Background: an optimization exercise with open tools, aiming at small area. Do not read the settings as production practice.
At most, simulation tests tie the RTL to the original design; equivalence was not proved.
Not every run is shown, and edits may drop behaviour that the tests do not exercise.
No functional check of the RTL was part of run 7.
No activity file was given, so power comes from the tool's default toggle rates.

**config.mk**
```make
export PLATFORM = sky130hd
export DESIGN_NAME = Pong_cyclone2
export DESIGN_NICKNAME = Pong_cyclone2
export VERILOG_FILES = /design/flow/design.v
export SDC_FILE = /design/flow/constraint.sdc
export NUM_CORES = 4
export LEC_CHECK = 0
export CAP_MARGIN = 20
export CORE_MARGIN = 2
export CORE_UTILIZATION = 40
export CTS_BUF_LIST = sky130_fd_sc_hd__clkbuf_8
export CTS_CLUSTER_SIZE = 30
export SLEW_MARGIN = 20
```
**constraint.sdc**
```tcl
create_clock -name core_clock -period 10.0 [get_ports {CLK}]
set_input_delay 2.0000 -clock core_clock [delete_from_list [all_inputs] [get_ports {CLK}]]
set_output_delay 2.0000 -clock core_clock [all_outputs]
set_load 0.01 [all_outputs]
```
**design.v**
```verilog
module Pong_cyclone2(
    input wire CLK,
    input wire RST_BTN,
    output wire VGA_HS_O,
    output wire VGA_VS_O,
    output wire [3:0] VGA_R,
    output wire [3:0] VGA_G,
    output wire [3:0] VGA_B,
    input key0,
    input key1,
    input key2,
    input key3,
    input startsig
    );
wire rst = ~RST_BTN;
function gt10(input [9:0] a, input [9:0] b);
    integer i; reg g;
    begin
        g = 1'b0;
        for (i = 0; i < 10; i = i + 1)
            g = (a[i] & ~b[i]) | (a[i] & g) | (~b[i] & g);
        gt10 = g;
    end
endfunction
function inr(input [9:0] a, input [9:0] b);
    integer i; reg br; reg [9:0] d;
    begin
        br = 1'b0;
        for (i = 0; i < 10; i = i + 1) begin
            d[i] = a[i] ^ b[i] ^ br;
            br = (~a[i] & b[i]) | (~a[i] & br) | (b[i] & br);
        end
        inr = ~br & (d[9:5] == 5'd0) & (d[4:0] != 5'd0) & (d[4:0] < 5'd20);
    end
endfunction
function [9:0] step10(input [9:0] p, input en, input up);
    integer i; reg t;
    begin
        t = en;
        for (i = 0; i < 10; i = i + 1) begin
            step10[i] = p[i] ^ t;
            t = t & ~(p[i] ^ up);
        end
    end
endfunction
reg [10:0] u;
reg [9:0]  v;
wire [9:0] xr = u[10:1];
wire blank = u[10] & u[9] & (u[8] | (u[7] & u[6]));    
wire eol   = u[10] & ~u[9] & u[8] & u[0];               
wire v525  = v[9] & v[3] & v[2] & v[0];                 
always @(posedge CLK)
    if (rst)
        u <= 11'd1727;
    else if (eol)
        u <= 11'd1728;
    else
        u <= u + 11'd1;
always @(posedge CLK)
    if (rst | (v525 & u[0]))
        v <= 10'd0;
    else if (eol)
        v <= v + 10'd1;
assign VGA_HS_O = ~((u >= 11'd1760) & (u < 11'd1952));
assign VGA_VS_O = ~((v >= 10'd490) & (v < 10'd492));
wire vb = v[9] | (v[8] & v[7] & v[6] & v[5]);
wire [8:0] y = vb ? 9'd479 : v[8:0];
reg [2:0] s1, ns1;
reg gos, nsgo, sgo;
wire ss   = s1[2] & ~s1[0];
wire go2  = s1[2] & s1[0];
wire play = ~ss & ~sgo;
reg [14:0] c;
wire ptick = (c == 15'h61ca);
always @(posedge CLK)
    if (rst)
        c <= 15'h03ff;
    else
        c <= {c[13:0], c[14] ^ c[13] ^ ptick};
reg [15:0] cb;
wire btick = (cb == 16'he1b8);
always @(posedge CLK)
    if (rst)
        cb <= 16'hc370;
    else
        cb <= {cb[14:0], cb[15] ^ cb[14] ^ cb[12] ^ cb[3] ^ btick};
reg [9:0] bx;
reg [8:0] by;
reg [8:0] ply1, ply2, pry1, pry2;
wire [9:0] yy = {1'b0, y};
wire [9:0] byy = {1'b0, by};
wire ballx = ~blank & inr(xr, bx);
wire bally = inr(yy, byy);
wire ball = ballx & bally;
wire [8:0] pa = xr[9] ? pry1 : ply1;
wire [8:0] pb = xr[9] ? pry2 : ply2;
wire pin = gt10(yy, {1'b0, pa}) & gt10({1'b0, pb}, yy);
wire pl = (xr != 10'd0) & (xr < 10'd20) & pin;
wire pr = (xr > 10'd620) & (xr < 10'd640) & pin;
wire inx     = (xr != 10'd0) & (xr < 10'd640);
wire toprow  = (v != 10'd0) & (v < 10'd10);
wire botrow  = (v > 10'd470);
wire top     = inx & toprow;
wire bottom  = inx & botrow;
wire left    = (xr != 10'd0) & (xr < 10'd10) & (v != 10'd0);
wire right   = (xr > 10'd630) & (xr < 10'd640) & (v != 10'd0);
wire border  = top | bottom | left | right;
wire redbg   = inx & (v != 10'd0);
wire ywall = s1[0] ? bottom : top;
wire xpad  = s1[1] ? pr : pl;
wire xwall = s1[1] ? right : left;
always @(posedge CLK)
    if (rst) begin
        s1 <= 3'b100;
        ns1 <= 3'b100;
        gos <= 1'b0;
        nsgo <= 1'b0;
        sgo <= 1'b0;
    end else begin
        s1 <= ns1;
        gos <= gos | go2;
        nsgo <= gos;
        sgo <= nsgo;
        if (ss)
            ns1 <= startsig ? 3'b011 : 3'b100;
        else if (~s1[2]) begin
            if (ball & ywall)
                ns1 <= {1'b0, s1[1], ~s1[0]};
            else if (ball & xpad)
                ns1 <= {1'b0, ~s1[1], s1[0]};
            else if (ball & xwall)
                ns1 <= 3'b101;
        end else
            ns1 <= 3'b101;
    end
wire bmove = ~s1[2] & btick;
wire [9:0] bx_n = step10(bx, bmove, s1[1]);
wire [9:0] by_n = step10({1'b0, by}, bmove, s1[0]);
always @(posedge CLK)
    if (ss) begin
        bx <= 10'd310;
        by <= 9'd230;
    end else begin
        bx <= bx_n;
        by <= by_n[8:0];
    end
wire pmove = play & ptick;
wire lmv = pmove & ~(key3 & key2);
wire rmv = pmove & ~(key1 & key0);
wire lhold = pl & (toprow | botrow);
wire rhold = pr & (toprow | botrow);
wire [9:0] ply1_n = step10({1'b0, ply1}, lmv & ~lhold, ~key3);
wire [9:0] ply2_n = step10({1'b0, ply2}, lmv, ~key3);
wire [9:0] pry1_n = step10({1'b0, pry1}, rmv & ~rhold, ~key1);
wire [9:0] pry2_n = step10({1'b0, pry2}, rmv, ~key1);
always @(posedge CLK)
    if (ss) begin
        ply1 <= 9'd190;
        ply2 <= 9'd290;
        pry1 <= 9'd360;
        pry2 <= 9'd460;
    end else begin
        ply1 <= ply1_n[8:0];
        ply2 <= ply2_n[8:0];
        pry1 <= pry1_n[8:0];
        pry2 <= pry2_n[8:0];
    end
wire t1, t2;
assign t1 = ((((xr > 10'd540) & (xr < 10'd570))) & (((v > 10'd230) & (v < 10'd260)) | ((v > 10'd290) & (v < 10'd320)) | ((v > 10'd320) & (v < 10'd370)) | ((v > 10'd370) & (v < 10'd400)))) |
    ((((xr > 10'd344) & (xr < 10'd361))) & (((v > 10'd72) & (v < 10'd80)) | ((v > 10'd230) & (v < 10'd400)))) |
    ((((xr > 10'd400) & (xr < 10'd416)) | ((xr > 10'd450) & (xr < 10'd456))) & (((v > 10'd72) & (v < 10'd128)) | ((v > 10'd230) & (v < 10'd400)))) |
    ((((xr > 10'd64) & (xr < 10'd73))) & (((v > 10'd8) & (v < 10'd16)) | ((v > 10'd16) & (v < 10'd24)) | ((v > 10'd24) & (v < 10'd32)) | ((v > 10'd32) & (v < 10'd40)) | ((v > 10'd40) & (v < 10'd48)) | ((v > 10'd48) & (v < 10'd56)) | ((v > 10'd230) & (v < 10'd400)))) |
    ((((xr > 10'd239) & (xr < 10'd249)) | ((xr > 10'd287) & (xr < 10'd290)) | ((xr > 10'd480) & (xr < 10'd511))) & (((v > 10'd230) & (v < 10'd260)) | ((v > 10'd370) & (v < 10'd400)))) |
    ((((xr > 10'd510) & (xr < 10'd541))) & (((v > 10'd230) & (v < 10'd260)) | ((v > 10'd290) & (v < 10'd320)) | ((v > 10'd370) & (v < 10'd400)))) |
    ((((xr > 10'd60) & (xr < 10'd65)) | ((xr > 10'd290) & (xr < 10'd297)) | (xr == 10'd304) | ((xr > 10'd340) & (xr < 10'd345)) | (xr == 10'd416) | ((xr > 10'd455) & (xr < 10'd480))) & (((v > 10'd230) & (v < 10'd400)))) |
    ((((xr > 10'd160) & (xr < 10'd168))) & (((v > 10'd16) & (v < 10'd24)) | ((v > 10'd24) & (v < 10'd32)) | ((v > 10'd32) & (v < 10'd40)) | ((v > 10'd40) & (v < 10'd48)) | ((v > 10'd48) & (v < 10'd56)) | ((v > 10'd230) & (v < 10'd260)) | ((v > 10'd260) & (v < 10'd280)) | ((v > 10'd280) & (v < 10'd310)))) |
    ((((xr > 10'd328) & (xr < 10'd336))) & (((v > 10'd8) & (v < 10'd64)) | ((v > 10'd80) & (v < 10'd128)))) |
    ((((xr > 10'd416) & (xr < 10'd430))) & (((v > 10'd96) & (v < 10'd104)) | ((v > 10'd230) & (v < 10'd400)))) |
    ((((xr > 10'd216) & (xr < 10'd224))) & (((v > 10'd8) & (v < 10'd16)) | ((v > 10'd16) & (v < 10'd24)) | ((v > 10'd48) & (v < 10'd56)) | ((v > 10'd56) & (v < 10'd64)) | ((v > 10'd72) & (v < 10'd80)) | ((v > 10'd80) & (v < 10'd88)) | ((v > 10'd112) & (v < 10'd120)) | ((v > 10'd120) & (v < 10'd128)) | ((v > 10'd230) & (v < 10'd400)))) |
    ((((xr > 10'd39) & (xr < 10'd48))) & (((v > 10'd8) & (v < 10'd16)) | ((v > 10'd40) & (v < 10'd48)) | ((v > 10'd48) & (v < 10'd56)))) |
    ((((xr > 10'd312) & (xr < 10'd320))) & (((v > 10'd24) & (v < 10'd48)) | ((v > 10'd72) & (v < 10'd80)) | ((v > 10'd80) & (v < 10'd88)) | ((v > 10'd104) & (v < 10'd112)) | ((v > 10'd230) & (v < 10'd400)))) |
    ((((xr > 10'd440) & (xr < 10'd451))) & (((v > 10'd72) & (v < 10'd128)))) |
    ((((xr > 10'd135) & (xr < 10'd151))) & (((v > 10'd8) & (v < 10'd16)) | ((v > 10'd56) & (v < 10'd64)) | ((v > 10'd230) & (v < 10'd260)) | ((v > 10'd280) & (v < 10'd310)))) |
    ((((xr > 10'd248) & (xr < 10'd264))) & (((v > 10'd8) & (v < 10'd16)) | ((v > 10'd16) & (v < 10'd24)) | ((v > 10'd24) & (v < 10'd32)) | ((v > 10'd32) & (v < 10'd40)) | ((v > 10'd40) & (v < 10'd48)) | ((v > 10'd48) & (v < 10'd56)) | ((v > 10'd56) & (v < 10'd64)) | ((v > 10'd72) & (v < 10'd80)) | ((v > 10'd80) & (v < 10'd88)) | ((v > 10'd88) & (v < 10'd96)) | ((v > 10'd96) & (v < 10'd104)) | ((v > 10'd104) & (v < 10'd112)) | ((v > 10'd112) & (v < 10'd120)) | ((v > 10'd120) & (v < 10'd128)) | ((v > 10'd230) & (v < 10'd260)) | ((v > 10'd370) & (v < 10'd400)))) |
    ((((xr > 10'd96) & (xr < 10'd104))) & (((v > 10'd48) & (v < 10'd64)) | ((v > 10'd230) & (v < 10'd260)) | ((v > 10'd280) & (v < 10'd310)))) |
    ((((xr > 10'd200) & (xr < 10'd217))) & (((v > 10'd8) & (v < 10'd16)) | ((v > 10'd56) & (v < 10'd64)) | ((v > 10'd72) & (v < 10'd80)) | ((v > 10'd120) & (v < 10'd128)) | ((v > 10'd230) & (v < 10'd400)))) |
    ((((xr > 10'd184) & (xr < 10'd200))) & (((v > 10'd8) & (v < 10'd16)) | ((v > 10'd16) & (v < 10'd24)) | ((v > 10'd24) & (v < 10'd32)) | ((v > 10'd32) & (v < 10'd40)) | ((v > 10'd40) & (v < 10'd48)) | ((v > 10'd48) & (v < 10'd56)) | ((v > 10'd56) & (v < 10'd64)) | ((v > 10'd72) & (v < 10'd80)) | ((v > 10'd80) & (v < 10'd88)) | ((v > 10'd88) & (v < 10'd96)) | ((v > 10'd96) & (v < 10'd104)) | ((v > 10'd104) & (v < 10'd112)) | ((v > 10'd112) & (v < 10'd120)) | ((v > 10'd120) & (v < 10'd128)))) |
    ((((xr > 10'd296) & (xr < 10'd304))) & (((v > 10'd8) & (v < 10'd64)) | ((v > 10'd80) & (v < 10'd128)) | ((v > 10'd230) & (v < 10'd400)))) |
    ((((xr > 10'd150) & (xr < 10'd153))) & (((v > 10'd8) & (v < 10'd16)) | ((v > 10'd56) & (v < 10'd64)) | ((v > 10'd230) & (v < 10'd260)) | ((v > 10'd260) & (v < 10'd280)) | ((v > 10'd280) & (v < 10'd310)))) |
    ((((xr > 10'd224) & (xr < 10'd230))) & (((v > 10'd16) & (v < 10'd24)) | ((v > 10'd24) & (v < 10'd32)) | ((v > 10'd32) & (v < 10'd40)) | ((v > 10'd40) & (v < 10'd48)) | ((v > 10'd48) & (v < 10'd56)) | ((v > 10'd80) & (v < 10'd88)) | ((v > 10'd88) & (v < 10'd96)) | ((v > 10'd96) & (v < 10'd104)) | ((v > 10'd104) & (v < 10'd112)) | ((v > 10'd112) & (v < 10'd120)) | ((v > 10'd230) & (v < 10'd400)))) |
    ((((xr > 10'd320) & (xr < 10'd328))) & (((v > 10'd32) & (v < 10'd56)) | ((v > 10'd72) & (v < 10'd128)))) |
    ((((xr > 10'd360) & (xr < 10'd370))) & (((v > 10'd72) & (v < 10'd80)) | ((v > 10'd80) & (v < 10'd128)) | ((v > 10'd230) & (v < 10'd400)))) |
    ((((xr > 10'd120) & (xr < 10'd136))) & (((v > 10'd8) & (v < 10'd16)) | ((v > 10'd16) & (v < 10'd24)) | ((v > 10'd24) & (v < 10'd32)) | ((v > 10'd32) & (v < 10'd40)) | ((v > 10'd40) & (v < 10'd48)) | ((v > 10'd48) & (v < 10'd56)) | ((v > 10'd56) & (v < 10'd64)) | ((v > 10'd230) & (v < 10'd260)) | ((v > 10'd280) & (v < 10'd310)))) |
    ((((xr > 10'd304) & (xr < 10'd312))) & (((v > 10'd16) & (v < 10'd40)) | ((v > 10'd72) & (v < 10'd80)) | ((v > 10'd80) & (v < 10'd88)) | ((v > 10'd104) & (v < 10'd112)) | ((v > 10'd230) & (v < 10'd400)))) |
    ((((xr > 10'd375) & (xr < 10'd385))) & (((v > 10'd72) & (v < 10'd80)) | ((v > 10'd265) & (v < 10'd320)))) |
    ((((xr > 10'd279) & (xr < 10'd288))) & (((v > 10'd8) & (v < 10'd16)) | ((v > 10'd56) & (v < 10'd64)) | ((v > 10'd72) & (v < 10'd80)) | ((v > 10'd120) & (v < 10'd128)) | ((v > 10'd230) & (v < 10'd260)) | ((v > 10'd370) & (v < 10'd400)))) |
    ((((xr > 10'd104) & (xr < 10'd112))) & (((v > 10'd8) & (v < 10'd56)) | ((v > 10'd230) & (v < 10'd260)) | ((v > 10'd280) & (v < 10'd310)))) |
    ((((xr > 10'd391) & (xr < 10'd400))) & (((v > 10'd285) & (v < 10'd350)))) |
    (((xr == 10'd312)) & (((v > 10'd72) & (v < 10'd80)) | ((v > 10'd80) & (v < 10'd88)) | ((v > 10'd104) & (v < 10'd112)) | ((v > 10'd230) & (v < 10'd400)))) |
    ((((xr > 10'd385) & (xr < 10'd392))) & (((v > 10'd72) & (v < 10'd80)) | ((v > 10'd285) & (v < 10'd350)))) |
    ((((xr > 10'd16) & (xr < 10'd24))) & (((v > 10'd8) & (v < 10'd16)) | ((v > 10'd16) & (v < 10'd24)) | ((v > 10'd24) & (v < 10'd32)) | ((v > 10'd32) & (v < 10'd40)) | ((v > 10'd56) & (v < 10'd64)))) |
    ((((xr > 10'd72) & (xr < 10'd80))) & (((v > 10'd8) & (v < 10'd16)) | ((v > 10'd16) & (v < 10'd24)) | ((v > 10'd24) & (v < 10'd32)) | ((v > 10'd32) & (v < 10'd40)) | ((v > 10'd40) & (v < 10'd48)) | ((v > 10'd48) & (v < 10'd56)) | ((v > 10'd56) & (v < 10'd64)) | ((v > 10'd230) & (v < 10'd400)))) |
    ((((xr > 10'd167) & (xr < 10'd176))) & (((v > 10'd24) & (v < 10'd32)) | ((v > 10'd32) & (v < 10'd40)) | ((v > 10'd40) & (v < 10'd48)) | ((v > 10'd230) & (v < 10'd260)) | ((v > 10'd260) & (v < 10'd280)) | ((v > 10'd280) & (v < 10'd310)))) |
    (((xr == 10'd96) | (xr == 10'd104) | ((xr > 10'd111) & (xr < 10'd121))) & (((v > 10'd230) & (v < 10'd260)) | ((v > 10'd280) & (v < 10'd310)))) |
    ((((xr > 10'd263) & (xr < 10'd280))) & (((v > 10'd8) & (v < 10'd16)) | ((v > 10'd24) & (v < 10'd32)) | ((v > 10'd56) & (v < 10'd64)) | ((v > 10'd72) & (v < 10'd80)) | ((v > 10'd88) & (v < 10'd96)) | ((v > 10'd120) & (v < 10'd128)) | ((v > 10'd230) & (v < 10'd260)) | ((v > 10'd370) & (v < 10'd400)))) |
    ((((xr > 10'd90) & (xr < 10'd96))) & (((v > 10'd56) & (v < 10'd64)) | ((v > 10'd230) & (v < 10'd260)) | ((v > 10'd280) & (v < 10'd310)))) |
    ((((xr > 10'd152) & (xr < 10'd160))) & (((v > 10'd8) & (v < 10'd16)) | ((v > 10'd16) & (v < 10'd24)) | ((v > 10'd48) & (v < 10'd56)) | ((v > 10'd56) & (v < 10'd64)) | ((v > 10'd230) & (v < 10'd260)) | ((v > 10'd260) & (v < 10'd280)) | ((v > 10'd280) & (v < 10'd310)))) |
    ((((xr > 10'd79) & (xr < 10'd88))) & (((v > 10'd48) & (v < 10'd56)) | ((v > 10'd56) & (v < 10'd64)) | ((v > 10'd230) & (v < 10'd400)))) |
    ((((xr > 10'd370) & (xr < 10'd376))) & (((v > 10'd72) & (v < 10'd80)) | ((v > 10'd80) & (v < 10'd128)) | ((v > 10'd265) & (v < 10'd320)))) |
    ((((xr > 10'd175) & (xr < 10'd180))) & (((v > 10'd230) & (v < 10'd260)) | ((v > 10'd260) & (v < 10'd280)) | ((v > 10'd280) & (v < 10'd310)))) |
    ((((xr > 10'd87) & (xr < 10'd90))) & (((v > 10'd56) & (v < 10'd64)) | ((v > 10'd230) & (v < 10'd400)))) |
    (((xr == 10'd32)) & (((v > 10'd8) & (v < 10'd16)) | ((v > 10'd32) & (v < 10'd40)) | ((v > 10'd40) & (v < 10'd48)) | ((v > 10'd56) & (v < 10'd64)))) |
    ((((xr > 10'd231) & (xr < 10'd240))) & (((v > 10'd24) & (v < 10'd32)) | ((v > 10'd32) & (v < 10'd40)) | ((v > 10'd40) & (v < 10'd48)) | ((v > 10'd88) & (v < 10'd96)) | ((v > 10'd96) & (v < 10'd104)) | ((v > 10'd104) & (v < 10'd112)) | ((v > 10'd230) & (v < 10'd260)) | ((v > 10'd370) & (v < 10'd400)))) |
    ((((xr > 10'd24) & (xr < 10'd32))) & (((v > 10'd8) & (v < 10'd16)) | ((v > 10'd24) & (v < 10'd32)) | ((v > 10'd32) & (v < 10'd40)) | ((v > 10'd40) & (v < 10'd48)) | ((v > 10'd56) & (v < 10'd64)))) |
    ((((xr > 10'd32) & (xr < 10'd40))) & (((v > 10'd8) & (v < 10'd16)) | ((v > 10'd32) & (v < 10'd40)) | ((v > 10'd40) & (v < 10'd48)) | ((v > 10'd48) & (v < 10'd56)) | ((v > 10'd56) & (v < 10'd64)))) |
    ((((xr > 10'd429) & (xr < 10'd440))) & (((v > 10'd96) & (v < 10'd104)))) |
    (((xr == 10'd230)) & (((v > 10'd16) & (v < 10'd24)) | ((v > 10'd24) & (v < 10'd32)) | ((v > 10'd32) & (v < 10'd40)) | ((v > 10'd40) & (v < 10'd48)) | ((v > 10'd48) & (v < 10'd56)) | ((v > 10'd80) & (v < 10'd88)) | ((v > 10'd88) & (v < 10'd96)) | ((v > 10'd96) & (v < 10'd104)) | ((v > 10'd104) & (v < 10'd112)) | ((v > 10'd112) & (v < 10'd120)))) |
    (((xr == 10'd224)) & (((v > 10'd16) & (v < 10'd24)) | ((v > 10'd48) & (v < 10'd56)) | ((v > 10'd80) & (v < 10'd88)) | ((v > 10'd112) & (v < 10'd120)) | ((v > 10'd230) & (v < 10'd400)))) |
    (((xr == 10'd24)) & (((v > 10'd8) & (v < 10'd16)) | ((v > 10'd24) & (v < 10'd32)) | ((v > 10'd32) & (v < 10'd40)) | ((v > 10'd56) & (v < 10'd64)))) |
    (((xr == 10'd231)) & (((v > 10'd16) & (v < 10'd24)) | ((v > 10'd24) & (v < 10'd32)) | ((v > 10'd32) & (v < 10'd40)) | ((v > 10'd40) & (v < 10'd48)) | ((v > 10'd48) & (v < 10'd56)) | ((v > 10'd80) & (v < 10'd88)) | ((v > 10'd88) & (v < 10'd96)) | ((v > 10'd96) & (v < 10'd104)) | ((v > 10'd104) & (v < 10'd112)) | ((v > 10'd112) & (v < 10'd120)) | ((v > 10'd230) & (v < 10'd260)) | ((v > 10'd370) & (v < 10'd400)))) |
    (((xr == 10'd160)) & (((v > 10'd16) & (v < 10'd24)) | ((v > 10'd48) & (v < 10'd56)) | ((v > 10'd230) & (v < 10'd260)) | ((v > 10'd260) & (v < 10'd280)) | ((v > 10'd280) & (v < 10'd310)))) |
    ((((xr > 10'd8) & (xr < 10'd17))) & (((v > 10'd16) & (v < 10'd24)) | ((v > 10'd24) & (v < 10'd32)) | ((v > 10'd56) & (v < 10'd64)))) |
    (((xr == 10'd385)) & (((v > 10'd72) & (v < 10'd80)))) |
    (((xr == 10'd370)) & (((v > 10'd72) & (v < 10'd80)) | ((v > 10'd80) & (v < 10'd128)))) |
    (((xr == 10'd200)) & (((v > 10'd8) & (v < 10'd16)) | ((v > 10'd56) & (v < 10'd64)) | ((v > 10'd72) & (v < 10'd80)) | ((v > 10'd120) & (v < 10'd128)))) |
    (((xr == 10'd90)) & (((v > 10'd56) & (v < 10'd64))));
assign t2 = ((((xr > 10'd96) & (xr < 10'd104)) | ((xr > 10'd424) & (xr < 10'd432)) | ((xr > 10'd432) & (xr < 10'd440))) & (((v > 10'd8) & (v < 10'd64)))) |
    ((((xr > 10'd8) & (xr < 10'd17)) | ((xr > 10'd240) & (xr < 10'd249)) | ((xr > 10'd295) & (xr < 10'd304))) & (((v > 10'd24) & (v < 10'd32)) | ((v > 10'd32) & (v < 10'd40)) | ((v > 10'd40) & (v < 10'd48)))) |
    ((((xr > 10'd328) & (xr < 10'd336))) & (((v > 10'd24) & (v < 10'd72)))) |
    ((((xr > 10'd463) & (xr < 10'd472))) & (((v > 10'd16) & (v < 10'd24)) | ((v > 10'd24) & (v < 10'd32)) | ((v > 10'd48) & (v < 10'd56)) | ((v > 10'd56) & (v < 10'd64)))) |
    ((((xr > 10'd80) & (xr < 10'd96))) & (((v > 10'd8) & (v < 10'd16)) | ((v > 10'd16) & (v < 10'd24)) | ((v > 10'd40) & (v < 10'd48)))) |
    ((((xr > 10'd16) & (xr < 10'd24)) | ((xr > 10'd248) & (xr < 10'd256)) | ((xr > 10'd288) & (xr < 10'd296))) & (((v > 10'd16) & (v < 10'd24)) | ((v > 10'd24) & (v < 10'd32)) | ((v > 10'd32) & (v < 10'd40)) | ((v > 10'd40) & (v < 10'd48)) | ((v > 10'd48) & (v < 10'd56)))) |
    ((((xr > 10'd440) & (xr < 10'd456))) & (((v > 10'd8) & (v < 10'd16)) | ((v > 10'd32) & (v < 10'd40)) | ((v > 10'd40) & (v < 10'd48)))) |
    ((((xr > 10'd120) & (xr < 10'd128)) | ((xr > 10'd152) & (xr < 10'd160)) | ((xr > 10'd160) & (xr < 10'd168))) & (((v > 10'd8) & (v < 10'd60)))) |
    ((((xr > 10'd320) & (xr < 10'd328))) & (((v > 10'd8) & (v < 10'd48)))) |
    ((((xr > 10'd176) & (xr < 10'd192)) | ((xr > 10'd376) & (xr < 10'd392))) & (((v > 10'd8) & (v < 10'd16)) | ((v > 10'd16) & (v < 10'd24)) | ((v > 10'd24) & (v < 10'd32)) | ((v > 10'd32) & (v < 10'd40)) | ((v > 10'd40) & (v < 10'd48)) | ((v > 10'd48) & (v < 10'd56)) | ((v > 10'd56) & (v < 10'd64)))) |
    ((((xr > 10'd191) & (xr < 10'd208)) | ((xr > 10'd391) & (xr < 10'd408))) & (((v > 10'd8) & (v < 10'd16)) | ((v > 10'd24) & (v < 10'd32)) | ((v > 10'd56) & (v < 10'd64)))) |
    ((((xr > 10'd456) & (xr < 10'd464))) & (((v > 10'd8) & (v < 10'd16)) | ((v > 10'd16) & (v < 10'd24)) | ((v > 10'd24) & (v < 10'd32)) | ((v > 10'd32) & (v < 10'd40)) | ((v > 10'd48) & (v < 10'd56)) | ((v > 10'd56) & (v < 10'd64)))) |
    ((((xr > 10'd72) & (xr < 10'd80)) | ((xr > 10'd104) & (xr < 10'd112))) & (((v > 10'd16) & (v < 10'd64)))) |
    ((((xr > 10'd48) & (xr < 10'd56))) & (((v > 10'd8) & (v < 10'd16)) | ((v > 10'd32) & (v < 10'd40)) | ((v > 10'd40) & (v < 10'd48)) | ((v > 10'd48) & (v < 10'd56)) | ((v > 10'd56) & (v < 10'd64)))) |
    (((xr == 10'd24) | (xr == 10'd256) | (xr == 10'd288)) & (((v > 10'd16) & (v < 10'd24)) | ((v > 10'd48) & (v < 10'd56)))) |
    ((((xr > 10'd40) & (xr < 10'd49))) & (((v > 10'd8) & (v < 10'd16)) | ((v > 10'd32) & (v < 10'd40)) | ((v > 10'd56) & (v < 10'd64)))) |
    ((((xr > 10'd31) & (xr < 10'd41)) | ((xr > 10'd207) & (xr < 10'd216)) | ((xr > 10'd263) & (xr < 10'd281)) | ((xr > 10'd407) & (xr < 10'd416))) & (((v > 10'd8) & (v < 10'd16)) | ((v > 10'd56) & (v < 10'd64)))) |
    ((((xr > 10'd24) & (xr < 10'd32)) | ((xr > 10'd256) & (xr < 10'd264)) | ((xr > 10'd280) & (xr < 10'd288))) & (((v > 10'd8) & (v < 10'd16)) | ((v > 10'd16) & (v < 10'd24)) | ((v > 10'd48) & (v < 10'd56)) | ((v > 10'd56) & (v < 10'd64)))) |
    ((((xr > 10'd336) & (xr < 10'd344))) & (((v > 10'd56) & (v < 10'd72)))) |
    ((((xr > 10'd55) & (xr < 10'd64))) & (((v > 10'd32) & (v < 10'd40)) | ((v > 10'd40) & (v < 10'd48)) | ((v > 10'd48) & (v < 10'd56)) | ((v > 10'd56) & (v < 10'd64)))) |
    ((((xr > 10'd312) & (xr < 10'd320)) | ((xr > 10'd360) & (xr < 10'd368))) & (((v > 10'd8) & (v < 10'd24)))) |
    ((((xr > 10'd128) & (xr < 10'd136)) | ((xr > 10'd144) & (xr < 10'd152))) & (((v > 10'd16) & (v < 10'd32)))) |
    ((((xr > 10'd471) & (xr < 10'd480))) & (((v > 10'd56) & (v < 10'd64)))) |
    ((((xr > 10'd344) & (xr < 10'd352))) & (((v > 10'd40) & (v < 10'd72)))) |
    ((((xr > 10'd352) & (xr < 10'd360))) & (((v > 10'd8) & (v < 10'd40)))) |
    ((((xr > 10'd136) & (xr < 10'd144))) & (((v > 10'd24) & (v < 10'd40)))) |
    (((xr == 10'd456)) & (((v > 10'd8) & (v < 10'd16)) | ((v > 10'd32) & (v < 10'd40)))) |
    (((xr == 10'd440)) & (((v > 10'd40) & (v < 10'd48))));
reg r3, g3, b3;
always @(posedge CLK)
    if (ss) begin
        r3 <= redbg;
        g3 <= t1;
        b3 <= t1;
    end else if (sgo) begin
        r3 <= t2;
        g3 <= t2;
        b3 <= t2;
    end else begin
        r3 <= pr | border;
        g3 <= pl | border;
        b3 <= ball | border;
    end
assign VGA_R = {r3, 3'b000};
assign VGA_G = {g3, 3'b000};
assign VGA_B = {b3, 3'b000};
endmodule
```
**run.sh**
```bash
#!/bin/bash
# synth_recipe.tcl (not shown) runs the flow's synth.tcl, then flattens the netlist and writes it again
# the make line also repeats each setting of config.mk as NAME=value (left out here)
make -C /OpenROAD-flow-scripts/flow DESIGN_CONFIG=/design/flow/config.mk WORK_HOME=/design/flow/orfs CLKGATE_MAP_FILE= SYNTH_SCRIPT=/design/flow/synth_recipe.tcl finish
```
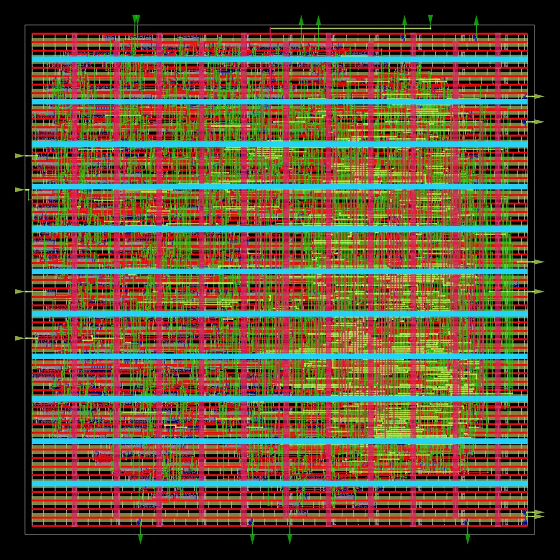
**Above:** run 1 (the whole layout, all layers).
site row count: 58
final instance area: 10700 um^2
final wirelength: 40.7 mm
Die Wd: 163 um

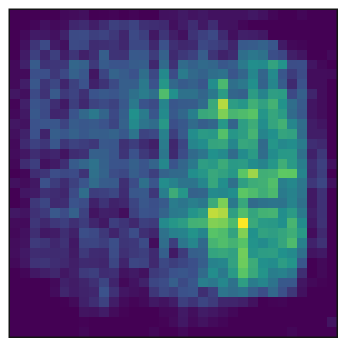
**Above:** run 1 (routed metal per tile).
(2 px per um) The die is cut into 33 by 33 equal tiles; dark purple is low, yellow is high, scaled to the fullest tile. Values are wire area over tile area, all layers added.
The densest ninth of the die: right middle. 17% of the tiles are nearly empty. 13% of the tiles are over half the peak.

==> metrics.md, run 1 <==
| Metric | Value |
|---|---|
| I/O pin cnt | `21` |
| Post-synth top area share | `23.5%` |
| Top_reg_cell synth | `dfxtp_1` |
| Nets@finish | `1331` |
| Starting density of the core | `40.5%` |
| Max_slew headroom | `roughly a fifth` |
| Met3 WL post-DR | `between 3 and 4 mm` |
| Placer Congestion | `roughly 1.0` |
| Hold Path Class | `register to register` |
| Synth top area cells | `dfxtp_1 (23%), nand2_1 (4.7%), nor2_1 (4.7%)` |
| CP Buf/Inv Count | `4` |
| Placed Area | `10300 um^2` |
| Top-count cell post-synth | `nand2_1` |
| Final sequential cell count | `119` |
| Status | `finished clean` |
| Nonclk buf count | `35` |
| P per Cell Area | `121 nW/um^2` |
| Inverters, non-clock | `39` |
| Final period demand of the worst path | `6.50 ns` |
| Met1 Routed Length | `between 15 and 20 mm` |
| Most common cell on crit path | `fa_1` |
| Flop2flop setup slack | `3.50 ns` |
| TritonCTS clock tree | `done` |
| FMAX | `154 MHz` |
| Crit path kind | `register to register` |
| # hold bufs at CTS | `0` |
| CP max FO | `17` |
| Core area | `25000 um^2` |
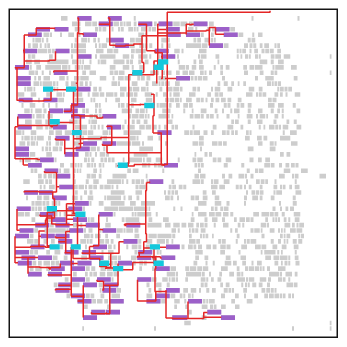
**Above:** run 1 (clock wires, drivers and flops).
(2 px per um)
Key: clock-net drivers = cyan [count 17]; clock wires = red [length 1720 um]; flip-flops = purple [count 119]
There are 18 routed clock nets.

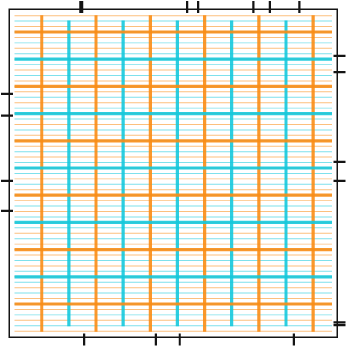
**Above:** run 1 (floorplan with the power grid).
(2 px per um) Pins as bars on the die edge.
Key: VDD = cyan; VSS = orange
11 straps on met5. 11 straps on met4. 21 signal pins sit on the boundary. 59 met1 rails follow the rows. The core has 58 rows.

run 1: cell families after synthesis:
group / Yosys count / share of synthesized area (%)
xor gates and xnor gates: 72 / 6.21
adders and majority gates: 26 / 4.46
DFF: 119 / 23.5
and+or+nand+nor: 626 / 33.3
buffers and inverters: 155 / 7.52
muxes: 22 / 2.51
AOI/OAI and AO/OA: 331 / 22.5
other: 1 / 0.0369
run 1: worst max path at each step:
| stage | from | end | slack (ns) | cells after the start |
|---|---|---|---|---|
| final | u[1]$_SDFF_PN1_ | ns1[0]$_SDFFE_PN0P_ | 3.50 | 22 |
| after global routing | u[1]$_SDFF_PN1_ | ns1[0]$_SDFFE_PN0P_ | 3.04 | 22 |
| after detailed placement | u[1]$_SDFF_PN1_ | ns1[0]$_SDFFE_PN0P_ | 3.56 | 22 |
| after floorplan | u[1]$_SDFF_PN1_ | ns1[0]$_SDFFE_PN0P_ | 4.16 | 23 |
| after CTS | u[1]$_SDFF_PN1_ | ns1[0]$_SDFFE_PN0P_ | 3.52 | 22 |
| after global placement | u[1]$_SDFF_PN1_ | ns1[2]$_SDFFE_PN1P_ | 3.79 | 22 |
==> run 2: changes to the inputs <==
==> flow/run.sh (new file) <==
#!/bin/bash
# Layout flow: the standard synthesis, then the combinational cells of its
# netlist are re-mapped for area with ABC (flip-flops kept as they are), then
# the standard layout from floorplan to finish, with a leaner clock tree.
# Each tool writes its full output to a log of its own in this folder.
set -euo pipefail
W=$PWD
LIB=$FLOW_HOME/platforms/sky130hd/lib/sky130_fd_sc_hd__tt_025C_1v80.lib
R=$W/orfs/results/sky130hd/Pong_cyclone2/base

# 1. standard synthesis
bash standard.sh synth > log_1_synth.log 2>&1

# 2. re-map the combinational logic for area
cp $R/1_2_yosys.v $W/synth_standard.v
python3 flow/unmap.py $LIB $W/synth_standard.v $W/remap_in.v > log_2_unmap.log 2>&1
DONT_USE=$(sed -n '/^export DONT_USE_CELLS/,/^#/p' $FLOW_HOME/platforms/sky130hd/config.mk \
  | grep -o 'sky130_fd_sc_hd__[a-z0-9_]*' | sed 's/^/-dont_use /' | tr '\n' ' ')
cat > $W/remap.ys <<YS
read_liberty -lib $LIB
read_verilog $W/remap_in.v
hierarchy -check -top $FLOW_TOP
proc
opt_expr
techmap
opt -fast
abc -liberty $LIB $DONT_USE -script $W/flow/remap.abc
opt_clean -purge
hilomap -singleton -hicell sky130_fd_sc_hd__conb_1 HI -locell sky130_fd_sc_hd__conb_1 LO
splitnets
opt_clean -purge
stat -liberty $LIB
check -assert -mapped
write_verilog -noattr -nohex -nodec $W/remap_out.v
YS
yosys -s $W/remap.ys > log_3_remap.log 2>&1
cp $W/remap_out.v $R/1_2_yosys.v
rm -f $R/1_synth.odb $R/1_synth.sdc
bash standard.sh synth > log_4_synth_odb.log 2>&1

# 3. standard layout, with a clock tree without dummy loads
bash standard.sh \
  "CTS_ARGS=-sink_clustering_enable -repair_clock_nets -dont_use_dummy_load -buf_list sky130_fd_sc_hd__clkbuf_8 -sink_clustering_size 30 -sink_clustering_max_diameter 100" \
  finish > log_5_layout.log 2>&1
==> flow/remap.abc (new file) <==
strash
&get -n
&st
&deepsyn -T 60
&put
dch -f
amap
topo
==> flow/unmap.py (new file) <==
#!/usr/bin/env python3
"""Rewrite a mapped sky130hd netlist so that every combinational cell becomes a
plain Verilog assign of its liberty function. Flip-flops (any cell whose
outputs are state, not a function of its pins) stay as cell instances, so
their names and types are kept.
usage: unmap.py LIB IN.v OUT.v"""
import re, sys

lib, src_path, out_path = sys.argv[1:4]
funcs = {}
cur = pin = None
for line in open(lib):
    m = re.match(r'\s*cell\s*\(\s*"?(\w+)"?\s*\)', line)
    if m:
        cur = m.group(1)
        funcs[cur] = {}
        continue
    m = re.match(r'\s*pin\s*\(\s*"?(\w+)"?\s*\)', line)
    if m:
        pin = m.group(1)
        continue
    m = re.match(r'\s*function\s*:\s*"([^"]*)"', line)
    if m and cur:
        funcs[cur][pin] = m.group(1)


def sequential(cell):
    f = funcs.get(cell, {})
    if not f:
        return True
    return any(re.search(r'\bI?Q\w*\b|IQ', e) for e in f.values())


def ref(n):
    n = n.strip()
    return '(' + n + (' ' if n.startswith('\\') else '') + ')'


def conv(f, conn):
    f = f.replace('!', '~')
    return re.sub(r'\b[A-Za-z_]\w*\b',
                  lambda m: ref(conn[m.group(0)]) if m.group(0) in conn else m.group(0), f)


src = open(src_path).read()
assigns = []
kept = 0


def repl(m):
    global kept
    cell, body = m.group(1), m.group(3)
    if sequential(cell):
        kept += 1
        return m.group(0)
    conn = dict((a, b.strip()) for a, b in re.findall(r'\.(\w+)\(([^()]*)\)', body))
    for p, f in funcs[cell].items():
        if p in conn and conn[p]:
            lhs = conn[p] + (' ' if conn[p].startswith('\\') else '')
            assigns.append('  assign %s = %s;' % (lhs, conv(f, conn)))
    return ''


res = re.sub(r'(sky130_fd_sc_hd__\w+)\s+(\\\S+\s|\S+)\s*\((.*?)\);', repl, src, flags=re.S)
res = res.replace('endmodule', '\n'.join(assigns) + '\nendmodule')
open(out_path, 'w').write(res)
print('kept %d sequential cells, wrote %d assigns' % (kept, len(assigns)))
==> standard.sh (new file) <==
#!/bin/bash
# synth_recipe.tcl (not shown) runs the flow's synth.tcl, then flattens the netlist and writes it again
# the make line also repeats each setting of config.mk as NAME=value (left out here)
make -C /OpenROAD-flow-scripts/flow DESIGN_CONFIG=/design/flow/config.mk WORK_HOME=/design/flow/orfs CLKGATE_MAP_FILE= SYNTH_SCRIPT=/design/flow/synth_recipe.tcl "${@:-finish}"
--- a/config.mk
+++ b/config.mk
@@ -8,6 +8,4 @@
 export CAP_MARGIN = 20
 export CORE_MARGIN = 2
 export CORE_UTILIZATION = 40
-export CTS_BUF_LIST = sky130_fd_sc_hd__clkbuf_8
-export CTS_CLUSTER_SIZE = 30
 export SLEW_MARGIN = 20
removed: run.sh
==> metrics.md, run 2 <==
| Metric | Value |
|---|---|
| Largest net degree at the start of global routing | `41 (was 56)` |
| Post-CTS setup repair buffer count | `0 (unchanged)` |
| Nets@finish | `1071 (was 1331)` |
| Setup crit end | `pry1[7]$_SDFF_PP0_ (was ns1[0]$_SDFFE_PN0P_)` |
| WP data required | `10.36 ns (was 10.31 ns)` |
| Post-route setup TNS | `0 ns (unchanged)` |
| CP Buf/Inv Count | `3 (was 4)` |
| Vias in the first global route | `7056 (was 9729)` |
| Slowest stage delay, CP | `0.92 ns (was 0.72 ns)` |
| I/O pin cnt | `21 (unchanged)` |
| Reg2Reg Depth | `27 (was 22)` |
| Final std cells w/o fill | `1287 (was 1641)` |
| Hold Path Cell Cnt | `2 (was 1)` |
| Flop2flop setup slack | `3.33 ns (was 3.50 ns)` |
| Antenna diodes | `0 (unchanged)` |
| Crit path kind | `register to register (unchanged)` |
| Max_slew headroom | `36.8% (was 21.4%)` |
| Final instance area | `7710 um^2 (was 10700 um^2)` |
| CP delay by family, top | `compound AO/OA/AOI/OAI gates (was adder cells)` |
| Setup-failing EPs final | `0 (unchanged)` |
| Status | `finished clean (unchanged)` |
| Placer Congestion | `0.994 (was 1.04)` |
| # hold bufs at CTS | `0 (unchanged)` |
| Clk root buf | `clkbuf_8 (unchanged)` |
| Worst path depth | `27 (was 22)` |
| CP max FO | `27 (was 17)` |
| Global route total overflow | `0 (unchanged)` |
| Setup crit start | `u[10]$_SDFF_PP1_ (was u[1]$_SDFF_PN1_)` |
| Final period demand of the worst path | `6.67 ns (was 6.50 ns)` |
| Ratio of cells with drive above 1 in the final layout | `2.17% (was 8.54%)` |
| Post-CTS Resized | `0 (unchanged)` |
| Vias | `7806 (was 10.6k)` |
| Antenna violations before repair | `0 (was 1)` |
| Warnings from Yosys | `1 (unchanged)` |
| P per Cell Area | `123 nW/um^2 (was 121 nW/um^2)` |
| DR iter-0 viols | `910 (was 1518)` |
| Core area | `17200 um^2 (was 25000 um^2)` |
| Total CTS buffers | `17 (unchanged)` |
| Hold Path Class | `register to register (unchanged)` |
| Clock buffer depth | `2 (unchanged)` |
| TritonCTS clock tree | `done (unchanged)` |
| FMAX | `150 MHz (was 154 MHz)` |
| P_leak | `2.42 nW (was 3.66 nW)` |
| Starting density of the core | `40.7% (was 40.5%)` |
| Placed Area | `7470 um^2 (was 10300 um^2)` |
| Most flops, register | `cb (unchanged)` |
| Register clock-pin slew on the reported worst setup and hold paths | `0.06 ns (was 0.08 ns)` |
| Unrepaired setup endpoints after global routing | `no (unchanged)` |
| Hold path start | `c[9]$_SDFF_PN1_ (was c[8]$_SDFF_PN1_)` |
| Most common cell on crit path | `nand2_1 (was fa_1)` |
run 2: area by class of cell:
class	instances	area (um^2)	share of cell area, %
multi-input cells	766	4120	53.5
flip-flops and latches	119	2380	30.9
inverters	144	541	7.01
well taps	225	282	3.65
clock buffers	17	234	3.04
repair buffers	16	148	1.92
run 2: through the flow:
step	hold slack, ns	setup WS [ns]	util [%]	total power [mW]
after floorplan	0.397	4.75	-	0.584
after global placement	0.407	3.77	43.4	0.635
after detailed placement	0.408	3.52	43.4	0.632
after CTS	0.411	3.48	44.7	0.951
after global routing	0.429	2.49	44.7	0.986
final	0.417	3.33	44.7	0.946
run 2: metal layers:
layer | up-vias | share of wire, % | global-route usage (%) | wire length (um)
met5 | - | 0 | 0 | 0
met4 | 0 | 3.4 | 11.6 | 789
met3 | 67 | 8.3 | 5.41 | 1960
met2 | 377 | 43 | 38.3 | 10200
met1 | 3567 | 45 | 36.2 | 10600
li1 | 3795 | - | - | -
run 2: report_power, final:
group	switching [mW]	total (mW)	internal (mW)	leakage, nW
Clock	0.170	0.319	0.149	0.122
Combinational	0.0895	0.124	0.0341	1.33
Sequential	0.0175	0.504	0.486	0.969
Total	0.277	0.946	0.669	2.42
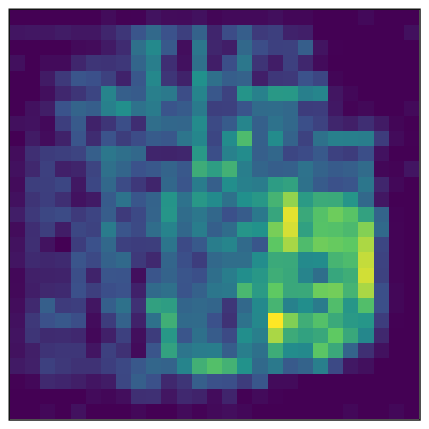
**Above:** run 2 (routed metal per tile).
(3 px per um) The die is cut into 27 by 27 equal tiles; dark purple is low, yellow is high, scaled to the fullest tile. Values are wire area over tile area, all layers added.
13% of the tiles are over half the peak. The mean over all tiles is 0.21. The fullest tile reaches 0.89. 19% of the tiles are nearly empty.

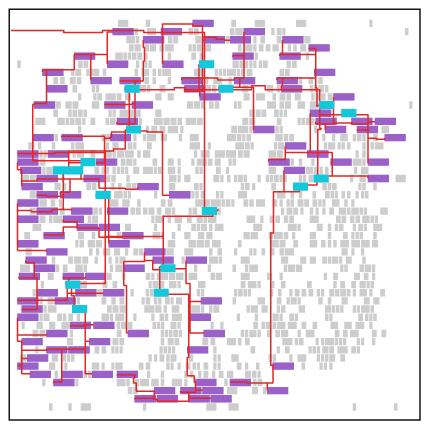
**Above:** run 2 (clock wires, drivers and flops).
(3 px per um)
Key: clock wires = red [length 1700 um]; clock-net drivers = cyan [count 17]; flip-flops = purple [count 119]
There are 18 routed clock nets. Position of the flops: widely spread.

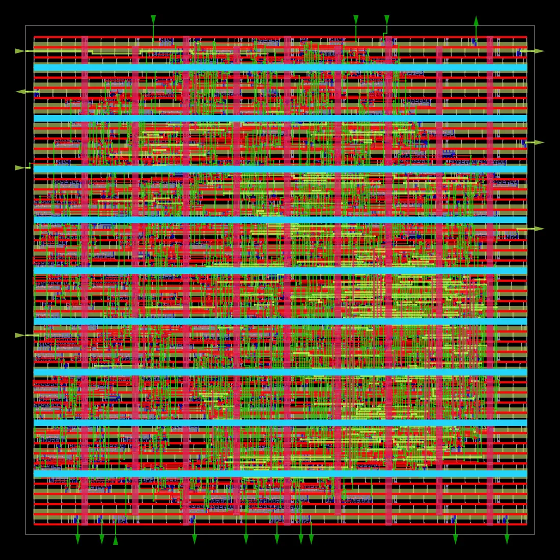
**Above:** run 2 (the whole layout, all layers).
site row count: 48
final wirelength: 23.5 mm
Die Wd: 136 um

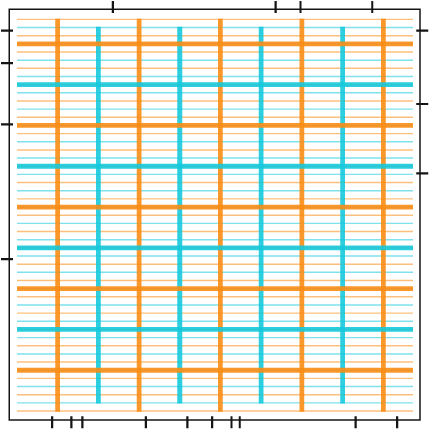
**Above:** run 2 (floorplan with the power grid).
(3 px per um) Pins as bars on the die edge.
Key: VSS = orange; VDD = cyan
9 straps on met4. 49 met1 rails follow the rows. 9 straps on met5.

==> run 3: changes to the inputs <==
==> flow/run.sh (replaced) <==
#!/bin/bash
# Layout flow: the standard synthesis, then the combinational cells of its
# netlist are re-mapped for area with ABC (flip-flops kept as they are, with
# their names and cell types), then the standard layout from floorplan to
# finish, with a leaner clock tree. Each tool writes its full output to a log
# of its own in this folder.
set -euo pipefail
W=$PWD
LIB=$FLOW_HOME/platforms/sky130hd/lib/sky130_fd_sc_hd__tt_025C_1v80.lib
R=$W/orfs/results/sky130hd/Pong_cyclone2/base

# 1. standard synthesis
bash standard.sh synth > log_1_synth.log 2>&1

# 2. re-map the combinational logic for area: four ABC runs with different
#    random seeds, the smallest result is kept
cp $R/1_2_yosys.v $W/synth_standard.v
python3 flow/unmap.py $LIB $W/synth_standard.v $W/remap_in.v > log_2_unmap.log 2>&1
DONT_USE=$(sed -n '/^export DONT_USE_CELLS/,/^#/p' $FLOW_HOME/platforms/sky130hd/config.mk \
  | grep -o 'sky130_fd_sc_hd__[a-z0-9_]*' | sed 's/^/-dont_use /' | tr '\n' ' ')
for S in 1 2 3 4; do
  sed "s/SEED/$S/" flow/remap.abc > $W/remap_$S.abc
  cat > $W/remap_$S.ys <<YS
read_liberty -lib $LIB
read_verilog $W/remap_in.v
hierarchy -check -top $FLOW_TOP
proc
opt_expr
techmap
opt -fast
abc -liberty $LIB $DONT_USE -script $W/remap_$S.abc
opt_clean -purge
hilomap -singleton -hicell sky130_fd_sc_hd__conb_1 HI -locell sky130_fd_sc_hd__conb_1 LO
splitnets
opt_clean -purge
tee -o $W/remap_$S.stat stat -liberty $LIB
check -assert -mapped
write_verilog -noattr -nohex -nodec $W/remap_out_$S.v
YS
  yosys -s $W/remap_$S.ys > log_3_remap_$S.log 2>&1 &
done
wait
best=""
best_area=""
for S in 1 2 3 4; do
  if [[ -s $W/remap_out_$S.v ]] && grep -q "Chip area" $W/remap_$S.stat; then
    a=$(grep "Chip area" $W/remap_$S.stat | awk '{print $NF}')
    echo "seed $S: area $a" >> log_3_remap_pick.log
    if [[ -z "$best" ]] || awk "BEGIN{exit !($a < $best_area)}"; then best=$S; best_area=$a; fi
  fi
done
echo "picked seed $best ($best_area)" >> log_3_remap_pick.log
if [[ -n "$best" ]]; then
  cp $W/remap_out_$best.v $R/1_2_yosys.v
  rm -f $R/1_synth.odb $R/1_synth.sdc
  bash standard.sh synth > log_4_synth_odb.log 2>&1
fi

# 3. standard layout, with a clock tree of small buffers and no dummy loads
bash standard.sh \
  "CTS_ARGS=-sink_clustering_enable -repair_clock_nets -dont_use_dummy_load -root_buf sky130_fd_sc_hd__clkbuf_8 -buf_list sky130_fd_sc_hd__clkbuf_4 sky130_fd_sc_hd__clkbuf_8 -sink_clustering_size 30 -sink_clustering_max_diameter 100" \
  "BUFFER_PORTS_ARGS=-buffer_cell sky130_fd_sc_hd__buf_1" \
  finish > log_5_layout.log 2>&1
==> flow/remap.abc (replaced) <==
strash
&get -n
&st
&deepsyn -J 40 -T 400 -S SEED
&put
dch -f
amap -F 2 -A 30
topo
==> metrics.md, run 3 <==
| Metric | Value |
|---|---|
| Status | `aborted with a tool error (was finished clean)` |
| Fail Step | `clock tree synthesis (4_1_cts)` |
| Run Error | `[ERROR STA-0564] clock_tree_synthesis positional arguments not supported.` |
| Starting density of the core | `40.7% (about the same)` |
| Post-Syn Area per Cell | `6.86 um^2 (was 6.87 um^2)` |
| Die Wd | `136 um (about the same)` |
| Pre-CTS setup slack | `4.43 ns (was 3.52 ns)` |
| Placer Congestion | `1.01 (was 0.994)` |
| Hpwl dp | `17.9 mm (was 17.3 mm)` |
| Site row count | `48 (unchanged)` |
| Warnings from Yosys | `1 (unchanged)` |
| I/O Buffers | `11 (unchanged)` |
| Die Y | `136 um (about the same)` |
| Cell area after synthesis | `7000 um^2 (was 7010 um^2)` |
| Post-Syn Instances | `1020 (was 1021)` |
| I/O pin cnt | `21 (unchanged)` |
==> run 3: how the worst max path moves through the flow <==
stage	startpoint	cells past startpoint	slack [ns]	end
after floorplan	u[10]$_SDFF_PP1_	24	5.58	ply1[8]$_SDFF_PP0_
after global placement	u[10]$_SDFF_PP1_	24	4.72	ply1[8]$_SDFF_PP0_
after detailed placement	u[10]$_SDFF_PP1_	24	4.43	ply1[8]$_SDFF_PP0_
==> run 3: per-stage QoR <==
step | util, % | cell area (um^2) | std cells | power, mW
floorplan | - | 7030 | 1028 | 0.590
global placement | 43.0 | 7380 | 1268 | 0.643
detailed placement | 43.0 | 7380 | 1268 | 0.640
==> run 3: power groups by stage <==
stage	logic (mW)	registers [mW]	clock network (mW)
3_5_place_dp	0.124	0.516	0
3_3_place_gp	0.127	0.516	0
2_1_floorplan	0.0815	0.508	0
==> run 4: changes to the inputs <==
--- a/flow/run.sh
+++ b/flow/run.sh
@@ -58,6 +58,6 @@
 
 # 3. standard layout, with a clock tree of small buffers and no dummy loads
 bash standard.sh \
-  "CTS_ARGS=-sink_clustering_enable -repair_clock_nets -dont_use_dummy_load -root_buf sky130_fd_sc_hd__clkbuf_8 -buf_list sky130_fd_sc_hd__clkbuf_4 sky130_fd_sc_hd__clkbuf_8 -sink_clustering_size 30 -sink_clustering_max_diameter 100" \
+  "CTS_ARGS=-sink_clustering_enable -repair_clock_nets -dont_use_dummy_load -root_buf sky130_fd_sc_hd__clkbuf_8 -buf_list {sky130_fd_sc_hd__clkbuf_4 sky130_fd_sc_hd__clkbuf_8} -sink_clustering_size 30 -sink_clustering_max_diameter 100" \
   "BUFFER_PORTS_ARGS=-buffer_cell sky130_fd_sc_hd__buf_1" \
   finish > log_5_layout.log 2>&1
==> metrics.md, run 4 <==
| Metric | Value |
|---|---|
| Most flops, register | `cb` |
| Final wirelength | `24.4 mm` |
| Clk root buf | `clkbuf_8` |
| Post-Syn Area per Cell | `6.86 um^2 (unchanged)` |
| Vias | `7949` |
| Nets@finish | `approximately 1.1k` |
| Post-route setup TNS | `0 ns` |
| Status | `finished clean (was aborted with a tool error)` |
| P_leak | `2.43 nW` |
| Post-Syn Instances | `1020 (unchanged)` |
| Setup slack after layout | `around 4.2 ns` |
| Unrepaired setup endpoints after global routing | `no` |
| Largest net degree at the start of global routing | `38` |
| Met1 global-route usage | `37.8%` |
| Post-CTS Resized | `0` |
| Site row count | `48 (unchanged)` |
| Max_slew headroom | `between 30% and 40%` |
| Flop2flop setup slack | `around 4.2 ns` |
| Die Y | `136 um (unchanged)` |
| Worst path depth | `24` |
| Crit path kind | `register to register` |
| Vias in the first global route | `7160` |
| Total CTS buffers | `17` |
| Slowest stage delay, CP | `0.94 ns` |
| Pre-CTS setup slack | `4.43 ns (unchanged)` |
| Final Util | `44.3%` |
| Cell area after synthesis | `7000 um^2 (unchanged)` |
| I/O Buffers | `11 (unchanged)` |
[run 4: worst max-delay path by stage]
| stage | to | slack (ns) |
|---|---|---|
| after floorplan | ply1[8]$_SDFF_PP0_ | 5.58 |
| after global placement | ply1[8]$_SDFF_PP0_ | 4.72 |
| after detailed placement | ply1[8]$_SDFF_PP0_ | 4.43 |
| after CTS | ply1[8]$_SDFF_PP0_ | 4.42 |
| after global routing | ply1[8]$_SDFF_PP0_ | 3.66 |
| final | ply1[8]$_SDFF_PP0_ | 4.24 |
[run 4: per-layer routing]
layer | vias up | routed length, um
met1 | 3665 | 11100
met2 | 419 | 10400
li1 | 3799 | -
met4 | 0 | 736
met5 | - | 0
met3 | 66 | 2090
[run 4: cell type report]
cell class,instances,area (um^2)
clock buffers,17,234
fillers,1831,9560
inverters,157,589
multi-input cells,752,4060
flip-flops and latches,119,2380
well taps,225,282
repair buffers,15,71.3
[run 4: where the power goes]
part           internal (mW)  switching (mW)  total (mW)  leakage, nW
Sequential             0.486          0.0196       0.506        0.970
Clock                  0.149           0.172       0.321        0.122
Combinational         0.0335          0.0967       0.130         1.34
Total                  0.669           0.288       0.958         2.43
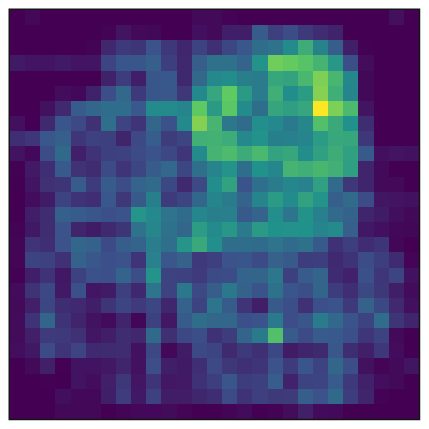
**Above:** run 4 (routed metal per tile).
(3 px per um) The die is cut into 27 by 27 equal tiles; dark purple is low, yellow is high, scaled to the fullest tile. Values are wire area over tile area, all layers added.
The mean over all tiles is 0.22. 17% of the tiles are nearly empty. 9.9% of the tiles are over half the peak. The fullest tile reaches 1.0.

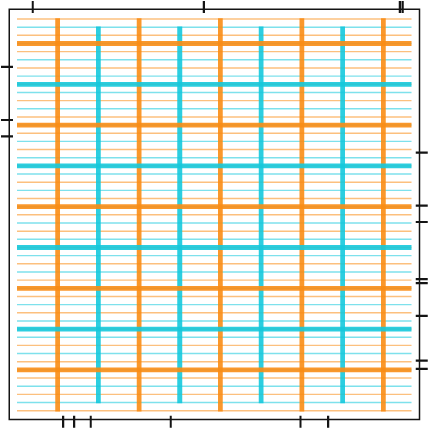
**Above:** run 4 (floorplan with the power grid).
(3 px per um) Pins as bars on the die edge.
Key: VSS = orange; VDD = cyan
21 signal pins sit on the boundary. 9 straps on met4. The core has 48 rows. 9 straps on met5.

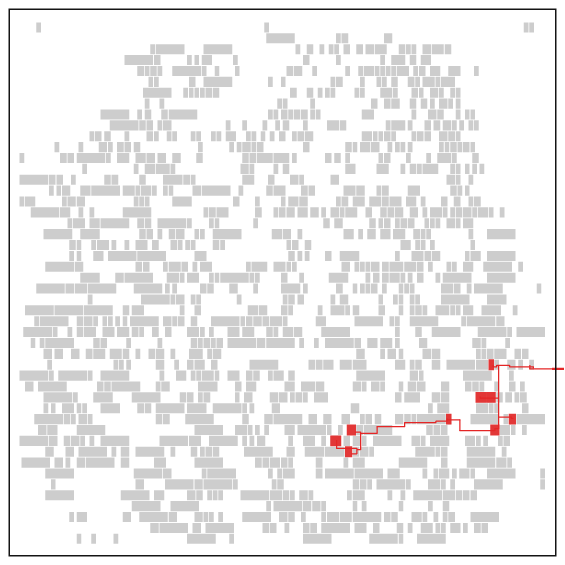
**Above:** run 4 (I/O nets highlighted).
(4 px per um)
Key: key1 = red [bits 1, direction input, end cells 9, buffers 1, wire 101 um]

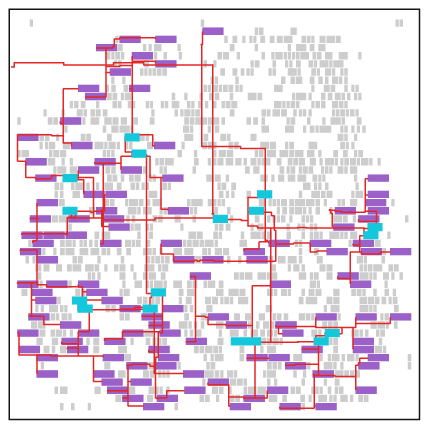
**Above:** run 4 (clock wires, drivers and flops).
(3 px per um)
Key: clock-net drivers = cyan [count 17]; clock wires = red [length 1670 um]; flip-flops = purple [count 119]
There are 18 routed clock nets.

==> run 5: changes to the inputs <==
--- a/flow/run.sh
+++ b/flow/run.sh
@@ -58,6 +58,6 @@
 
 # 3. standard layout, with a clock tree of small buffers and no dummy loads
 bash standard.sh \
-  "CTS_ARGS=-sink_clustering_enable -repair_clock_nets -dont_use_dummy_load -root_buf sky130_fd_sc_hd__clkbuf_8 -buf_list {sky130_fd_sc_hd__clkbuf_4 sky130_fd_sc_hd__clkbuf_8} -sink_clustering_size 30 -sink_clustering_max_diameter 100" \
+  "CTS_ARGS=-sink_clustering_enable -repair_clock_nets -dont_use_dummy_load -root_buf sky130_fd_sc_hd__clkbuf_8 -buf_list sky130_fd_sc_hd__clkbuf_8 -sink_clustering_size 30 -sink_clustering_max_diameter 100" \
   "BUFFER_PORTS_ARGS=-buffer_cell sky130_fd_sc_hd__buf_1" \
   finish > log_5_layout.log 2>&1
==> metrics.md, run 5 <==
| Metric | Value |
|---|---|
| Setup crit end | `ply1[8]$_SDFF_PP0_ (unchanged)` |
| Status | `finished clean (unchanged)` |
| Total CTS buffers | `17 (unchanged)` |
| Die Y | `136 um (unchanged)` |
| Site row count | `48 (unchanged)` |
| Pint | `0.669 mW (unchanged)` |
| Hold Path Cell Cnt | `2 (unchanged)` |
| Global route total overflow | `0 (unchanged)` |
| Sequential power | `0.506 mW (about the same)` |
| Setup-failing EPs final | `0 (unchanged)` |
| CP Buf/Inv Count | `4 (unchanged)` |
| Worst path depth | `24 (unchanged)` |
| Comb pwr share | `13.6% (about the same)` |
| Post-route setup TNS | `0 ns (unchanged)` |
| Warnings from Yosys | `1 (unchanged)` |
| TritonCTS clock tree | `done (unchanged)` |
| DR iter-0 viols | `1072 (unchanged)` |
| P per Cell Area | `126 nW/um^2 (unchanged)` |
| Core area | `17200 um^2 (unchanged)` |
| Unrepaired setup endpoints after global routing | `no (unchanged)` |
| Ratio of cells with drive above 1 in the final layout | `1.98% (unchanged)` |
| # hold bufs at CTS | `0 (unchanged)` |
| CP delay by family, top | `compound AO/OA/AOI/OAI gates (unchanged)` |
| WP data required | `10.36 ns (about the same)` |
| Starting density of the core | `40.7% (unchanged)` |
| Post-CTS setup repair buffer count | `0 (unchanged)` |
| Largest net degree at the start of global routing | `38 (unchanged)` |
| P_clk | `0.321 mW (about the same)` |
| Hold path start | `cb[2]$_SDFF_PN0_ (unchanged)` |
| Clk pwr share | `33.6% (about the same)` |
| Setup crit start | `u[10]$_SDFF_PP1_ (unchanged)` |
| Cell area after synthesis | `7000 um^2 (unchanged)` |
| P_leak | `2.43 nW (unchanged)` |
| Crit path kind | `register to register (unchanged)` |
| Die Wd | `136 um (unchanged)` |
| Most flops, register | `cb (unchanged)` |
| P_comb | `0.130 mW (about the same)` |
| Post-CTS Resized | `0 (unchanged)` |
| Clk root buf | `clkbuf_8 (unchanged)` |
| Clock buffer depth | `2 (unchanged)` |
| Placed Cells | `1268 (unchanged)` |
| Antenna violations before repair | `0 (unchanged)` |
| Post-Syn Area per Cell | `6.86 um^2 (unchanged)` |
-- run 5: cell counts in the layout (fill, tap and decap cells not counted) --
No cell type changed its count.
-- run 5: layout make-up --
cell class,count,area (um^2)
Inverter,157,589
Tap cell,225,282
Fill cell,1831,9560
Clock buffer,17,234
Sequential cell,119,2380
Multi-Input combinational cell,752,4060
Timing Repair Buffer,15,71.3
-- run 5: through the flow --
stage | setup slack [ns] | cell area, um^2 | power (mW) | hold slack [ns] | util [%]
after CTS | 4.42 | 7620 | 0.958 | 0.421 | 44.3
after global placement | 4.72 | 7380 | 0.643 | 0.412 | 43.0
after floorplan | 5.58 | 7030 | 0.590 | 0.392 | -
after global routing | 3.66 | 7620 | 0.992 | 0.433 | 44.3
after detailed placement | 4.43 | 7380 | 0.640 | 0.412 | 43.0
final | 4.24 | 7620 | 0.958 | 0.417 | 44.3
-- run 5: routing by layer --
| metal | track usage, % | vias to the layer above | routed length (um) |
|---|---|---|---|
| met3 | 5.67 | 66 | 2090 |
| met1 | 37.8 | 3665 | 11100 |
| li1 | - | 3799 | - |
| met5 | 0 | - | 0 |
| met4 | 10.7 | 0 | 736 |
| met2 | 39.1 | 419 | 10400 |
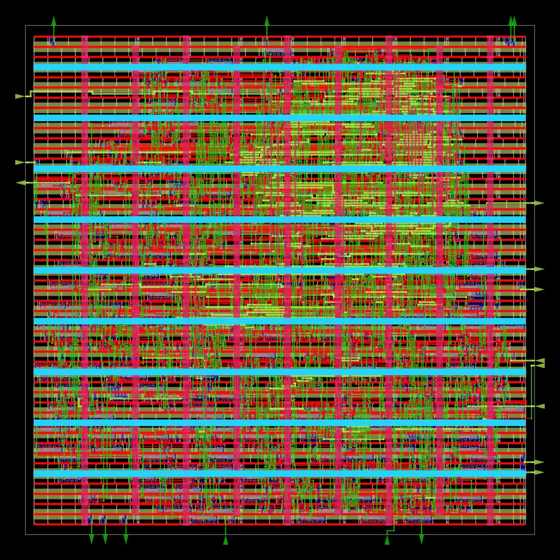
**Above:** run 5 (the whole layout, all layers).
final wirelength: 24.4 mm
Die Area: 18600 um^2
final std cells w/o fill: 1285
I/O pin cnt: 21

==> run 6: changes to the inputs <==
--- a/flow/run.sh
+++ b/flow/run.sh
@@ -12,13 +12,13 @@
 # 1. standard synthesis
 bash standard.sh synth > log_1_synth.log 2>&1
 
-# 2. re-map the combinational logic for area: four ABC runs with different
-#    random seeds, the smallest result is kept
+# 2. re-map the combinational logic for area: eight ABC runs with different
+#    random seeds (four at a time), the smallest result is kept
 cp $R/1_2_yosys.v $W/synth_standard.v
 python3 flow/unmap.py $LIB $W/synth_standard.v $W/remap_in.v > log_2_unmap.log 2>&1
 DONT_USE=$(sed -n '/^export DONT_USE_CELLS/,/^#/p' $FLOW_HOME/platforms/sky130hd/config.mk \
   | grep -o 'sky130_fd_sc_hd__[a-z0-9_]*' | sed 's/^/-dont_use /' | tr '\n' ' ')
-for S in 1 2 3 4; do
+for S in 1 2 3 4 5 6 7 8; do
   sed "s/SEED/$S/" flow/remap.abc > $W/remap_$S.abc
   cat > $W/remap_$S.ys <<YS
 read_liberty -lib $LIB
@@ -38,11 +38,12 @@
 write_verilog -noattr -nohex -nodec $W/remap_out_$S.v
 YS
   yosys -s $W/remap_$S.ys > log_3_remap_$S.log 2>&1 &
+  if (( S % 4 == 0 )); then wait; fi
 done
 wait
 best=""
 best_area=""
-for S in 1 2 3 4; do
+for S in 1 2 3 4 5 6 7 8; do
   if [[ -s $W/remap_out_$S.v ]] && grep -q "Chip area" $W/remap_$S.stat; then
     a=$(grep "Chip area" $W/remap_$S.stat | awk '{print $NF}')
     echo "seed $S: area $a" >> log_3_remap_pick.log
@@ -58,6 +59,6 @@
 
 # 3. standard layout, with a clock tree of small buffers and no dummy loads
 bash standard.sh \
-  "CTS_ARGS=-sink_clustering_enable -repair_clock_nets -dont_use_dummy_load -root_buf sky130_fd_sc_hd__clkbuf_8 -buf_list sky130_fd_sc_hd__clkbuf_8 -sink_clustering_size 30 -sink_clustering_max_diameter 100" \
+  "CTS_ARGS=-sink_clustering_enable -repair_clock_nets -dont_use_dummy_load -root_buf sky130_fd_sc_hd__clkbuf_16 -buf_list sky130_fd_sc_hd__clkbuf_4 -sink_clustering_size 30 -sink_clustering_max_diameter 100" \
   "BUFFER_PORTS_ARGS=-buffer_cell sky130_fd_sc_hd__buf_1" \
   finish > log_5_layout.log 2>&1
--- a/config.mk
+++ b/config.mk
@@ -7,5 +7,5 @@
 export LEC_CHECK = 0
 export CAP_MARGIN = 20
 export CORE_MARGIN = 2
-export CORE_UTILIZATION = 40
+export CORE_UTILIZATION = 55
 export SLEW_MARGIN = 20
==> metrics.md, run 6 <==
| Metric | Value |
|---|---|
| Final std cells w/o fill | `1201 (was 1285)` |
| Post-CTS setup repair buffer count | `0 (unchanged)` |
| I/O Buffers | `11 (unchanged)` |
| Placed Cells | `1184 (was 1268)` |
| WP data required | `10.29 ns (was 10.36 ns)` |
| Area of the multi-input gates | `4010 um^2 (was 4060 um^2)` |
| Register area | `2380 um^2 (unchanged)` |
| Uppermost layer routed | `met4 (unchanged)` |
| P_leak | `2.34 nW (was 2.43 nW)` |
| Hold Path Class | `register to register (unchanged)` |
| Placer Congestion | `1.01 (about the same)` |
| Setup slack after layout | `4.44 ns (was 4.24 ns)` |
| Unrepaired setup endpoints after global routing | `no (unchanged)` |
| Site row count | `40 (was 48)` |
| Clock buffer depth | `2 (unchanged)` |
| Pre-CTS setup slack | `4.64 ns (was 4.43 ns)` |
| Register share of total power | `57.5% (was 52.8%)` |
| # fillers | `1154 (was 1831)` |
| Final wirelength | `22.1 mm (was 24.4 mm)` |
| Metal2 WL | `8.99 mm (was 10.4 mm)` |
| Gr busiest metal | `met2 (unchanged)` |
| Total CTS buffers | `17 (unchanged)` |
| Met1 global-route usage | `46.9% (was 37.8%)` |
| Nets@finish | `1042 (was 1069)` |
| Core area | `12200 um^2 (was 17200 um^2)` |
| Ratio of cells with drive above 1 in the final layout | `2.13% (was 1.98%)` |
| Overall power | `0.872 mW (was 0.958 mW)` |
| Hpwl dp | `16.0 mm (was 17.9 mm)` |
| Slowest stage delay, CP | `0.87 ns (was 0.94 ns)` |
| Cell area after synthesis | `6930 um^2 (was 7000 um^2)` |
| Die Y | `116 um (was 136 um)` |
| I/O pin cnt | `21 (unchanged)` |
| DR iter-0 viols | `1097 (was 1072)` |
| TritonCTS clock tree | `done (unchanged)` |
| Vias | `7891 (was 7949)` |
| Crit path kind | `register to register (unchanged)` |
| GR Layer Usage met2 | `47.6% (was 39.1%)` |
| Die Wd | `116 um (was 136 um)` |
| CP max FO | `27 (was 31)` |
| Status | `finished clean (unchanged)` |
| Max_slew headroom | `34.4% (was 30.3%)` |
| Starting density of the core | `57.0% (was 40.7%)` |
| Hold path start | `c[9]$_SDFF_PN1_ (was cb[2]$_SDFF_PN0_)` |
| Most flops, register | `cb (unchanged)` |
| Most common cell on crit path | `clkinv_1` |
| Met3 WL post-DR | `2.29 mm (was 2.09 mm)` |
| Global route total overflow | `0 (unchanged)` |
| Clk root buf | `clkbuf_16 (was clkbuf_8)` |
| CP delay by family, top | `compound AO/OA/AOI/OAI gates (unchanged)` |
| Post-Syn Instances | `992 (was 1020)` |
| Clk pwr share | `28.2% (was 33.6%)` |
| # hold bufs at CTS | `0 (unchanged)` |
## run 6: power groups by stage
stage                     clock network [mW]  logic (mW)  registers (mW)
after floorplan                            0      0.0811           0.508
after global placement                     0       0.122           0.512
after detailed placement                   0       0.119           0.512
after CTS                              0.252       0.120           0.501
after global routing                   0.269       0.135           0.503
final                                  0.246       0.125           0.501
## run 6: area by class of cell
| type | count | area share (%) |
|---|---|---|
| clock buffers | 17 | 1.96 |
| inverters | 150 | 7.62 |
| multi-input cells | 731 | 54.3 |
| flip-flops and latches | 119 | 32.2 |
| well taps | 168 | 2.84 |
| repair buffers | 16 | 1.07 |
## run 6: worst max path at each step
stage	start	endpoint	slack, ns
floorplan	u[10]$_SDFF_PP1_	pry1[8]$_SDFF_PP1_	5.58
global placement	u[10]$_SDFF_PP1_	pry1[8]$_SDFF_PP1_	4.82
detailed placement	u[10]$_SDFF_PP1_	pry1[8]$_SDFF_PP1_	4.64
CTS	u[10]$_SDFF_PP1_	pry1[8]$_SDFF_PP1_	4.55
global route	u[10]$_SDFF_PP1_	pry1[8]$_SDFF_PP1_	3.74
finish	u[10]$_SDFF_PP1_	pry1[8]$_SDFF_PP1_	4.44
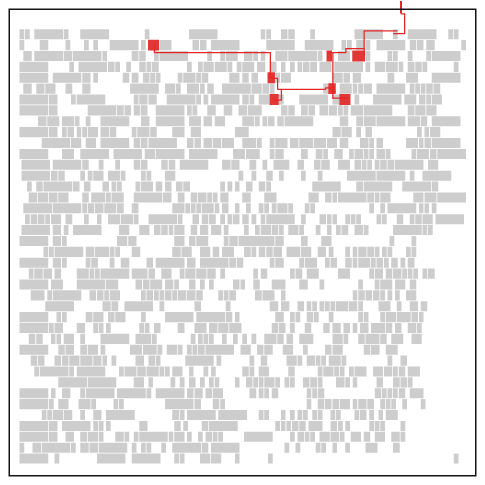
**Above:** run 6 (I/O nets highlighted).
(4 px per um)
Key: key1 = red [bits 1, direction input, end cells 7, buffers 1, wire 111 um]

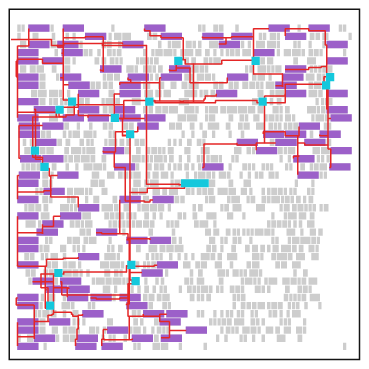
**Above:** run 6 (clock wires, drivers and flops).
(3 px per um)
Key: clock wires = red [length 1460 um]; clock-net drivers = cyan [count 17]; flip-flops = purple [count 119]
There are 18 routed clock nets. Position of the flops: widely spread.

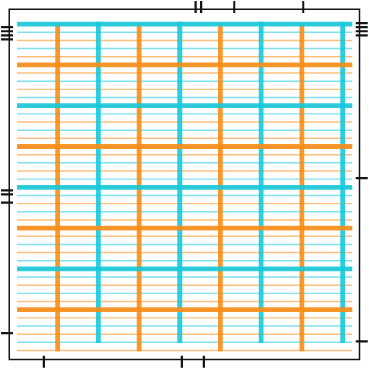
**Above:** run 6 (floorplan with the power grid).
(3 px per um) Pins as bars on the die edge.
Key: VDD = cyan; VSS = orange
The core has 40 rows. 8 straps on met4.

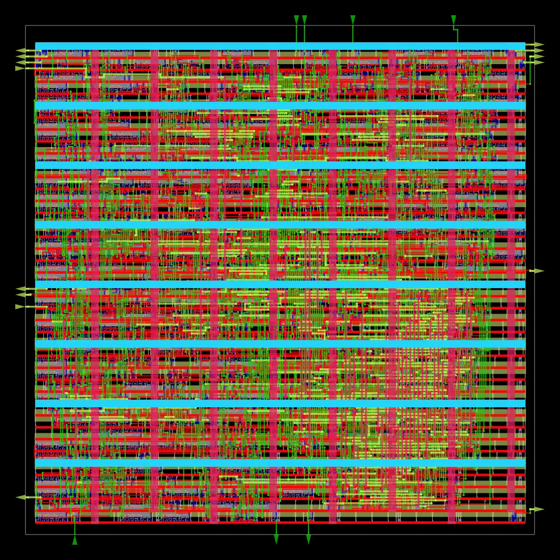
**Above:** run 6 (the whole layout, all layers).
Final Util: 60.8%
Die Area: 13500 um^2
final instance area: 7390 um^2

==> run 7: a larger rewrite; changed files in full <==
removed: flow/run.sh
removed: flow/remap.abc
removed: flow/unmap.py
removed: standard.sh
==> design.v <==
module Pong_cyclone2(
    input wire CLK,
    input wire RST_BTN,
    output wire VGA_HS_O,
    output wire VGA_VS_O,
    output wire [3:0] VGA_R,
    output wire [3:0] VGA_G,
    output wire [3:0] VGA_B,
    input key0,
    input key1,
    input key2,
    input key3,
    input startsig
    );
wire rst = ~RST_BTN;
function gt10(input [9:0] a, input [9:0] b);
    integer i; reg g;
    begin
        g = 1'b0;
        for (i = 0; i < 10; i = i + 1)
            g = (a[i] & ~b[i]) | (a[i] & g) | (~b[i] & g);
        gt10 = g;
    end
endfunction
function [9:0] step10(input [9:0] p, input en, input up);
    integer i; reg t;
    begin
        t = en;
        for (i = 0; i < 10; i = i + 1) begin
            step10[i] = p[i] ^ t;
            t = t & ~(p[i] ^ up);
        end
    end
endfunction
reg [10:0] u;
reg [9:0]  v;
wire [9:0] xr = u[10:1];
wire blank = u[10] & u[9] & (u[8] | (u[7] & u[6]));    
wire eol   = u[10] & ~u[9] & u[8] & u[0];               
wire v525  = v[9] & v[3] & v[2] & v[0];                 
always @(posedge CLK)
    if (rst)
        u <= 11'd1727;
    else if (eol)
        u <= 11'd1728;
    else
        u <= u + 11'd1;
always @(posedge CLK)
    if (rst | (v525 & u[0]))
        v <= 10'd0;
    else if (eol)
        v <= v + 10'd1;
assign VGA_HS_O = ~((u >= 11'd1760) & (u < 11'd1952));
assign VGA_VS_O = ~((v >= 10'd490) & (v < 10'd492));
wire vb = v[9] | (v[8] & v[7] & v[6] & v[5]);
wire [8:0] y = vb ? 9'd479 : v[8:0];
reg [2:0] s1, ns1;
reg gos, nsgo, sgo;
wire ss   = s1[2] & ~s1[0];
wire go2  = s1[2] & s1[0];
wire play = ~ss & ~sgo;
reg [14:0] c;
wire ptick = (c == 15'h61ca);
always @(posedge CLK)
    if (rst)
        c <= 15'h03ff;
    else
        c <= {c[13:0], c[14] ^ c[13] ^ ptick};
reg [15:0] cb;
wire btick = (cb == 16'he1b8);
always @(posedge CLK)
    if (rst)
        cb <= 16'hc370;
    else
        cb <= {cb[14:0], cb[15] ^ cb[14] ^ cb[12] ^ cb[3] ^ btick};
reg [9:0] bx;
reg [8:0] by;
reg [8:0] ply1, ply2, pry1, pry2;
wire [9:0] yy = {1'b0, y};
wire [9:0] byy = {1'b0, by};
wire [10:0] dx = {1'b0, xr} - {1'b0, bx};
wire [10:0] dy = {1'b0, yy} - {1'b0, byy};
wire ballx = ~blank & (dx[10:5] == 6'd0) & (dx[4:0] != 5'd0) & (dx[4:0] < 5'd20);
wire bally = (dy[10:5] == 6'd0) & (dy[4:0] != 5'd0) & (dy[4:0] < 5'd20);
wire ball = ballx & bally;
wire pl = (xr != 10'd0) & (xr < 10'd20)
        & gt10(yy, {1'b0, ply1}) & gt10({1'b0, ply2}, yy);
wire pr = (xr > 10'd620) & (xr < 10'd640)
        & gt10(yy, {1'b0, pry1}) & gt10({1'b0, pry2}, yy);
wire inx     = (xr != 10'd0) & (xr < 10'd640);
wire toprow  = (v != 10'd0) & (v < 10'd10);
wire botrow  = (v > 10'd470);
wire top     = inx & toprow;
wire bottom  = inx & botrow;
wire left    = (xr != 10'd0) & (xr < 10'd10) & (v != 10'd0);
wire right   = (xr > 10'd630) & (xr < 10'd640) & (v != 10'd0);
wire border  = top | bottom | left | right;
wire redbg   = inx & (v != 10'd0);
wire ywall = s1[0] ? bottom : top;
wire xpad  = s1[1] ? pr : pl;
wire xwall = s1[1] ? right : left;
always @(posedge CLK)
    if (rst) begin
        s1 <= 3'b100;
        ns1 <= 3'b100;
        gos <= 1'b0;
        nsgo <= 1'b0;
        sgo <= 1'b0;
    end else begin
        s1 <= ns1;
        gos <= gos | go2;
        nsgo <= gos;
        sgo <= nsgo;
        if (ss)
            ns1 <= startsig ? 3'b011 : 3'b100;
        else if (~s1[2]) begin
            if (ball & ywall)
                ns1 <= {1'b0, s1[1], ~s1[0]};
            else if (ball & xpad)
                ns1 <= {1'b0, ~s1[1], s1[0]};
            else if (ball & xwall)
                ns1 <= 3'b101;
        end else
            ns1 <= 3'b101;
    end
wire bmove = ~s1[2] & btick;
wire [9:0] bx_n = step10(bx, bmove, s1[1]);
wire [9:0] by_n = step10({1'b0, by}, bmove, s1[0]);
always @(posedge CLK)
    if (ss) begin
        bx <= 10'd310;
        by <= 9'd230;
    end else begin
        bx <= bx_n;
        by <= by_n[8:0];
    end
wire pmove = play & ptick;
wire lmv = pmove & ~(key3 & key2);
wire rmv = pmove & ~(key1 & key0);
wire lhold = pl & (toprow | botrow);
wire rhold = pr & (toprow | botrow);
wire [9:0] ply1_n = step10({1'b0, ply1}, lmv & ~lhold, ~key3);
wire [9:0] ply2_n = step10({1'b0, ply2}, lmv, ~key3);
wire [9:0] pry1_n = step10({1'b0, pry1}, rmv & ~rhold, ~key1);
wire [9:0] pry2_n = step10({1'b0, pry2}, rmv, ~key1);
always @(posedge CLK)
    if (ss) begin
        ply1 <= 9'd190;
        ply2 <= 9'd290;
        pry1 <= 9'd360;
        pry2 <= 9'd460;
    end else begin
        ply1 <= ply1_n[8:0];
        ply2 <= ply2_n[8:0];
        pry1 <= pry1_n[8:0];
        pry2 <= pry2_n[8:0];
    end
wire t1, t2;
assign t1 = ((xr > 10'd16) & (xr < 10'd48) & (v > 10'd8) & (v < 10'd16)) |
    ((xr > 10'd8) & (xr < 10'd24) & (v > 10'd16) & (v < 10'd24)) |
    ((xr > 10'd8) & (xr < 10'd32) & (v > 10'd24) & (v < 10'd32)) |
    ((xr > 10'd16) & (xr < 10'd40) & (v > 10'd32) & (v < 10'd40)) |
    ((xr > 10'd24) & (xr < 10'd48) & (v > 10'd40) & (v < 10'd48)) |
    ((xr > 10'd32) & (xr < 10'd48) & (v > 10'd48) & (v < 10'd56)) |
    ((xr > 10'd8) & (xr < 10'd40) & (v > 10'd56) & (v < 10'd64)) |
    ((xr > 10'd64) & (xr < 10'd80) & (v > 10'd8) & (v < 10'd16)) |
    ((xr > 10'd64) & (xr < 10'd80) & (v > 10'd16) & (v < 10'd24)) |
    ((xr > 10'd64) & (xr < 10'd80) & (v > 10'd24) & (v < 10'd32)) |
    ((xr > 10'd64) & (xr < 10'd80) & (v > 10'd32) & (v < 10'd40)) |
    ((xr > 10'd64) & (xr < 10'd80) & (v > 10'd40) & (v < 10'd48)) |
    ((xr > 10'd64) & (xr < 10'd88) & (v > 10'd48) & (v < 10'd56)) |
    ((xr > 10'd72) & (xr < 10'd96) & (v > 10'd56) & (v < 10'd64)) |
    ((xr > 10'd96) & (xr < 10'd104) & (v > 10'd48) & (v < 10'd64)) |
    ((xr > 10'd104) & (xr < 10'd112) & (v > 10'd8) & (v < 10'd56)) |
    ((xr > 10'd120) & (xr < 10'd160) & (v > 10'd8) & (v < 10'd16)) |
    ((xr > 10'd120) & (xr < 10'd136) & (v > 10'd16) & (v < 10'd24)) |
    ((xr > 10'd152) & (xr < 10'd168) & (v > 10'd16) & (v < 10'd24)) |
    ((xr > 10'd120) & (xr < 10'd136) & (v > 10'd24) & (v < 10'd32)) |
    ((xr > 10'd160) & (xr < 10'd176) & (v > 10'd24) & (v < 10'd32)) |
    ((xr > 10'd120) & (xr < 10'd136) & (v > 10'd32) & (v < 10'd40)) |
    ((xr > 10'd160) & (xr < 10'd176) & (v > 10'd32) & (v < 10'd40)) |
    ((xr > 10'd120) & (xr < 10'd136) & (v > 10'd40) & (v < 10'd48)) |
    ((xr > 10'd160) & (xr < 10'd176) & (v > 10'd40) & (v < 10'd48)) |
    ((xr > 10'd120) & (xr < 10'd136) & (v > 10'd48) & (v < 10'd56)) |
    ((xr > 10'd152) & (xr < 10'd168) & (v > 10'd48) & (v < 10'd56)) |
    ((xr > 10'd120) & (xr < 10'd160) & (v > 10'd56) & (v < 10'd64)) |
    ((xr > 10'd184) & (xr < 10'd224) & (v > 10'd8) & (v < 10'd16)) |
    ((xr > 10'd184) & (xr < 10'd200) & (v > 10'd16) & (v < 10'd24)) |
    ((xr > 10'd216) & (xr < 10'd232) & (v > 10'd16) & (v < 10'd24)) |
    ((xr > 10'd184) & (xr < 10'd200) & (v > 10'd24) & (v < 10'd32)) |
    ((xr > 10'd224) & (xr < 10'd240) & (v > 10'd24) & (v < 10'd32)) |
    ((xr > 10'd184) & (xr < 10'd200) & (v > 10'd32) & (v < 10'd40)) |
    ((xr > 10'd224) & (xr < 10'd240) & (v > 10'd32) & (v < 10'd40)) |
    ((xr > 10'd184) & (xr < 10'd200) & (v > 10'd40) & (v < 10'd48)) |
    ((xr > 10'd224) & (xr < 10'd240) & (v > 10'd40) & (v < 10'd48)) |
    ((xr > 10'd184) & (xr < 10'd200) & (v > 10'd48) & (v < 10'd56)) |
    ((xr > 10'd216) & (xr < 10'd232) & (v > 10'd48) & (v < 10'd56)) |
    ((xr > 10'd184) & (xr < 10'd224) & (v > 10'd56) & (v < 10'd64)) |
    ((xr > 10'd248) & (xr < 10'd288) & (v > 10'd8) & (v < 10'd16)) |
    ((xr > 10'd248) & (xr < 10'd264) & (v > 10'd16) & (v < 10'd24)) |
    ((xr > 10'd248) & (xr < 10'd280) & (v > 10'd24) & (v < 10'd32)) |
    ((xr > 10'd248) & (xr < 10'd264) & (v > 10'd32) & (v < 10'd40)) |
    ((xr > 10'd248) & (xr < 10'd264) & (v > 10'd40) & (v < 10'd48)) |
    ((xr > 10'd248) & (xr < 10'd264) & (v > 10'd48) & (v < 10'd56)) |
    ((xr > 10'd248) & (xr < 10'd288) & (v > 10'd56) & (v < 10'd64)) |
    ((xr > 10'd296) & (xr < 10'd304) & (v > 10'd8) & (v < 10'd64)) |
    ((xr > 10'd304) & (xr < 10'd312) & (v > 10'd16) & (v < 10'd40)) |
    ((xr > 10'd312) & (xr < 10'd320) & (v > 10'd24) & (v < 10'd48)) |
    ((xr > 10'd320) & (xr < 10'd328) & (v > 10'd32) & (v < 10'd56)) |
    ((xr > 10'd328) & (xr < 10'd336) & (v > 10'd8) & (v < 10'd64)) |
    ((xr > 10'd184) & (xr < 10'd224) & (v > 10'd72) & (v < 10'd80)) |
    ((xr > 10'd184) & (xr < 10'd200) & (v > 10'd80) & (v < 10'd88)) |
    ((xr > 10'd216) & (xr < 10'd232) & (v > 10'd80) & (v < 10'd88)) |
    ((xr > 10'd184) & (xr < 10'd200) & (v > 10'd88) & (v < 10'd96)) |
    ((xr > 10'd224) & (xr < 10'd240) & (v > 10'd88) & (v < 10'd96)) |
    ((xr > 10'd184) & (xr < 10'd200) & (v > 10'd96) & (v < 10'd104)) |
    ((xr > 10'd224) & (xr < 10'd240) & (v > 10'd96) & (v < 10'd104)) |
    ((xr > 10'd184) & (xr < 10'd200) & (v > 10'd104) & (v < 10'd112)) |
    ((xr > 10'd224) & (xr < 10'd240) & (v > 10'd104) & (v < 10'd112)) |
    ((xr > 10'd184) & (xr < 10'd200) & (v > 10'd112) & (v < 10'd120)) |
    ((xr > 10'd216) & (xr < 10'd232) & (v > 10'd112) & (v < 10'd120)) |
    ((xr > 10'd184) & (xr < 10'd224) & (v > 10'd120) & (v < 10'd128)) |
    ((xr > 10'd248) & (xr < 10'd288) & (v > 10'd72) & (v < 10'd80)) |
    ((xr > 10'd248) & (xr < 10'd264) & (v > 10'd80) & (v < 10'd88)) |
    ((xr > 10'd248) & (xr < 10'd280) & (v > 10'd88) & (v < 10'd96)) |
    ((xr > 10'd248) & (xr < 10'd264) & (v > 10'd96) & (v < 10'd104)) |
    ((xr > 10'd248) & (xr < 10'd264) & (v > 10'd104) & (v < 10'd112)) |
    ((xr > 10'd248) & (xr < 10'd264) & (v > 10'd112) & (v < 10'd120)) |
    ((xr > 10'd248) & (xr < 10'd288) & (v > 10'd120) & (v < 10'd128)) |
    ((xr > 10'd304) & (xr < 10'd320) & (v > 10'd72) & (v < 10'd80)) |
    ((xr > 10'd296) & (xr < 10'd304) & (v > 10'd80) & (v < 10'd128)) |
    ((xr > 10'd304) & (xr < 10'd320) & (v > 10'd80) & (v < 10'd88)) |
    ((xr > 10'd304) & (xr < 10'd320) & (v > 10'd104) & (v < 10'd112)) |
    ((xr > 10'd320) & (xr < 10'd328) & (v > 10'd72) & (v < 10'd128)) |
    ((xr > 10'd328) & (xr < 10'd336) & (v > 10'd80) & (v < 10'd128)) |
    ((xr > 10'd344) & (xr < 10'd392) & (v > 10'd72) & (v < 10'd80)) |
    ((xr > 10'd360) & (xr < 10'd376) & (v > 10'd80) & (v < 10'd128)) |
    ((xr > 10'd400) & (xr < 10'd416) & (v > 10'd72) & (v < 10'd128)) |
    ((xr > 10'd416) & (xr < 10'd440) & (v > 10'd96) & (v < 10'd104)) |
    ((xr > 10'd440) & (xr < 10'd456) & (v > 10'd72) & (v < 10'd128)) |
    ((xr > 10'd60) & (xr < 10'd90) & (v > 10'd230) & (v < 10'd400)) |
    ((xr > 10'd90) & (xr < 10'd180) & (v > 10'd230) & (v < 10'd260)) |
    ((xr > 10'd90) & (xr < 10'd180) & (v > 10'd280) & (v < 10'd310)) |
    ((xr > 10'd150) & (xr < 10'd180) & (v > 10'd260) & (v < 10'd280)) |
    ((xr > 10'd200) & (xr < 10'd230) & (v > 10'd230) & (v < 10'd400)) |
    ((xr > 10'd230) & (xr < 10'd290) & (v > 10'd230) & (v < 10'd260)) |
    ((xr > 10'd290) & (xr < 10'd320) & (v > 10'd230) & (v < 10'd400)) |
    ((xr > 10'd230) & (xr < 10'd290) & (v > 10'd370) & (v < 10'd400)) |
    ((xr > 10'd340) & (xr < 10'd370) & (v > 10'd230) & (v < 10'd400)) |
    ((xr > 10'd370) & (xr < 10'd385) & (v > 10'd265) & (v < 10'd320)) |
    ((xr > 10'd385) & (xr < 10'd400) & (v > 10'd285) & (v < 10'd350)) |
    ((xr > 10'd400) & (xr < 10'd430) & (v > 10'd230) & (v < 10'd400)) |
    ((xr > 10'd450) & (xr < 10'd480) & (v > 10'd230) & (v < 10'd400)) |
    ((xr > 10'd480) & (xr < 10'd570) & (v > 10'd230) & (v < 10'd260)) |
    ((xr > 10'd480) & (xr < 10'd570) & (v > 10'd370) & (v < 10'd400)) |
    ((xr > 10'd540) & (xr < 10'd570) & (v > 10'd320) & (v < 10'd370)) |
    ((xr > 10'd510) & (xr < 10'd570) & (v > 10'd290) & (v < 10'd320));
assign t2 = ((xr > 10'd24) & (xr < 10'd56) & (v > 10'd8) & (v < 10'd16)) |
    ((xr > 10'd16) & (xr < 10'd32) & (v > 10'd16) & (v < 10'd24)) |
    ((xr > 10'd8) & (xr < 10'd24) & (v > 10'd24) & (v < 10'd32)) |
    ((xr > 10'd8) & (xr < 10'd24) & (v > 10'd32) & (v < 10'd40)) |
    ((xr > 10'd8) & (xr < 10'd24) & (v > 10'd40) & (v < 10'd48)) |
    ((xr > 10'd16) & (xr < 10'd32) & (v > 10'd48) & (v < 10'd56)) |
    ((xr > 10'd24) & (xr < 10'd64) & (v > 10'd56) & (v < 10'd64)) |
    ((xr > 10'd48) & (xr < 10'd64) & (v > 10'd48) & (v < 10'd56)) |
    ((xr > 10'd48) & (xr < 10'd64) & (v > 10'd40) & (v < 10'd48)) |
    ((xr > 10'd40) & (xr < 10'd64) & (v > 10'd32) & (v < 10'd40)) |
    ((xr > 10'd80) & (xr < 10'd96) & (v > 10'd8) & (v < 10'd16)) |
    ((xr > 10'd72) & (xr < 10'd80) & (v > 10'd16) & (v < 10'd64)) |
    ((xr > 10'd80) & (xr < 10'd96) & (v > 10'd16) & (v < 10'd24)) |
    ((xr > 10'd80) & (xr < 10'd96) & (v > 10'd40) & (v < 10'd48)) |
    ((xr > 10'd96) & (xr < 10'd104) & (v > 10'd8) & (v < 10'd64)) |
    ((xr > 10'd104) & (xr < 10'd112) & (v > 10'd16) & (v < 10'd64)) |
    ((xr > 10'd120) & (xr < 10'd128) & (v > 10'd8) & (v < 10'd60)) |
    ((xr > 10'd128) & (xr < 10'd136) & (v > 10'd16) & (v < 10'd32)) |
    ((xr > 10'd136) & (xr < 10'd144) & (v > 10'd24) & (v < 10'd40)) |
    ((xr > 10'd144) & (xr < 10'd152) & (v > 10'd16) & (v < 10'd32)) |
    ((xr > 10'd152) & (xr < 10'd160) & (v > 10'd8) & (v < 10'd60)) |
    ((xr > 10'd160) & (xr < 10'd168) & (v > 10'd8) & (v < 10'd60)) |
    ((xr > 10'd176) & (xr < 10'd216) & (v > 10'd8) & (v < 10'd16)) |
    ((xr > 10'd176) & (xr < 10'd192) & (v > 10'd16) & (v < 10'd24)) |
    ((xr > 10'd176) & (xr < 10'd208) & (v > 10'd24) & (v < 10'd32)) |
    ((xr > 10'd176) & (xr < 10'd192) & (v > 10'd32) & (v < 10'd40)) |
    ((xr > 10'd176) & (xr < 10'd192) & (v > 10'd40) & (v < 10'd48)) |
    ((xr > 10'd176) & (xr < 10'd192) & (v > 10'd48) & (v < 10'd56)) |
    ((xr > 10'd176) & (xr < 10'd216) & (v > 10'd56) & (v < 10'd64)) |
    ((xr > 10'd256) & (xr < 10'd288) & (v > 10'd8) & (v < 10'd16)) |
    ((xr > 10'd248) & (xr < 10'd264) & (v > 10'd16) & (v < 10'd24)) |
    ((xr > 10'd280) & (xr < 10'd296) & (v > 10'd16) & (v < 10'd24)) |
    ((xr > 10'd240) & (xr < 10'd256) & (v > 10'd24) & (v < 10'd32)) |
    ((xr > 10'd288) & (xr < 10'd304) & (v > 10'd24) & (v < 10'd32)) |
    ((xr > 10'd240) & (xr < 10'd256) & (v > 10'd32) & (v < 10'd40)) |
    ((xr > 10'd288) & (xr < 10'd304) & (v > 10'd32) & (v < 10'd40)) |
    ((xr > 10'd240) & (xr < 10'd256) & (v > 10'd40) & (v < 10'd48)) |
    ((xr > 10'd288) & (xr < 10'd304) & (v > 10'd40) & (v < 10'd48)) |
    ((xr > 10'd248) & (xr < 10'd264) & (v > 10'd48) & (v < 10'd56)) |
    ((xr > 10'd280) & (xr < 10'd296) & (v > 10'd48) & (v < 10'd56)) |
    ((xr > 10'd256) & (xr < 10'd288) & (v > 10'd56) & (v < 10'd64)) |
    ((xr > 10'd312) & (xr < 10'd320) & (v > 10'd8) & (v < 10'd24)) |
    ((xr > 10'd320) & (xr < 10'd328) & (v > 10'd8) & (v < 10'd48)) |
    ((xr > 10'd328) & (xr < 10'd336) & (v > 10'd24) & (v < 10'd72)) |
    ((xr > 10'd336) & (xr < 10'd344) & (v > 10'd56) & (v < 10'd72)) |
    ((xr > 10'd344) & (xr < 10'd352) & (v > 10'd40) & (v < 10'd72)) |
    ((xr > 10'd352) & (xr < 10'd360) & (v > 10'd8) & (v < 10'd40)) |
    ((xr > 10'd360) & (xr < 10'd368) & (v > 10'd8) & (v < 10'd24)) |
    ((xr > 10'd376) & (xr < 10'd416) & (v > 10'd8) & (v < 10'd16)) |
    ((xr > 10'd376) & (xr < 10'd392) & (v > 10'd16) & (v < 10'd24)) |
    ((xr > 10'd376) & (xr < 10'd408) & (v > 10'd24) & (v < 10'd32)) |
    ((xr > 10'd376) & (xr < 10'd392) & (v > 10'd32) & (v < 10'd40)) |
    ((xr > 10'd376) & (xr < 10'd392) & (v > 10'd40) & (v < 10'd48)) |
    ((xr > 10'd376) & (xr < 10'd392) & (v > 10'd48) & (v < 10'd56)) |
    ((xr > 10'd376) & (xr < 10'd416) & (v > 10'd56) & (v < 10'd64)) |
    ((xr > 10'd424) & (xr < 10'd432) & (v > 10'd8) & (v < 10'd64)) |
    ((xr > 10'd432) & (xr < 10'd440) & (v > 10'd8) & (v < 10'd64)) |
    ((xr > 10'd440) & (xr < 10'd464) & (v > 10'd8) & (v < 10'd16)) |
    ((xr > 10'd456) & (xr < 10'd472) & (v > 10'd16) & (v < 10'd24)) |
    ((xr > 10'd456) & (xr < 10'd472) & (v > 10'd24) & (v < 10'd32)) |
    ((xr > 10'd440) & (xr < 10'd464) & (v > 10'd32) & (v < 10'd40)) |
    ((xr > 10'd432) & (xr < 10'd456) & (v > 10'd40) & (v < 10'd48)) |
    ((xr > 10'd456) & (xr < 10'd472) & (v > 10'd48) & (v < 10'd56)) |
    ((xr > 10'd456) & (xr < 10'd480) & (v > 10'd56) & (v < 10'd64));
reg r3, g3, b3;
always @(posedge CLK)
    if (ss) begin
        r3 <= redbg;
        g3 <= t1;
        b3 <= t1;
    end else if (sgo) begin
        r3 <= t2;
        g3 <= t2;
        b3 <= t2;
    end else begin
        r3 <= pr | border;
        g3 <= pl | border;
        b3 <= ball | border;
    end
assign VGA_R = {r3, 3'b000};
assign VGA_G = {g3, 3'b000};
assign VGA_B = {b3, 3'b000};
endmodule
==> run.sh <==
#!/bin/bash
# synth_recipe.tcl (not shown) runs the flow's synth.tcl, then flattens the netlist and writes it again
# the make line also repeats each setting of config.mk as NAME=value (left out here)
make -C /OpenROAD-flow-scripts/flow DESIGN_CONFIG=/design/flow/config.mk WORK_HOME=/design/flow/orfs CLKGATE_MAP_FILE= SYNTH_SCRIPT=/design/flow/synth_recipe.tcl finish
==> config.mk <==
export PLATFORM = sky130hd
export DESIGN_NAME = Pong_cyclone2
export DESIGN_NICKNAME = Pong_cyclone2
export VERILOG_FILES = /design/flow/design.v
export SDC_FILE = /design/flow/constraint.sdc
export NUM_CORES = 4
export LEC_CHECK = 0
export CAP_MARGIN = 20
export CORE_MARGIN = 2
export CORE_UTILIZATION = 40
export SLEW_MARGIN = 20
==> metrics.md, run 7 <==
| Metric | Value |
|---|---|
| Status | `finished clean (unchanged)` |
| # hold bufs at CTS | `0 (unchanged)` |
| Top_reg_cell synth | `dfxtp_1` |
| P per Cell Area | `134 nW/um^2 (was 118 nW/um^2)` |
| Pre-CTS setup slack | `5.43 ns (was 4.64 ns)` |
| Metal2 WL | `16.0 mm (was 8.99 mm)` |
| Post-route setup TNS | `0 ns (unchanged)` |
| DR iter-0 viols | `1496 (was 1097)` |
| Nets@finish | `1383 (was 1042)` |
| Comb pwr share | `22.2% (was 14.3%)` |
| Met3 usage in global routing | `5.05% (was 9.13%)` |
| Register area | `2380 um^2 (unchanged)` |
| P_leak | `3.77 nW (was 2.34 nW)` |
| Flop2flop setup slack | `5.28 ns (was 4.44 ns)` |
| Synth top area cells | `dfxtp_1 (23%), nor2_1 (4.9%), a21oi_1 (4.4%)` |
| Total CTS buffers | `17 (unchanged)` |
| P_comb | `0.325 mW (was 0.125 mW)` |
| Area of the multi-input gates | `7100 um^2 (was 4010 um^2)` |
| CP Buf/Inv Count | `1 (was 6)` |
| Register share of total power | `35.3% (was 57.5%)` |
| Register clock-pin slew on the reported worst setup and hold paths | `0.06 ns (was 0.11 ns)` |
| Gr busiest metal | `met2 (unchanged)` |
| WP data required | `10.36 ns (was 10.29 ns)` |
| Hold_ws | `0.437 ns (was 0.394 ns)` |
| Post-Syn Instances | `1407 (was 992)` |
| Core area | `25000 um^2 (was 12200 um^2)` |
| Met1 Routed Length | `16.2 mm (was 9.74 mm)` |
| Starting density of the core | `40.6% (was 57.0%)` |
| Sequential power | `0.516 mW (was 0.501 mW)` |
| Cell area after synthesis | `10200 um^2 (was 6930 um^2)` |
| Hold Path Class | `register to register (unchanged)` |
| Unrepaired setup endpoints after global routing | `no (unchanged)` |
| Met1 global-route usage | `38.2% (was 46.9%)` |
| Site row count | `58 (was 40)` |
| Sw frac | `36.4% (was 29.8%)` |
| Post-CTS Resized | `0 (unchanged)` |
| Top-count cell post-synth | `nor2_1` |
| Post-Syn Area per Cell | `7.22 um^2 (was 6.98 um^2)` |
| Pint | `0.931 mW (was 0.612 mW)` |
| TritonCTS clock tree | `done (unchanged)` |
| Psw | `0.532 mW (was 0.260 mW)` |
| Vias | `10.9k (was 7891)` |
| Max_slew headroom | `24.6% (was 34.4%)` |
| GR Layer Usage met2 | `41.7% (was 47.6%)` |
| Top Consumer | `clock (was registers)` |
| Ratio of cells with drive above 1 in the final layout | `6.61% (was 2.13%)` |
| Final period demand of the worst path | `4.72 ns (was 5.56 ns)` |
| Final Util | `43.7% (was 60.8%)` |
| Global route total overflow | `0 (unchanged)` |
| Clk root buf | `clkbuf_16 (unchanged)` |
| Placed Area | `10400 um^2 (was 7250 um^2)` |
| Crit path kind | `register to register (unchanged)` |
[run 7: worst paths after layout]
path | startpoint | end | depth (start not counted)
hold reg to reg | cb[4]$_SDFF_PN1_ | cb[5]$_SDFF_PN1_ | 1
hold / removal | cb[4]$_SDFF_PN1_ | cb[5]$_SDFF_PN1_ | 1
setup / recovery | v[6]$_SDFFE_PP0P_ | ns1[1]$_SDFFE_PN0P_ | 12
setup reg to reg | v[6]$_SDFFE_PP0P_ | ns1[1]$_SDFFE_PN0P_ | 12
[run 7: cells by family after synthesis]
family | Yosys count | synth area share (%)
xor+xnor | 79 | 6.81
other cells | 1 | 0.0369
simple gates | 621 | 32.7
fa+ha+maj | 34 | 4.19
flops | 119 | 23.5
buf+inv | 168 | 6.94
mux | 6 | 0.616
compound gates | 379 | 25.2
[run 7: layout make-up]
| class | instances | area share [%] |
|---|---|---|
| well taps | 330 | 3.77 |
| flip-flops and latches | 119 | 21.8 |
| inverters | 49 | 1.68 |
| multi-input cells | 1128 | 64.9 |
| clock buffers | 17 | 3.88 |
| repair buffers | 33 | 2.49 |
| clock inverters | 15 | 1.57 |
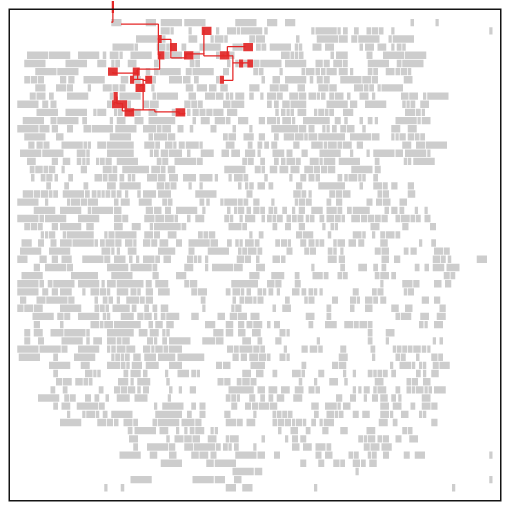
**Above:** run 7 (I/O nets highlighted).
(3 px per um)
Key: key1 = red [bits 1, direction input, end cells 22, buffers 1, wire 167 um]

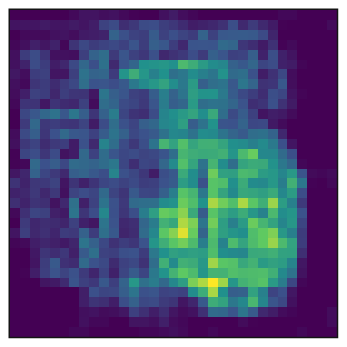
**Above:** run 7 (routed metal per tile).
(2 px per um) The die is cut into 33 by 33 equal tiles; dark purple is low, yellow is high, scaled to the fullest tile. Values are wire area over tile area, all layers added.
The densest ninth of the die: middle. The fullest tile reaches 0.96. The mean over all tiles is 0.24. 16% of the tiles are over half the peak. 20% of the tiles are nearly empty.

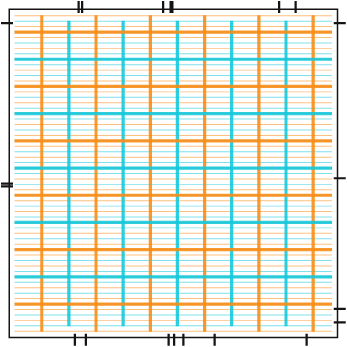
**Above:** run 7 (floorplan with the power grid).
(2 px per um) Pins as bars on the die edge.
Key: VSS = orange; VDD = cyan
11 straps on met5. 21 signal pins sit on the boundary.

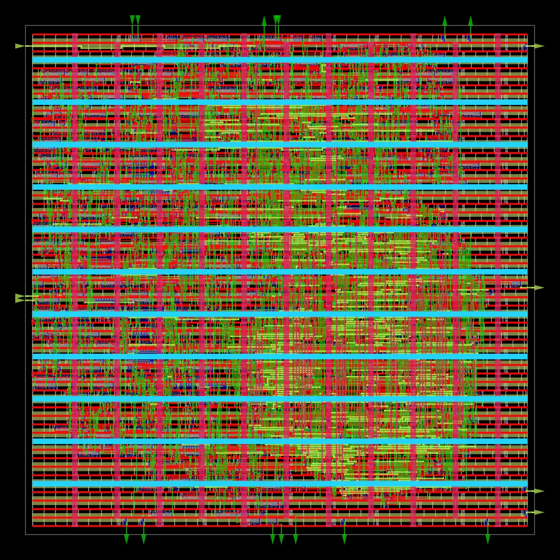
**Above:** run 7 (the whole layout, all layers).
final wirelength: 37.4 mm
Die Y: 163 um
Die Wd: 163 um
final std cells w/o fill: 1691
Die Area: 26700 um^2

static timing again, ports no longer ideal:
Ports are ideal in the flow. The routed layouts listed here were re-timed in OpenROAD.
Step 1: set_driving_cell puts a clkbuf_16 on CLK and a buf_2 on each other input, an assumption about the parent block.
Step 2 also shifts input and output timing later by t, the mid clock arrival at the registers, as if the neighbouring blocks saw the same clock.
a / b / c = no drivers / after step 1 / after step 2; a / b = the first two.
run	t, ns	setup WS [ns]	clock arrival spread, ns	slew at the worst register clock pin (ns)
run 1	0.484	3.497 / 3.497 / 3.497	0.012 / 0.012	0.09 / 0.09
run 2	0.472	3.326 / 3.326 / 3.326	0.026 / 0.026	0.08 / 0.08
run 4	0.464	4.245 / 4.245 / 4.245	0.023 / 0.023	0.07 / 0.07
run 5	0.464	4.245 / 4.245 / 4.245	0.023 / 0.023	0.07 / 0.07
run 6	0.398	4.440 / 4.440 / 4.440	0.044 / 0.044	0.12 / 0.12
run 7	0.477	5.277 / 5.248 / 5.277	0.016 / 0.016	0.07 / 0.07
After both steps every run listed still meets setup and hold.
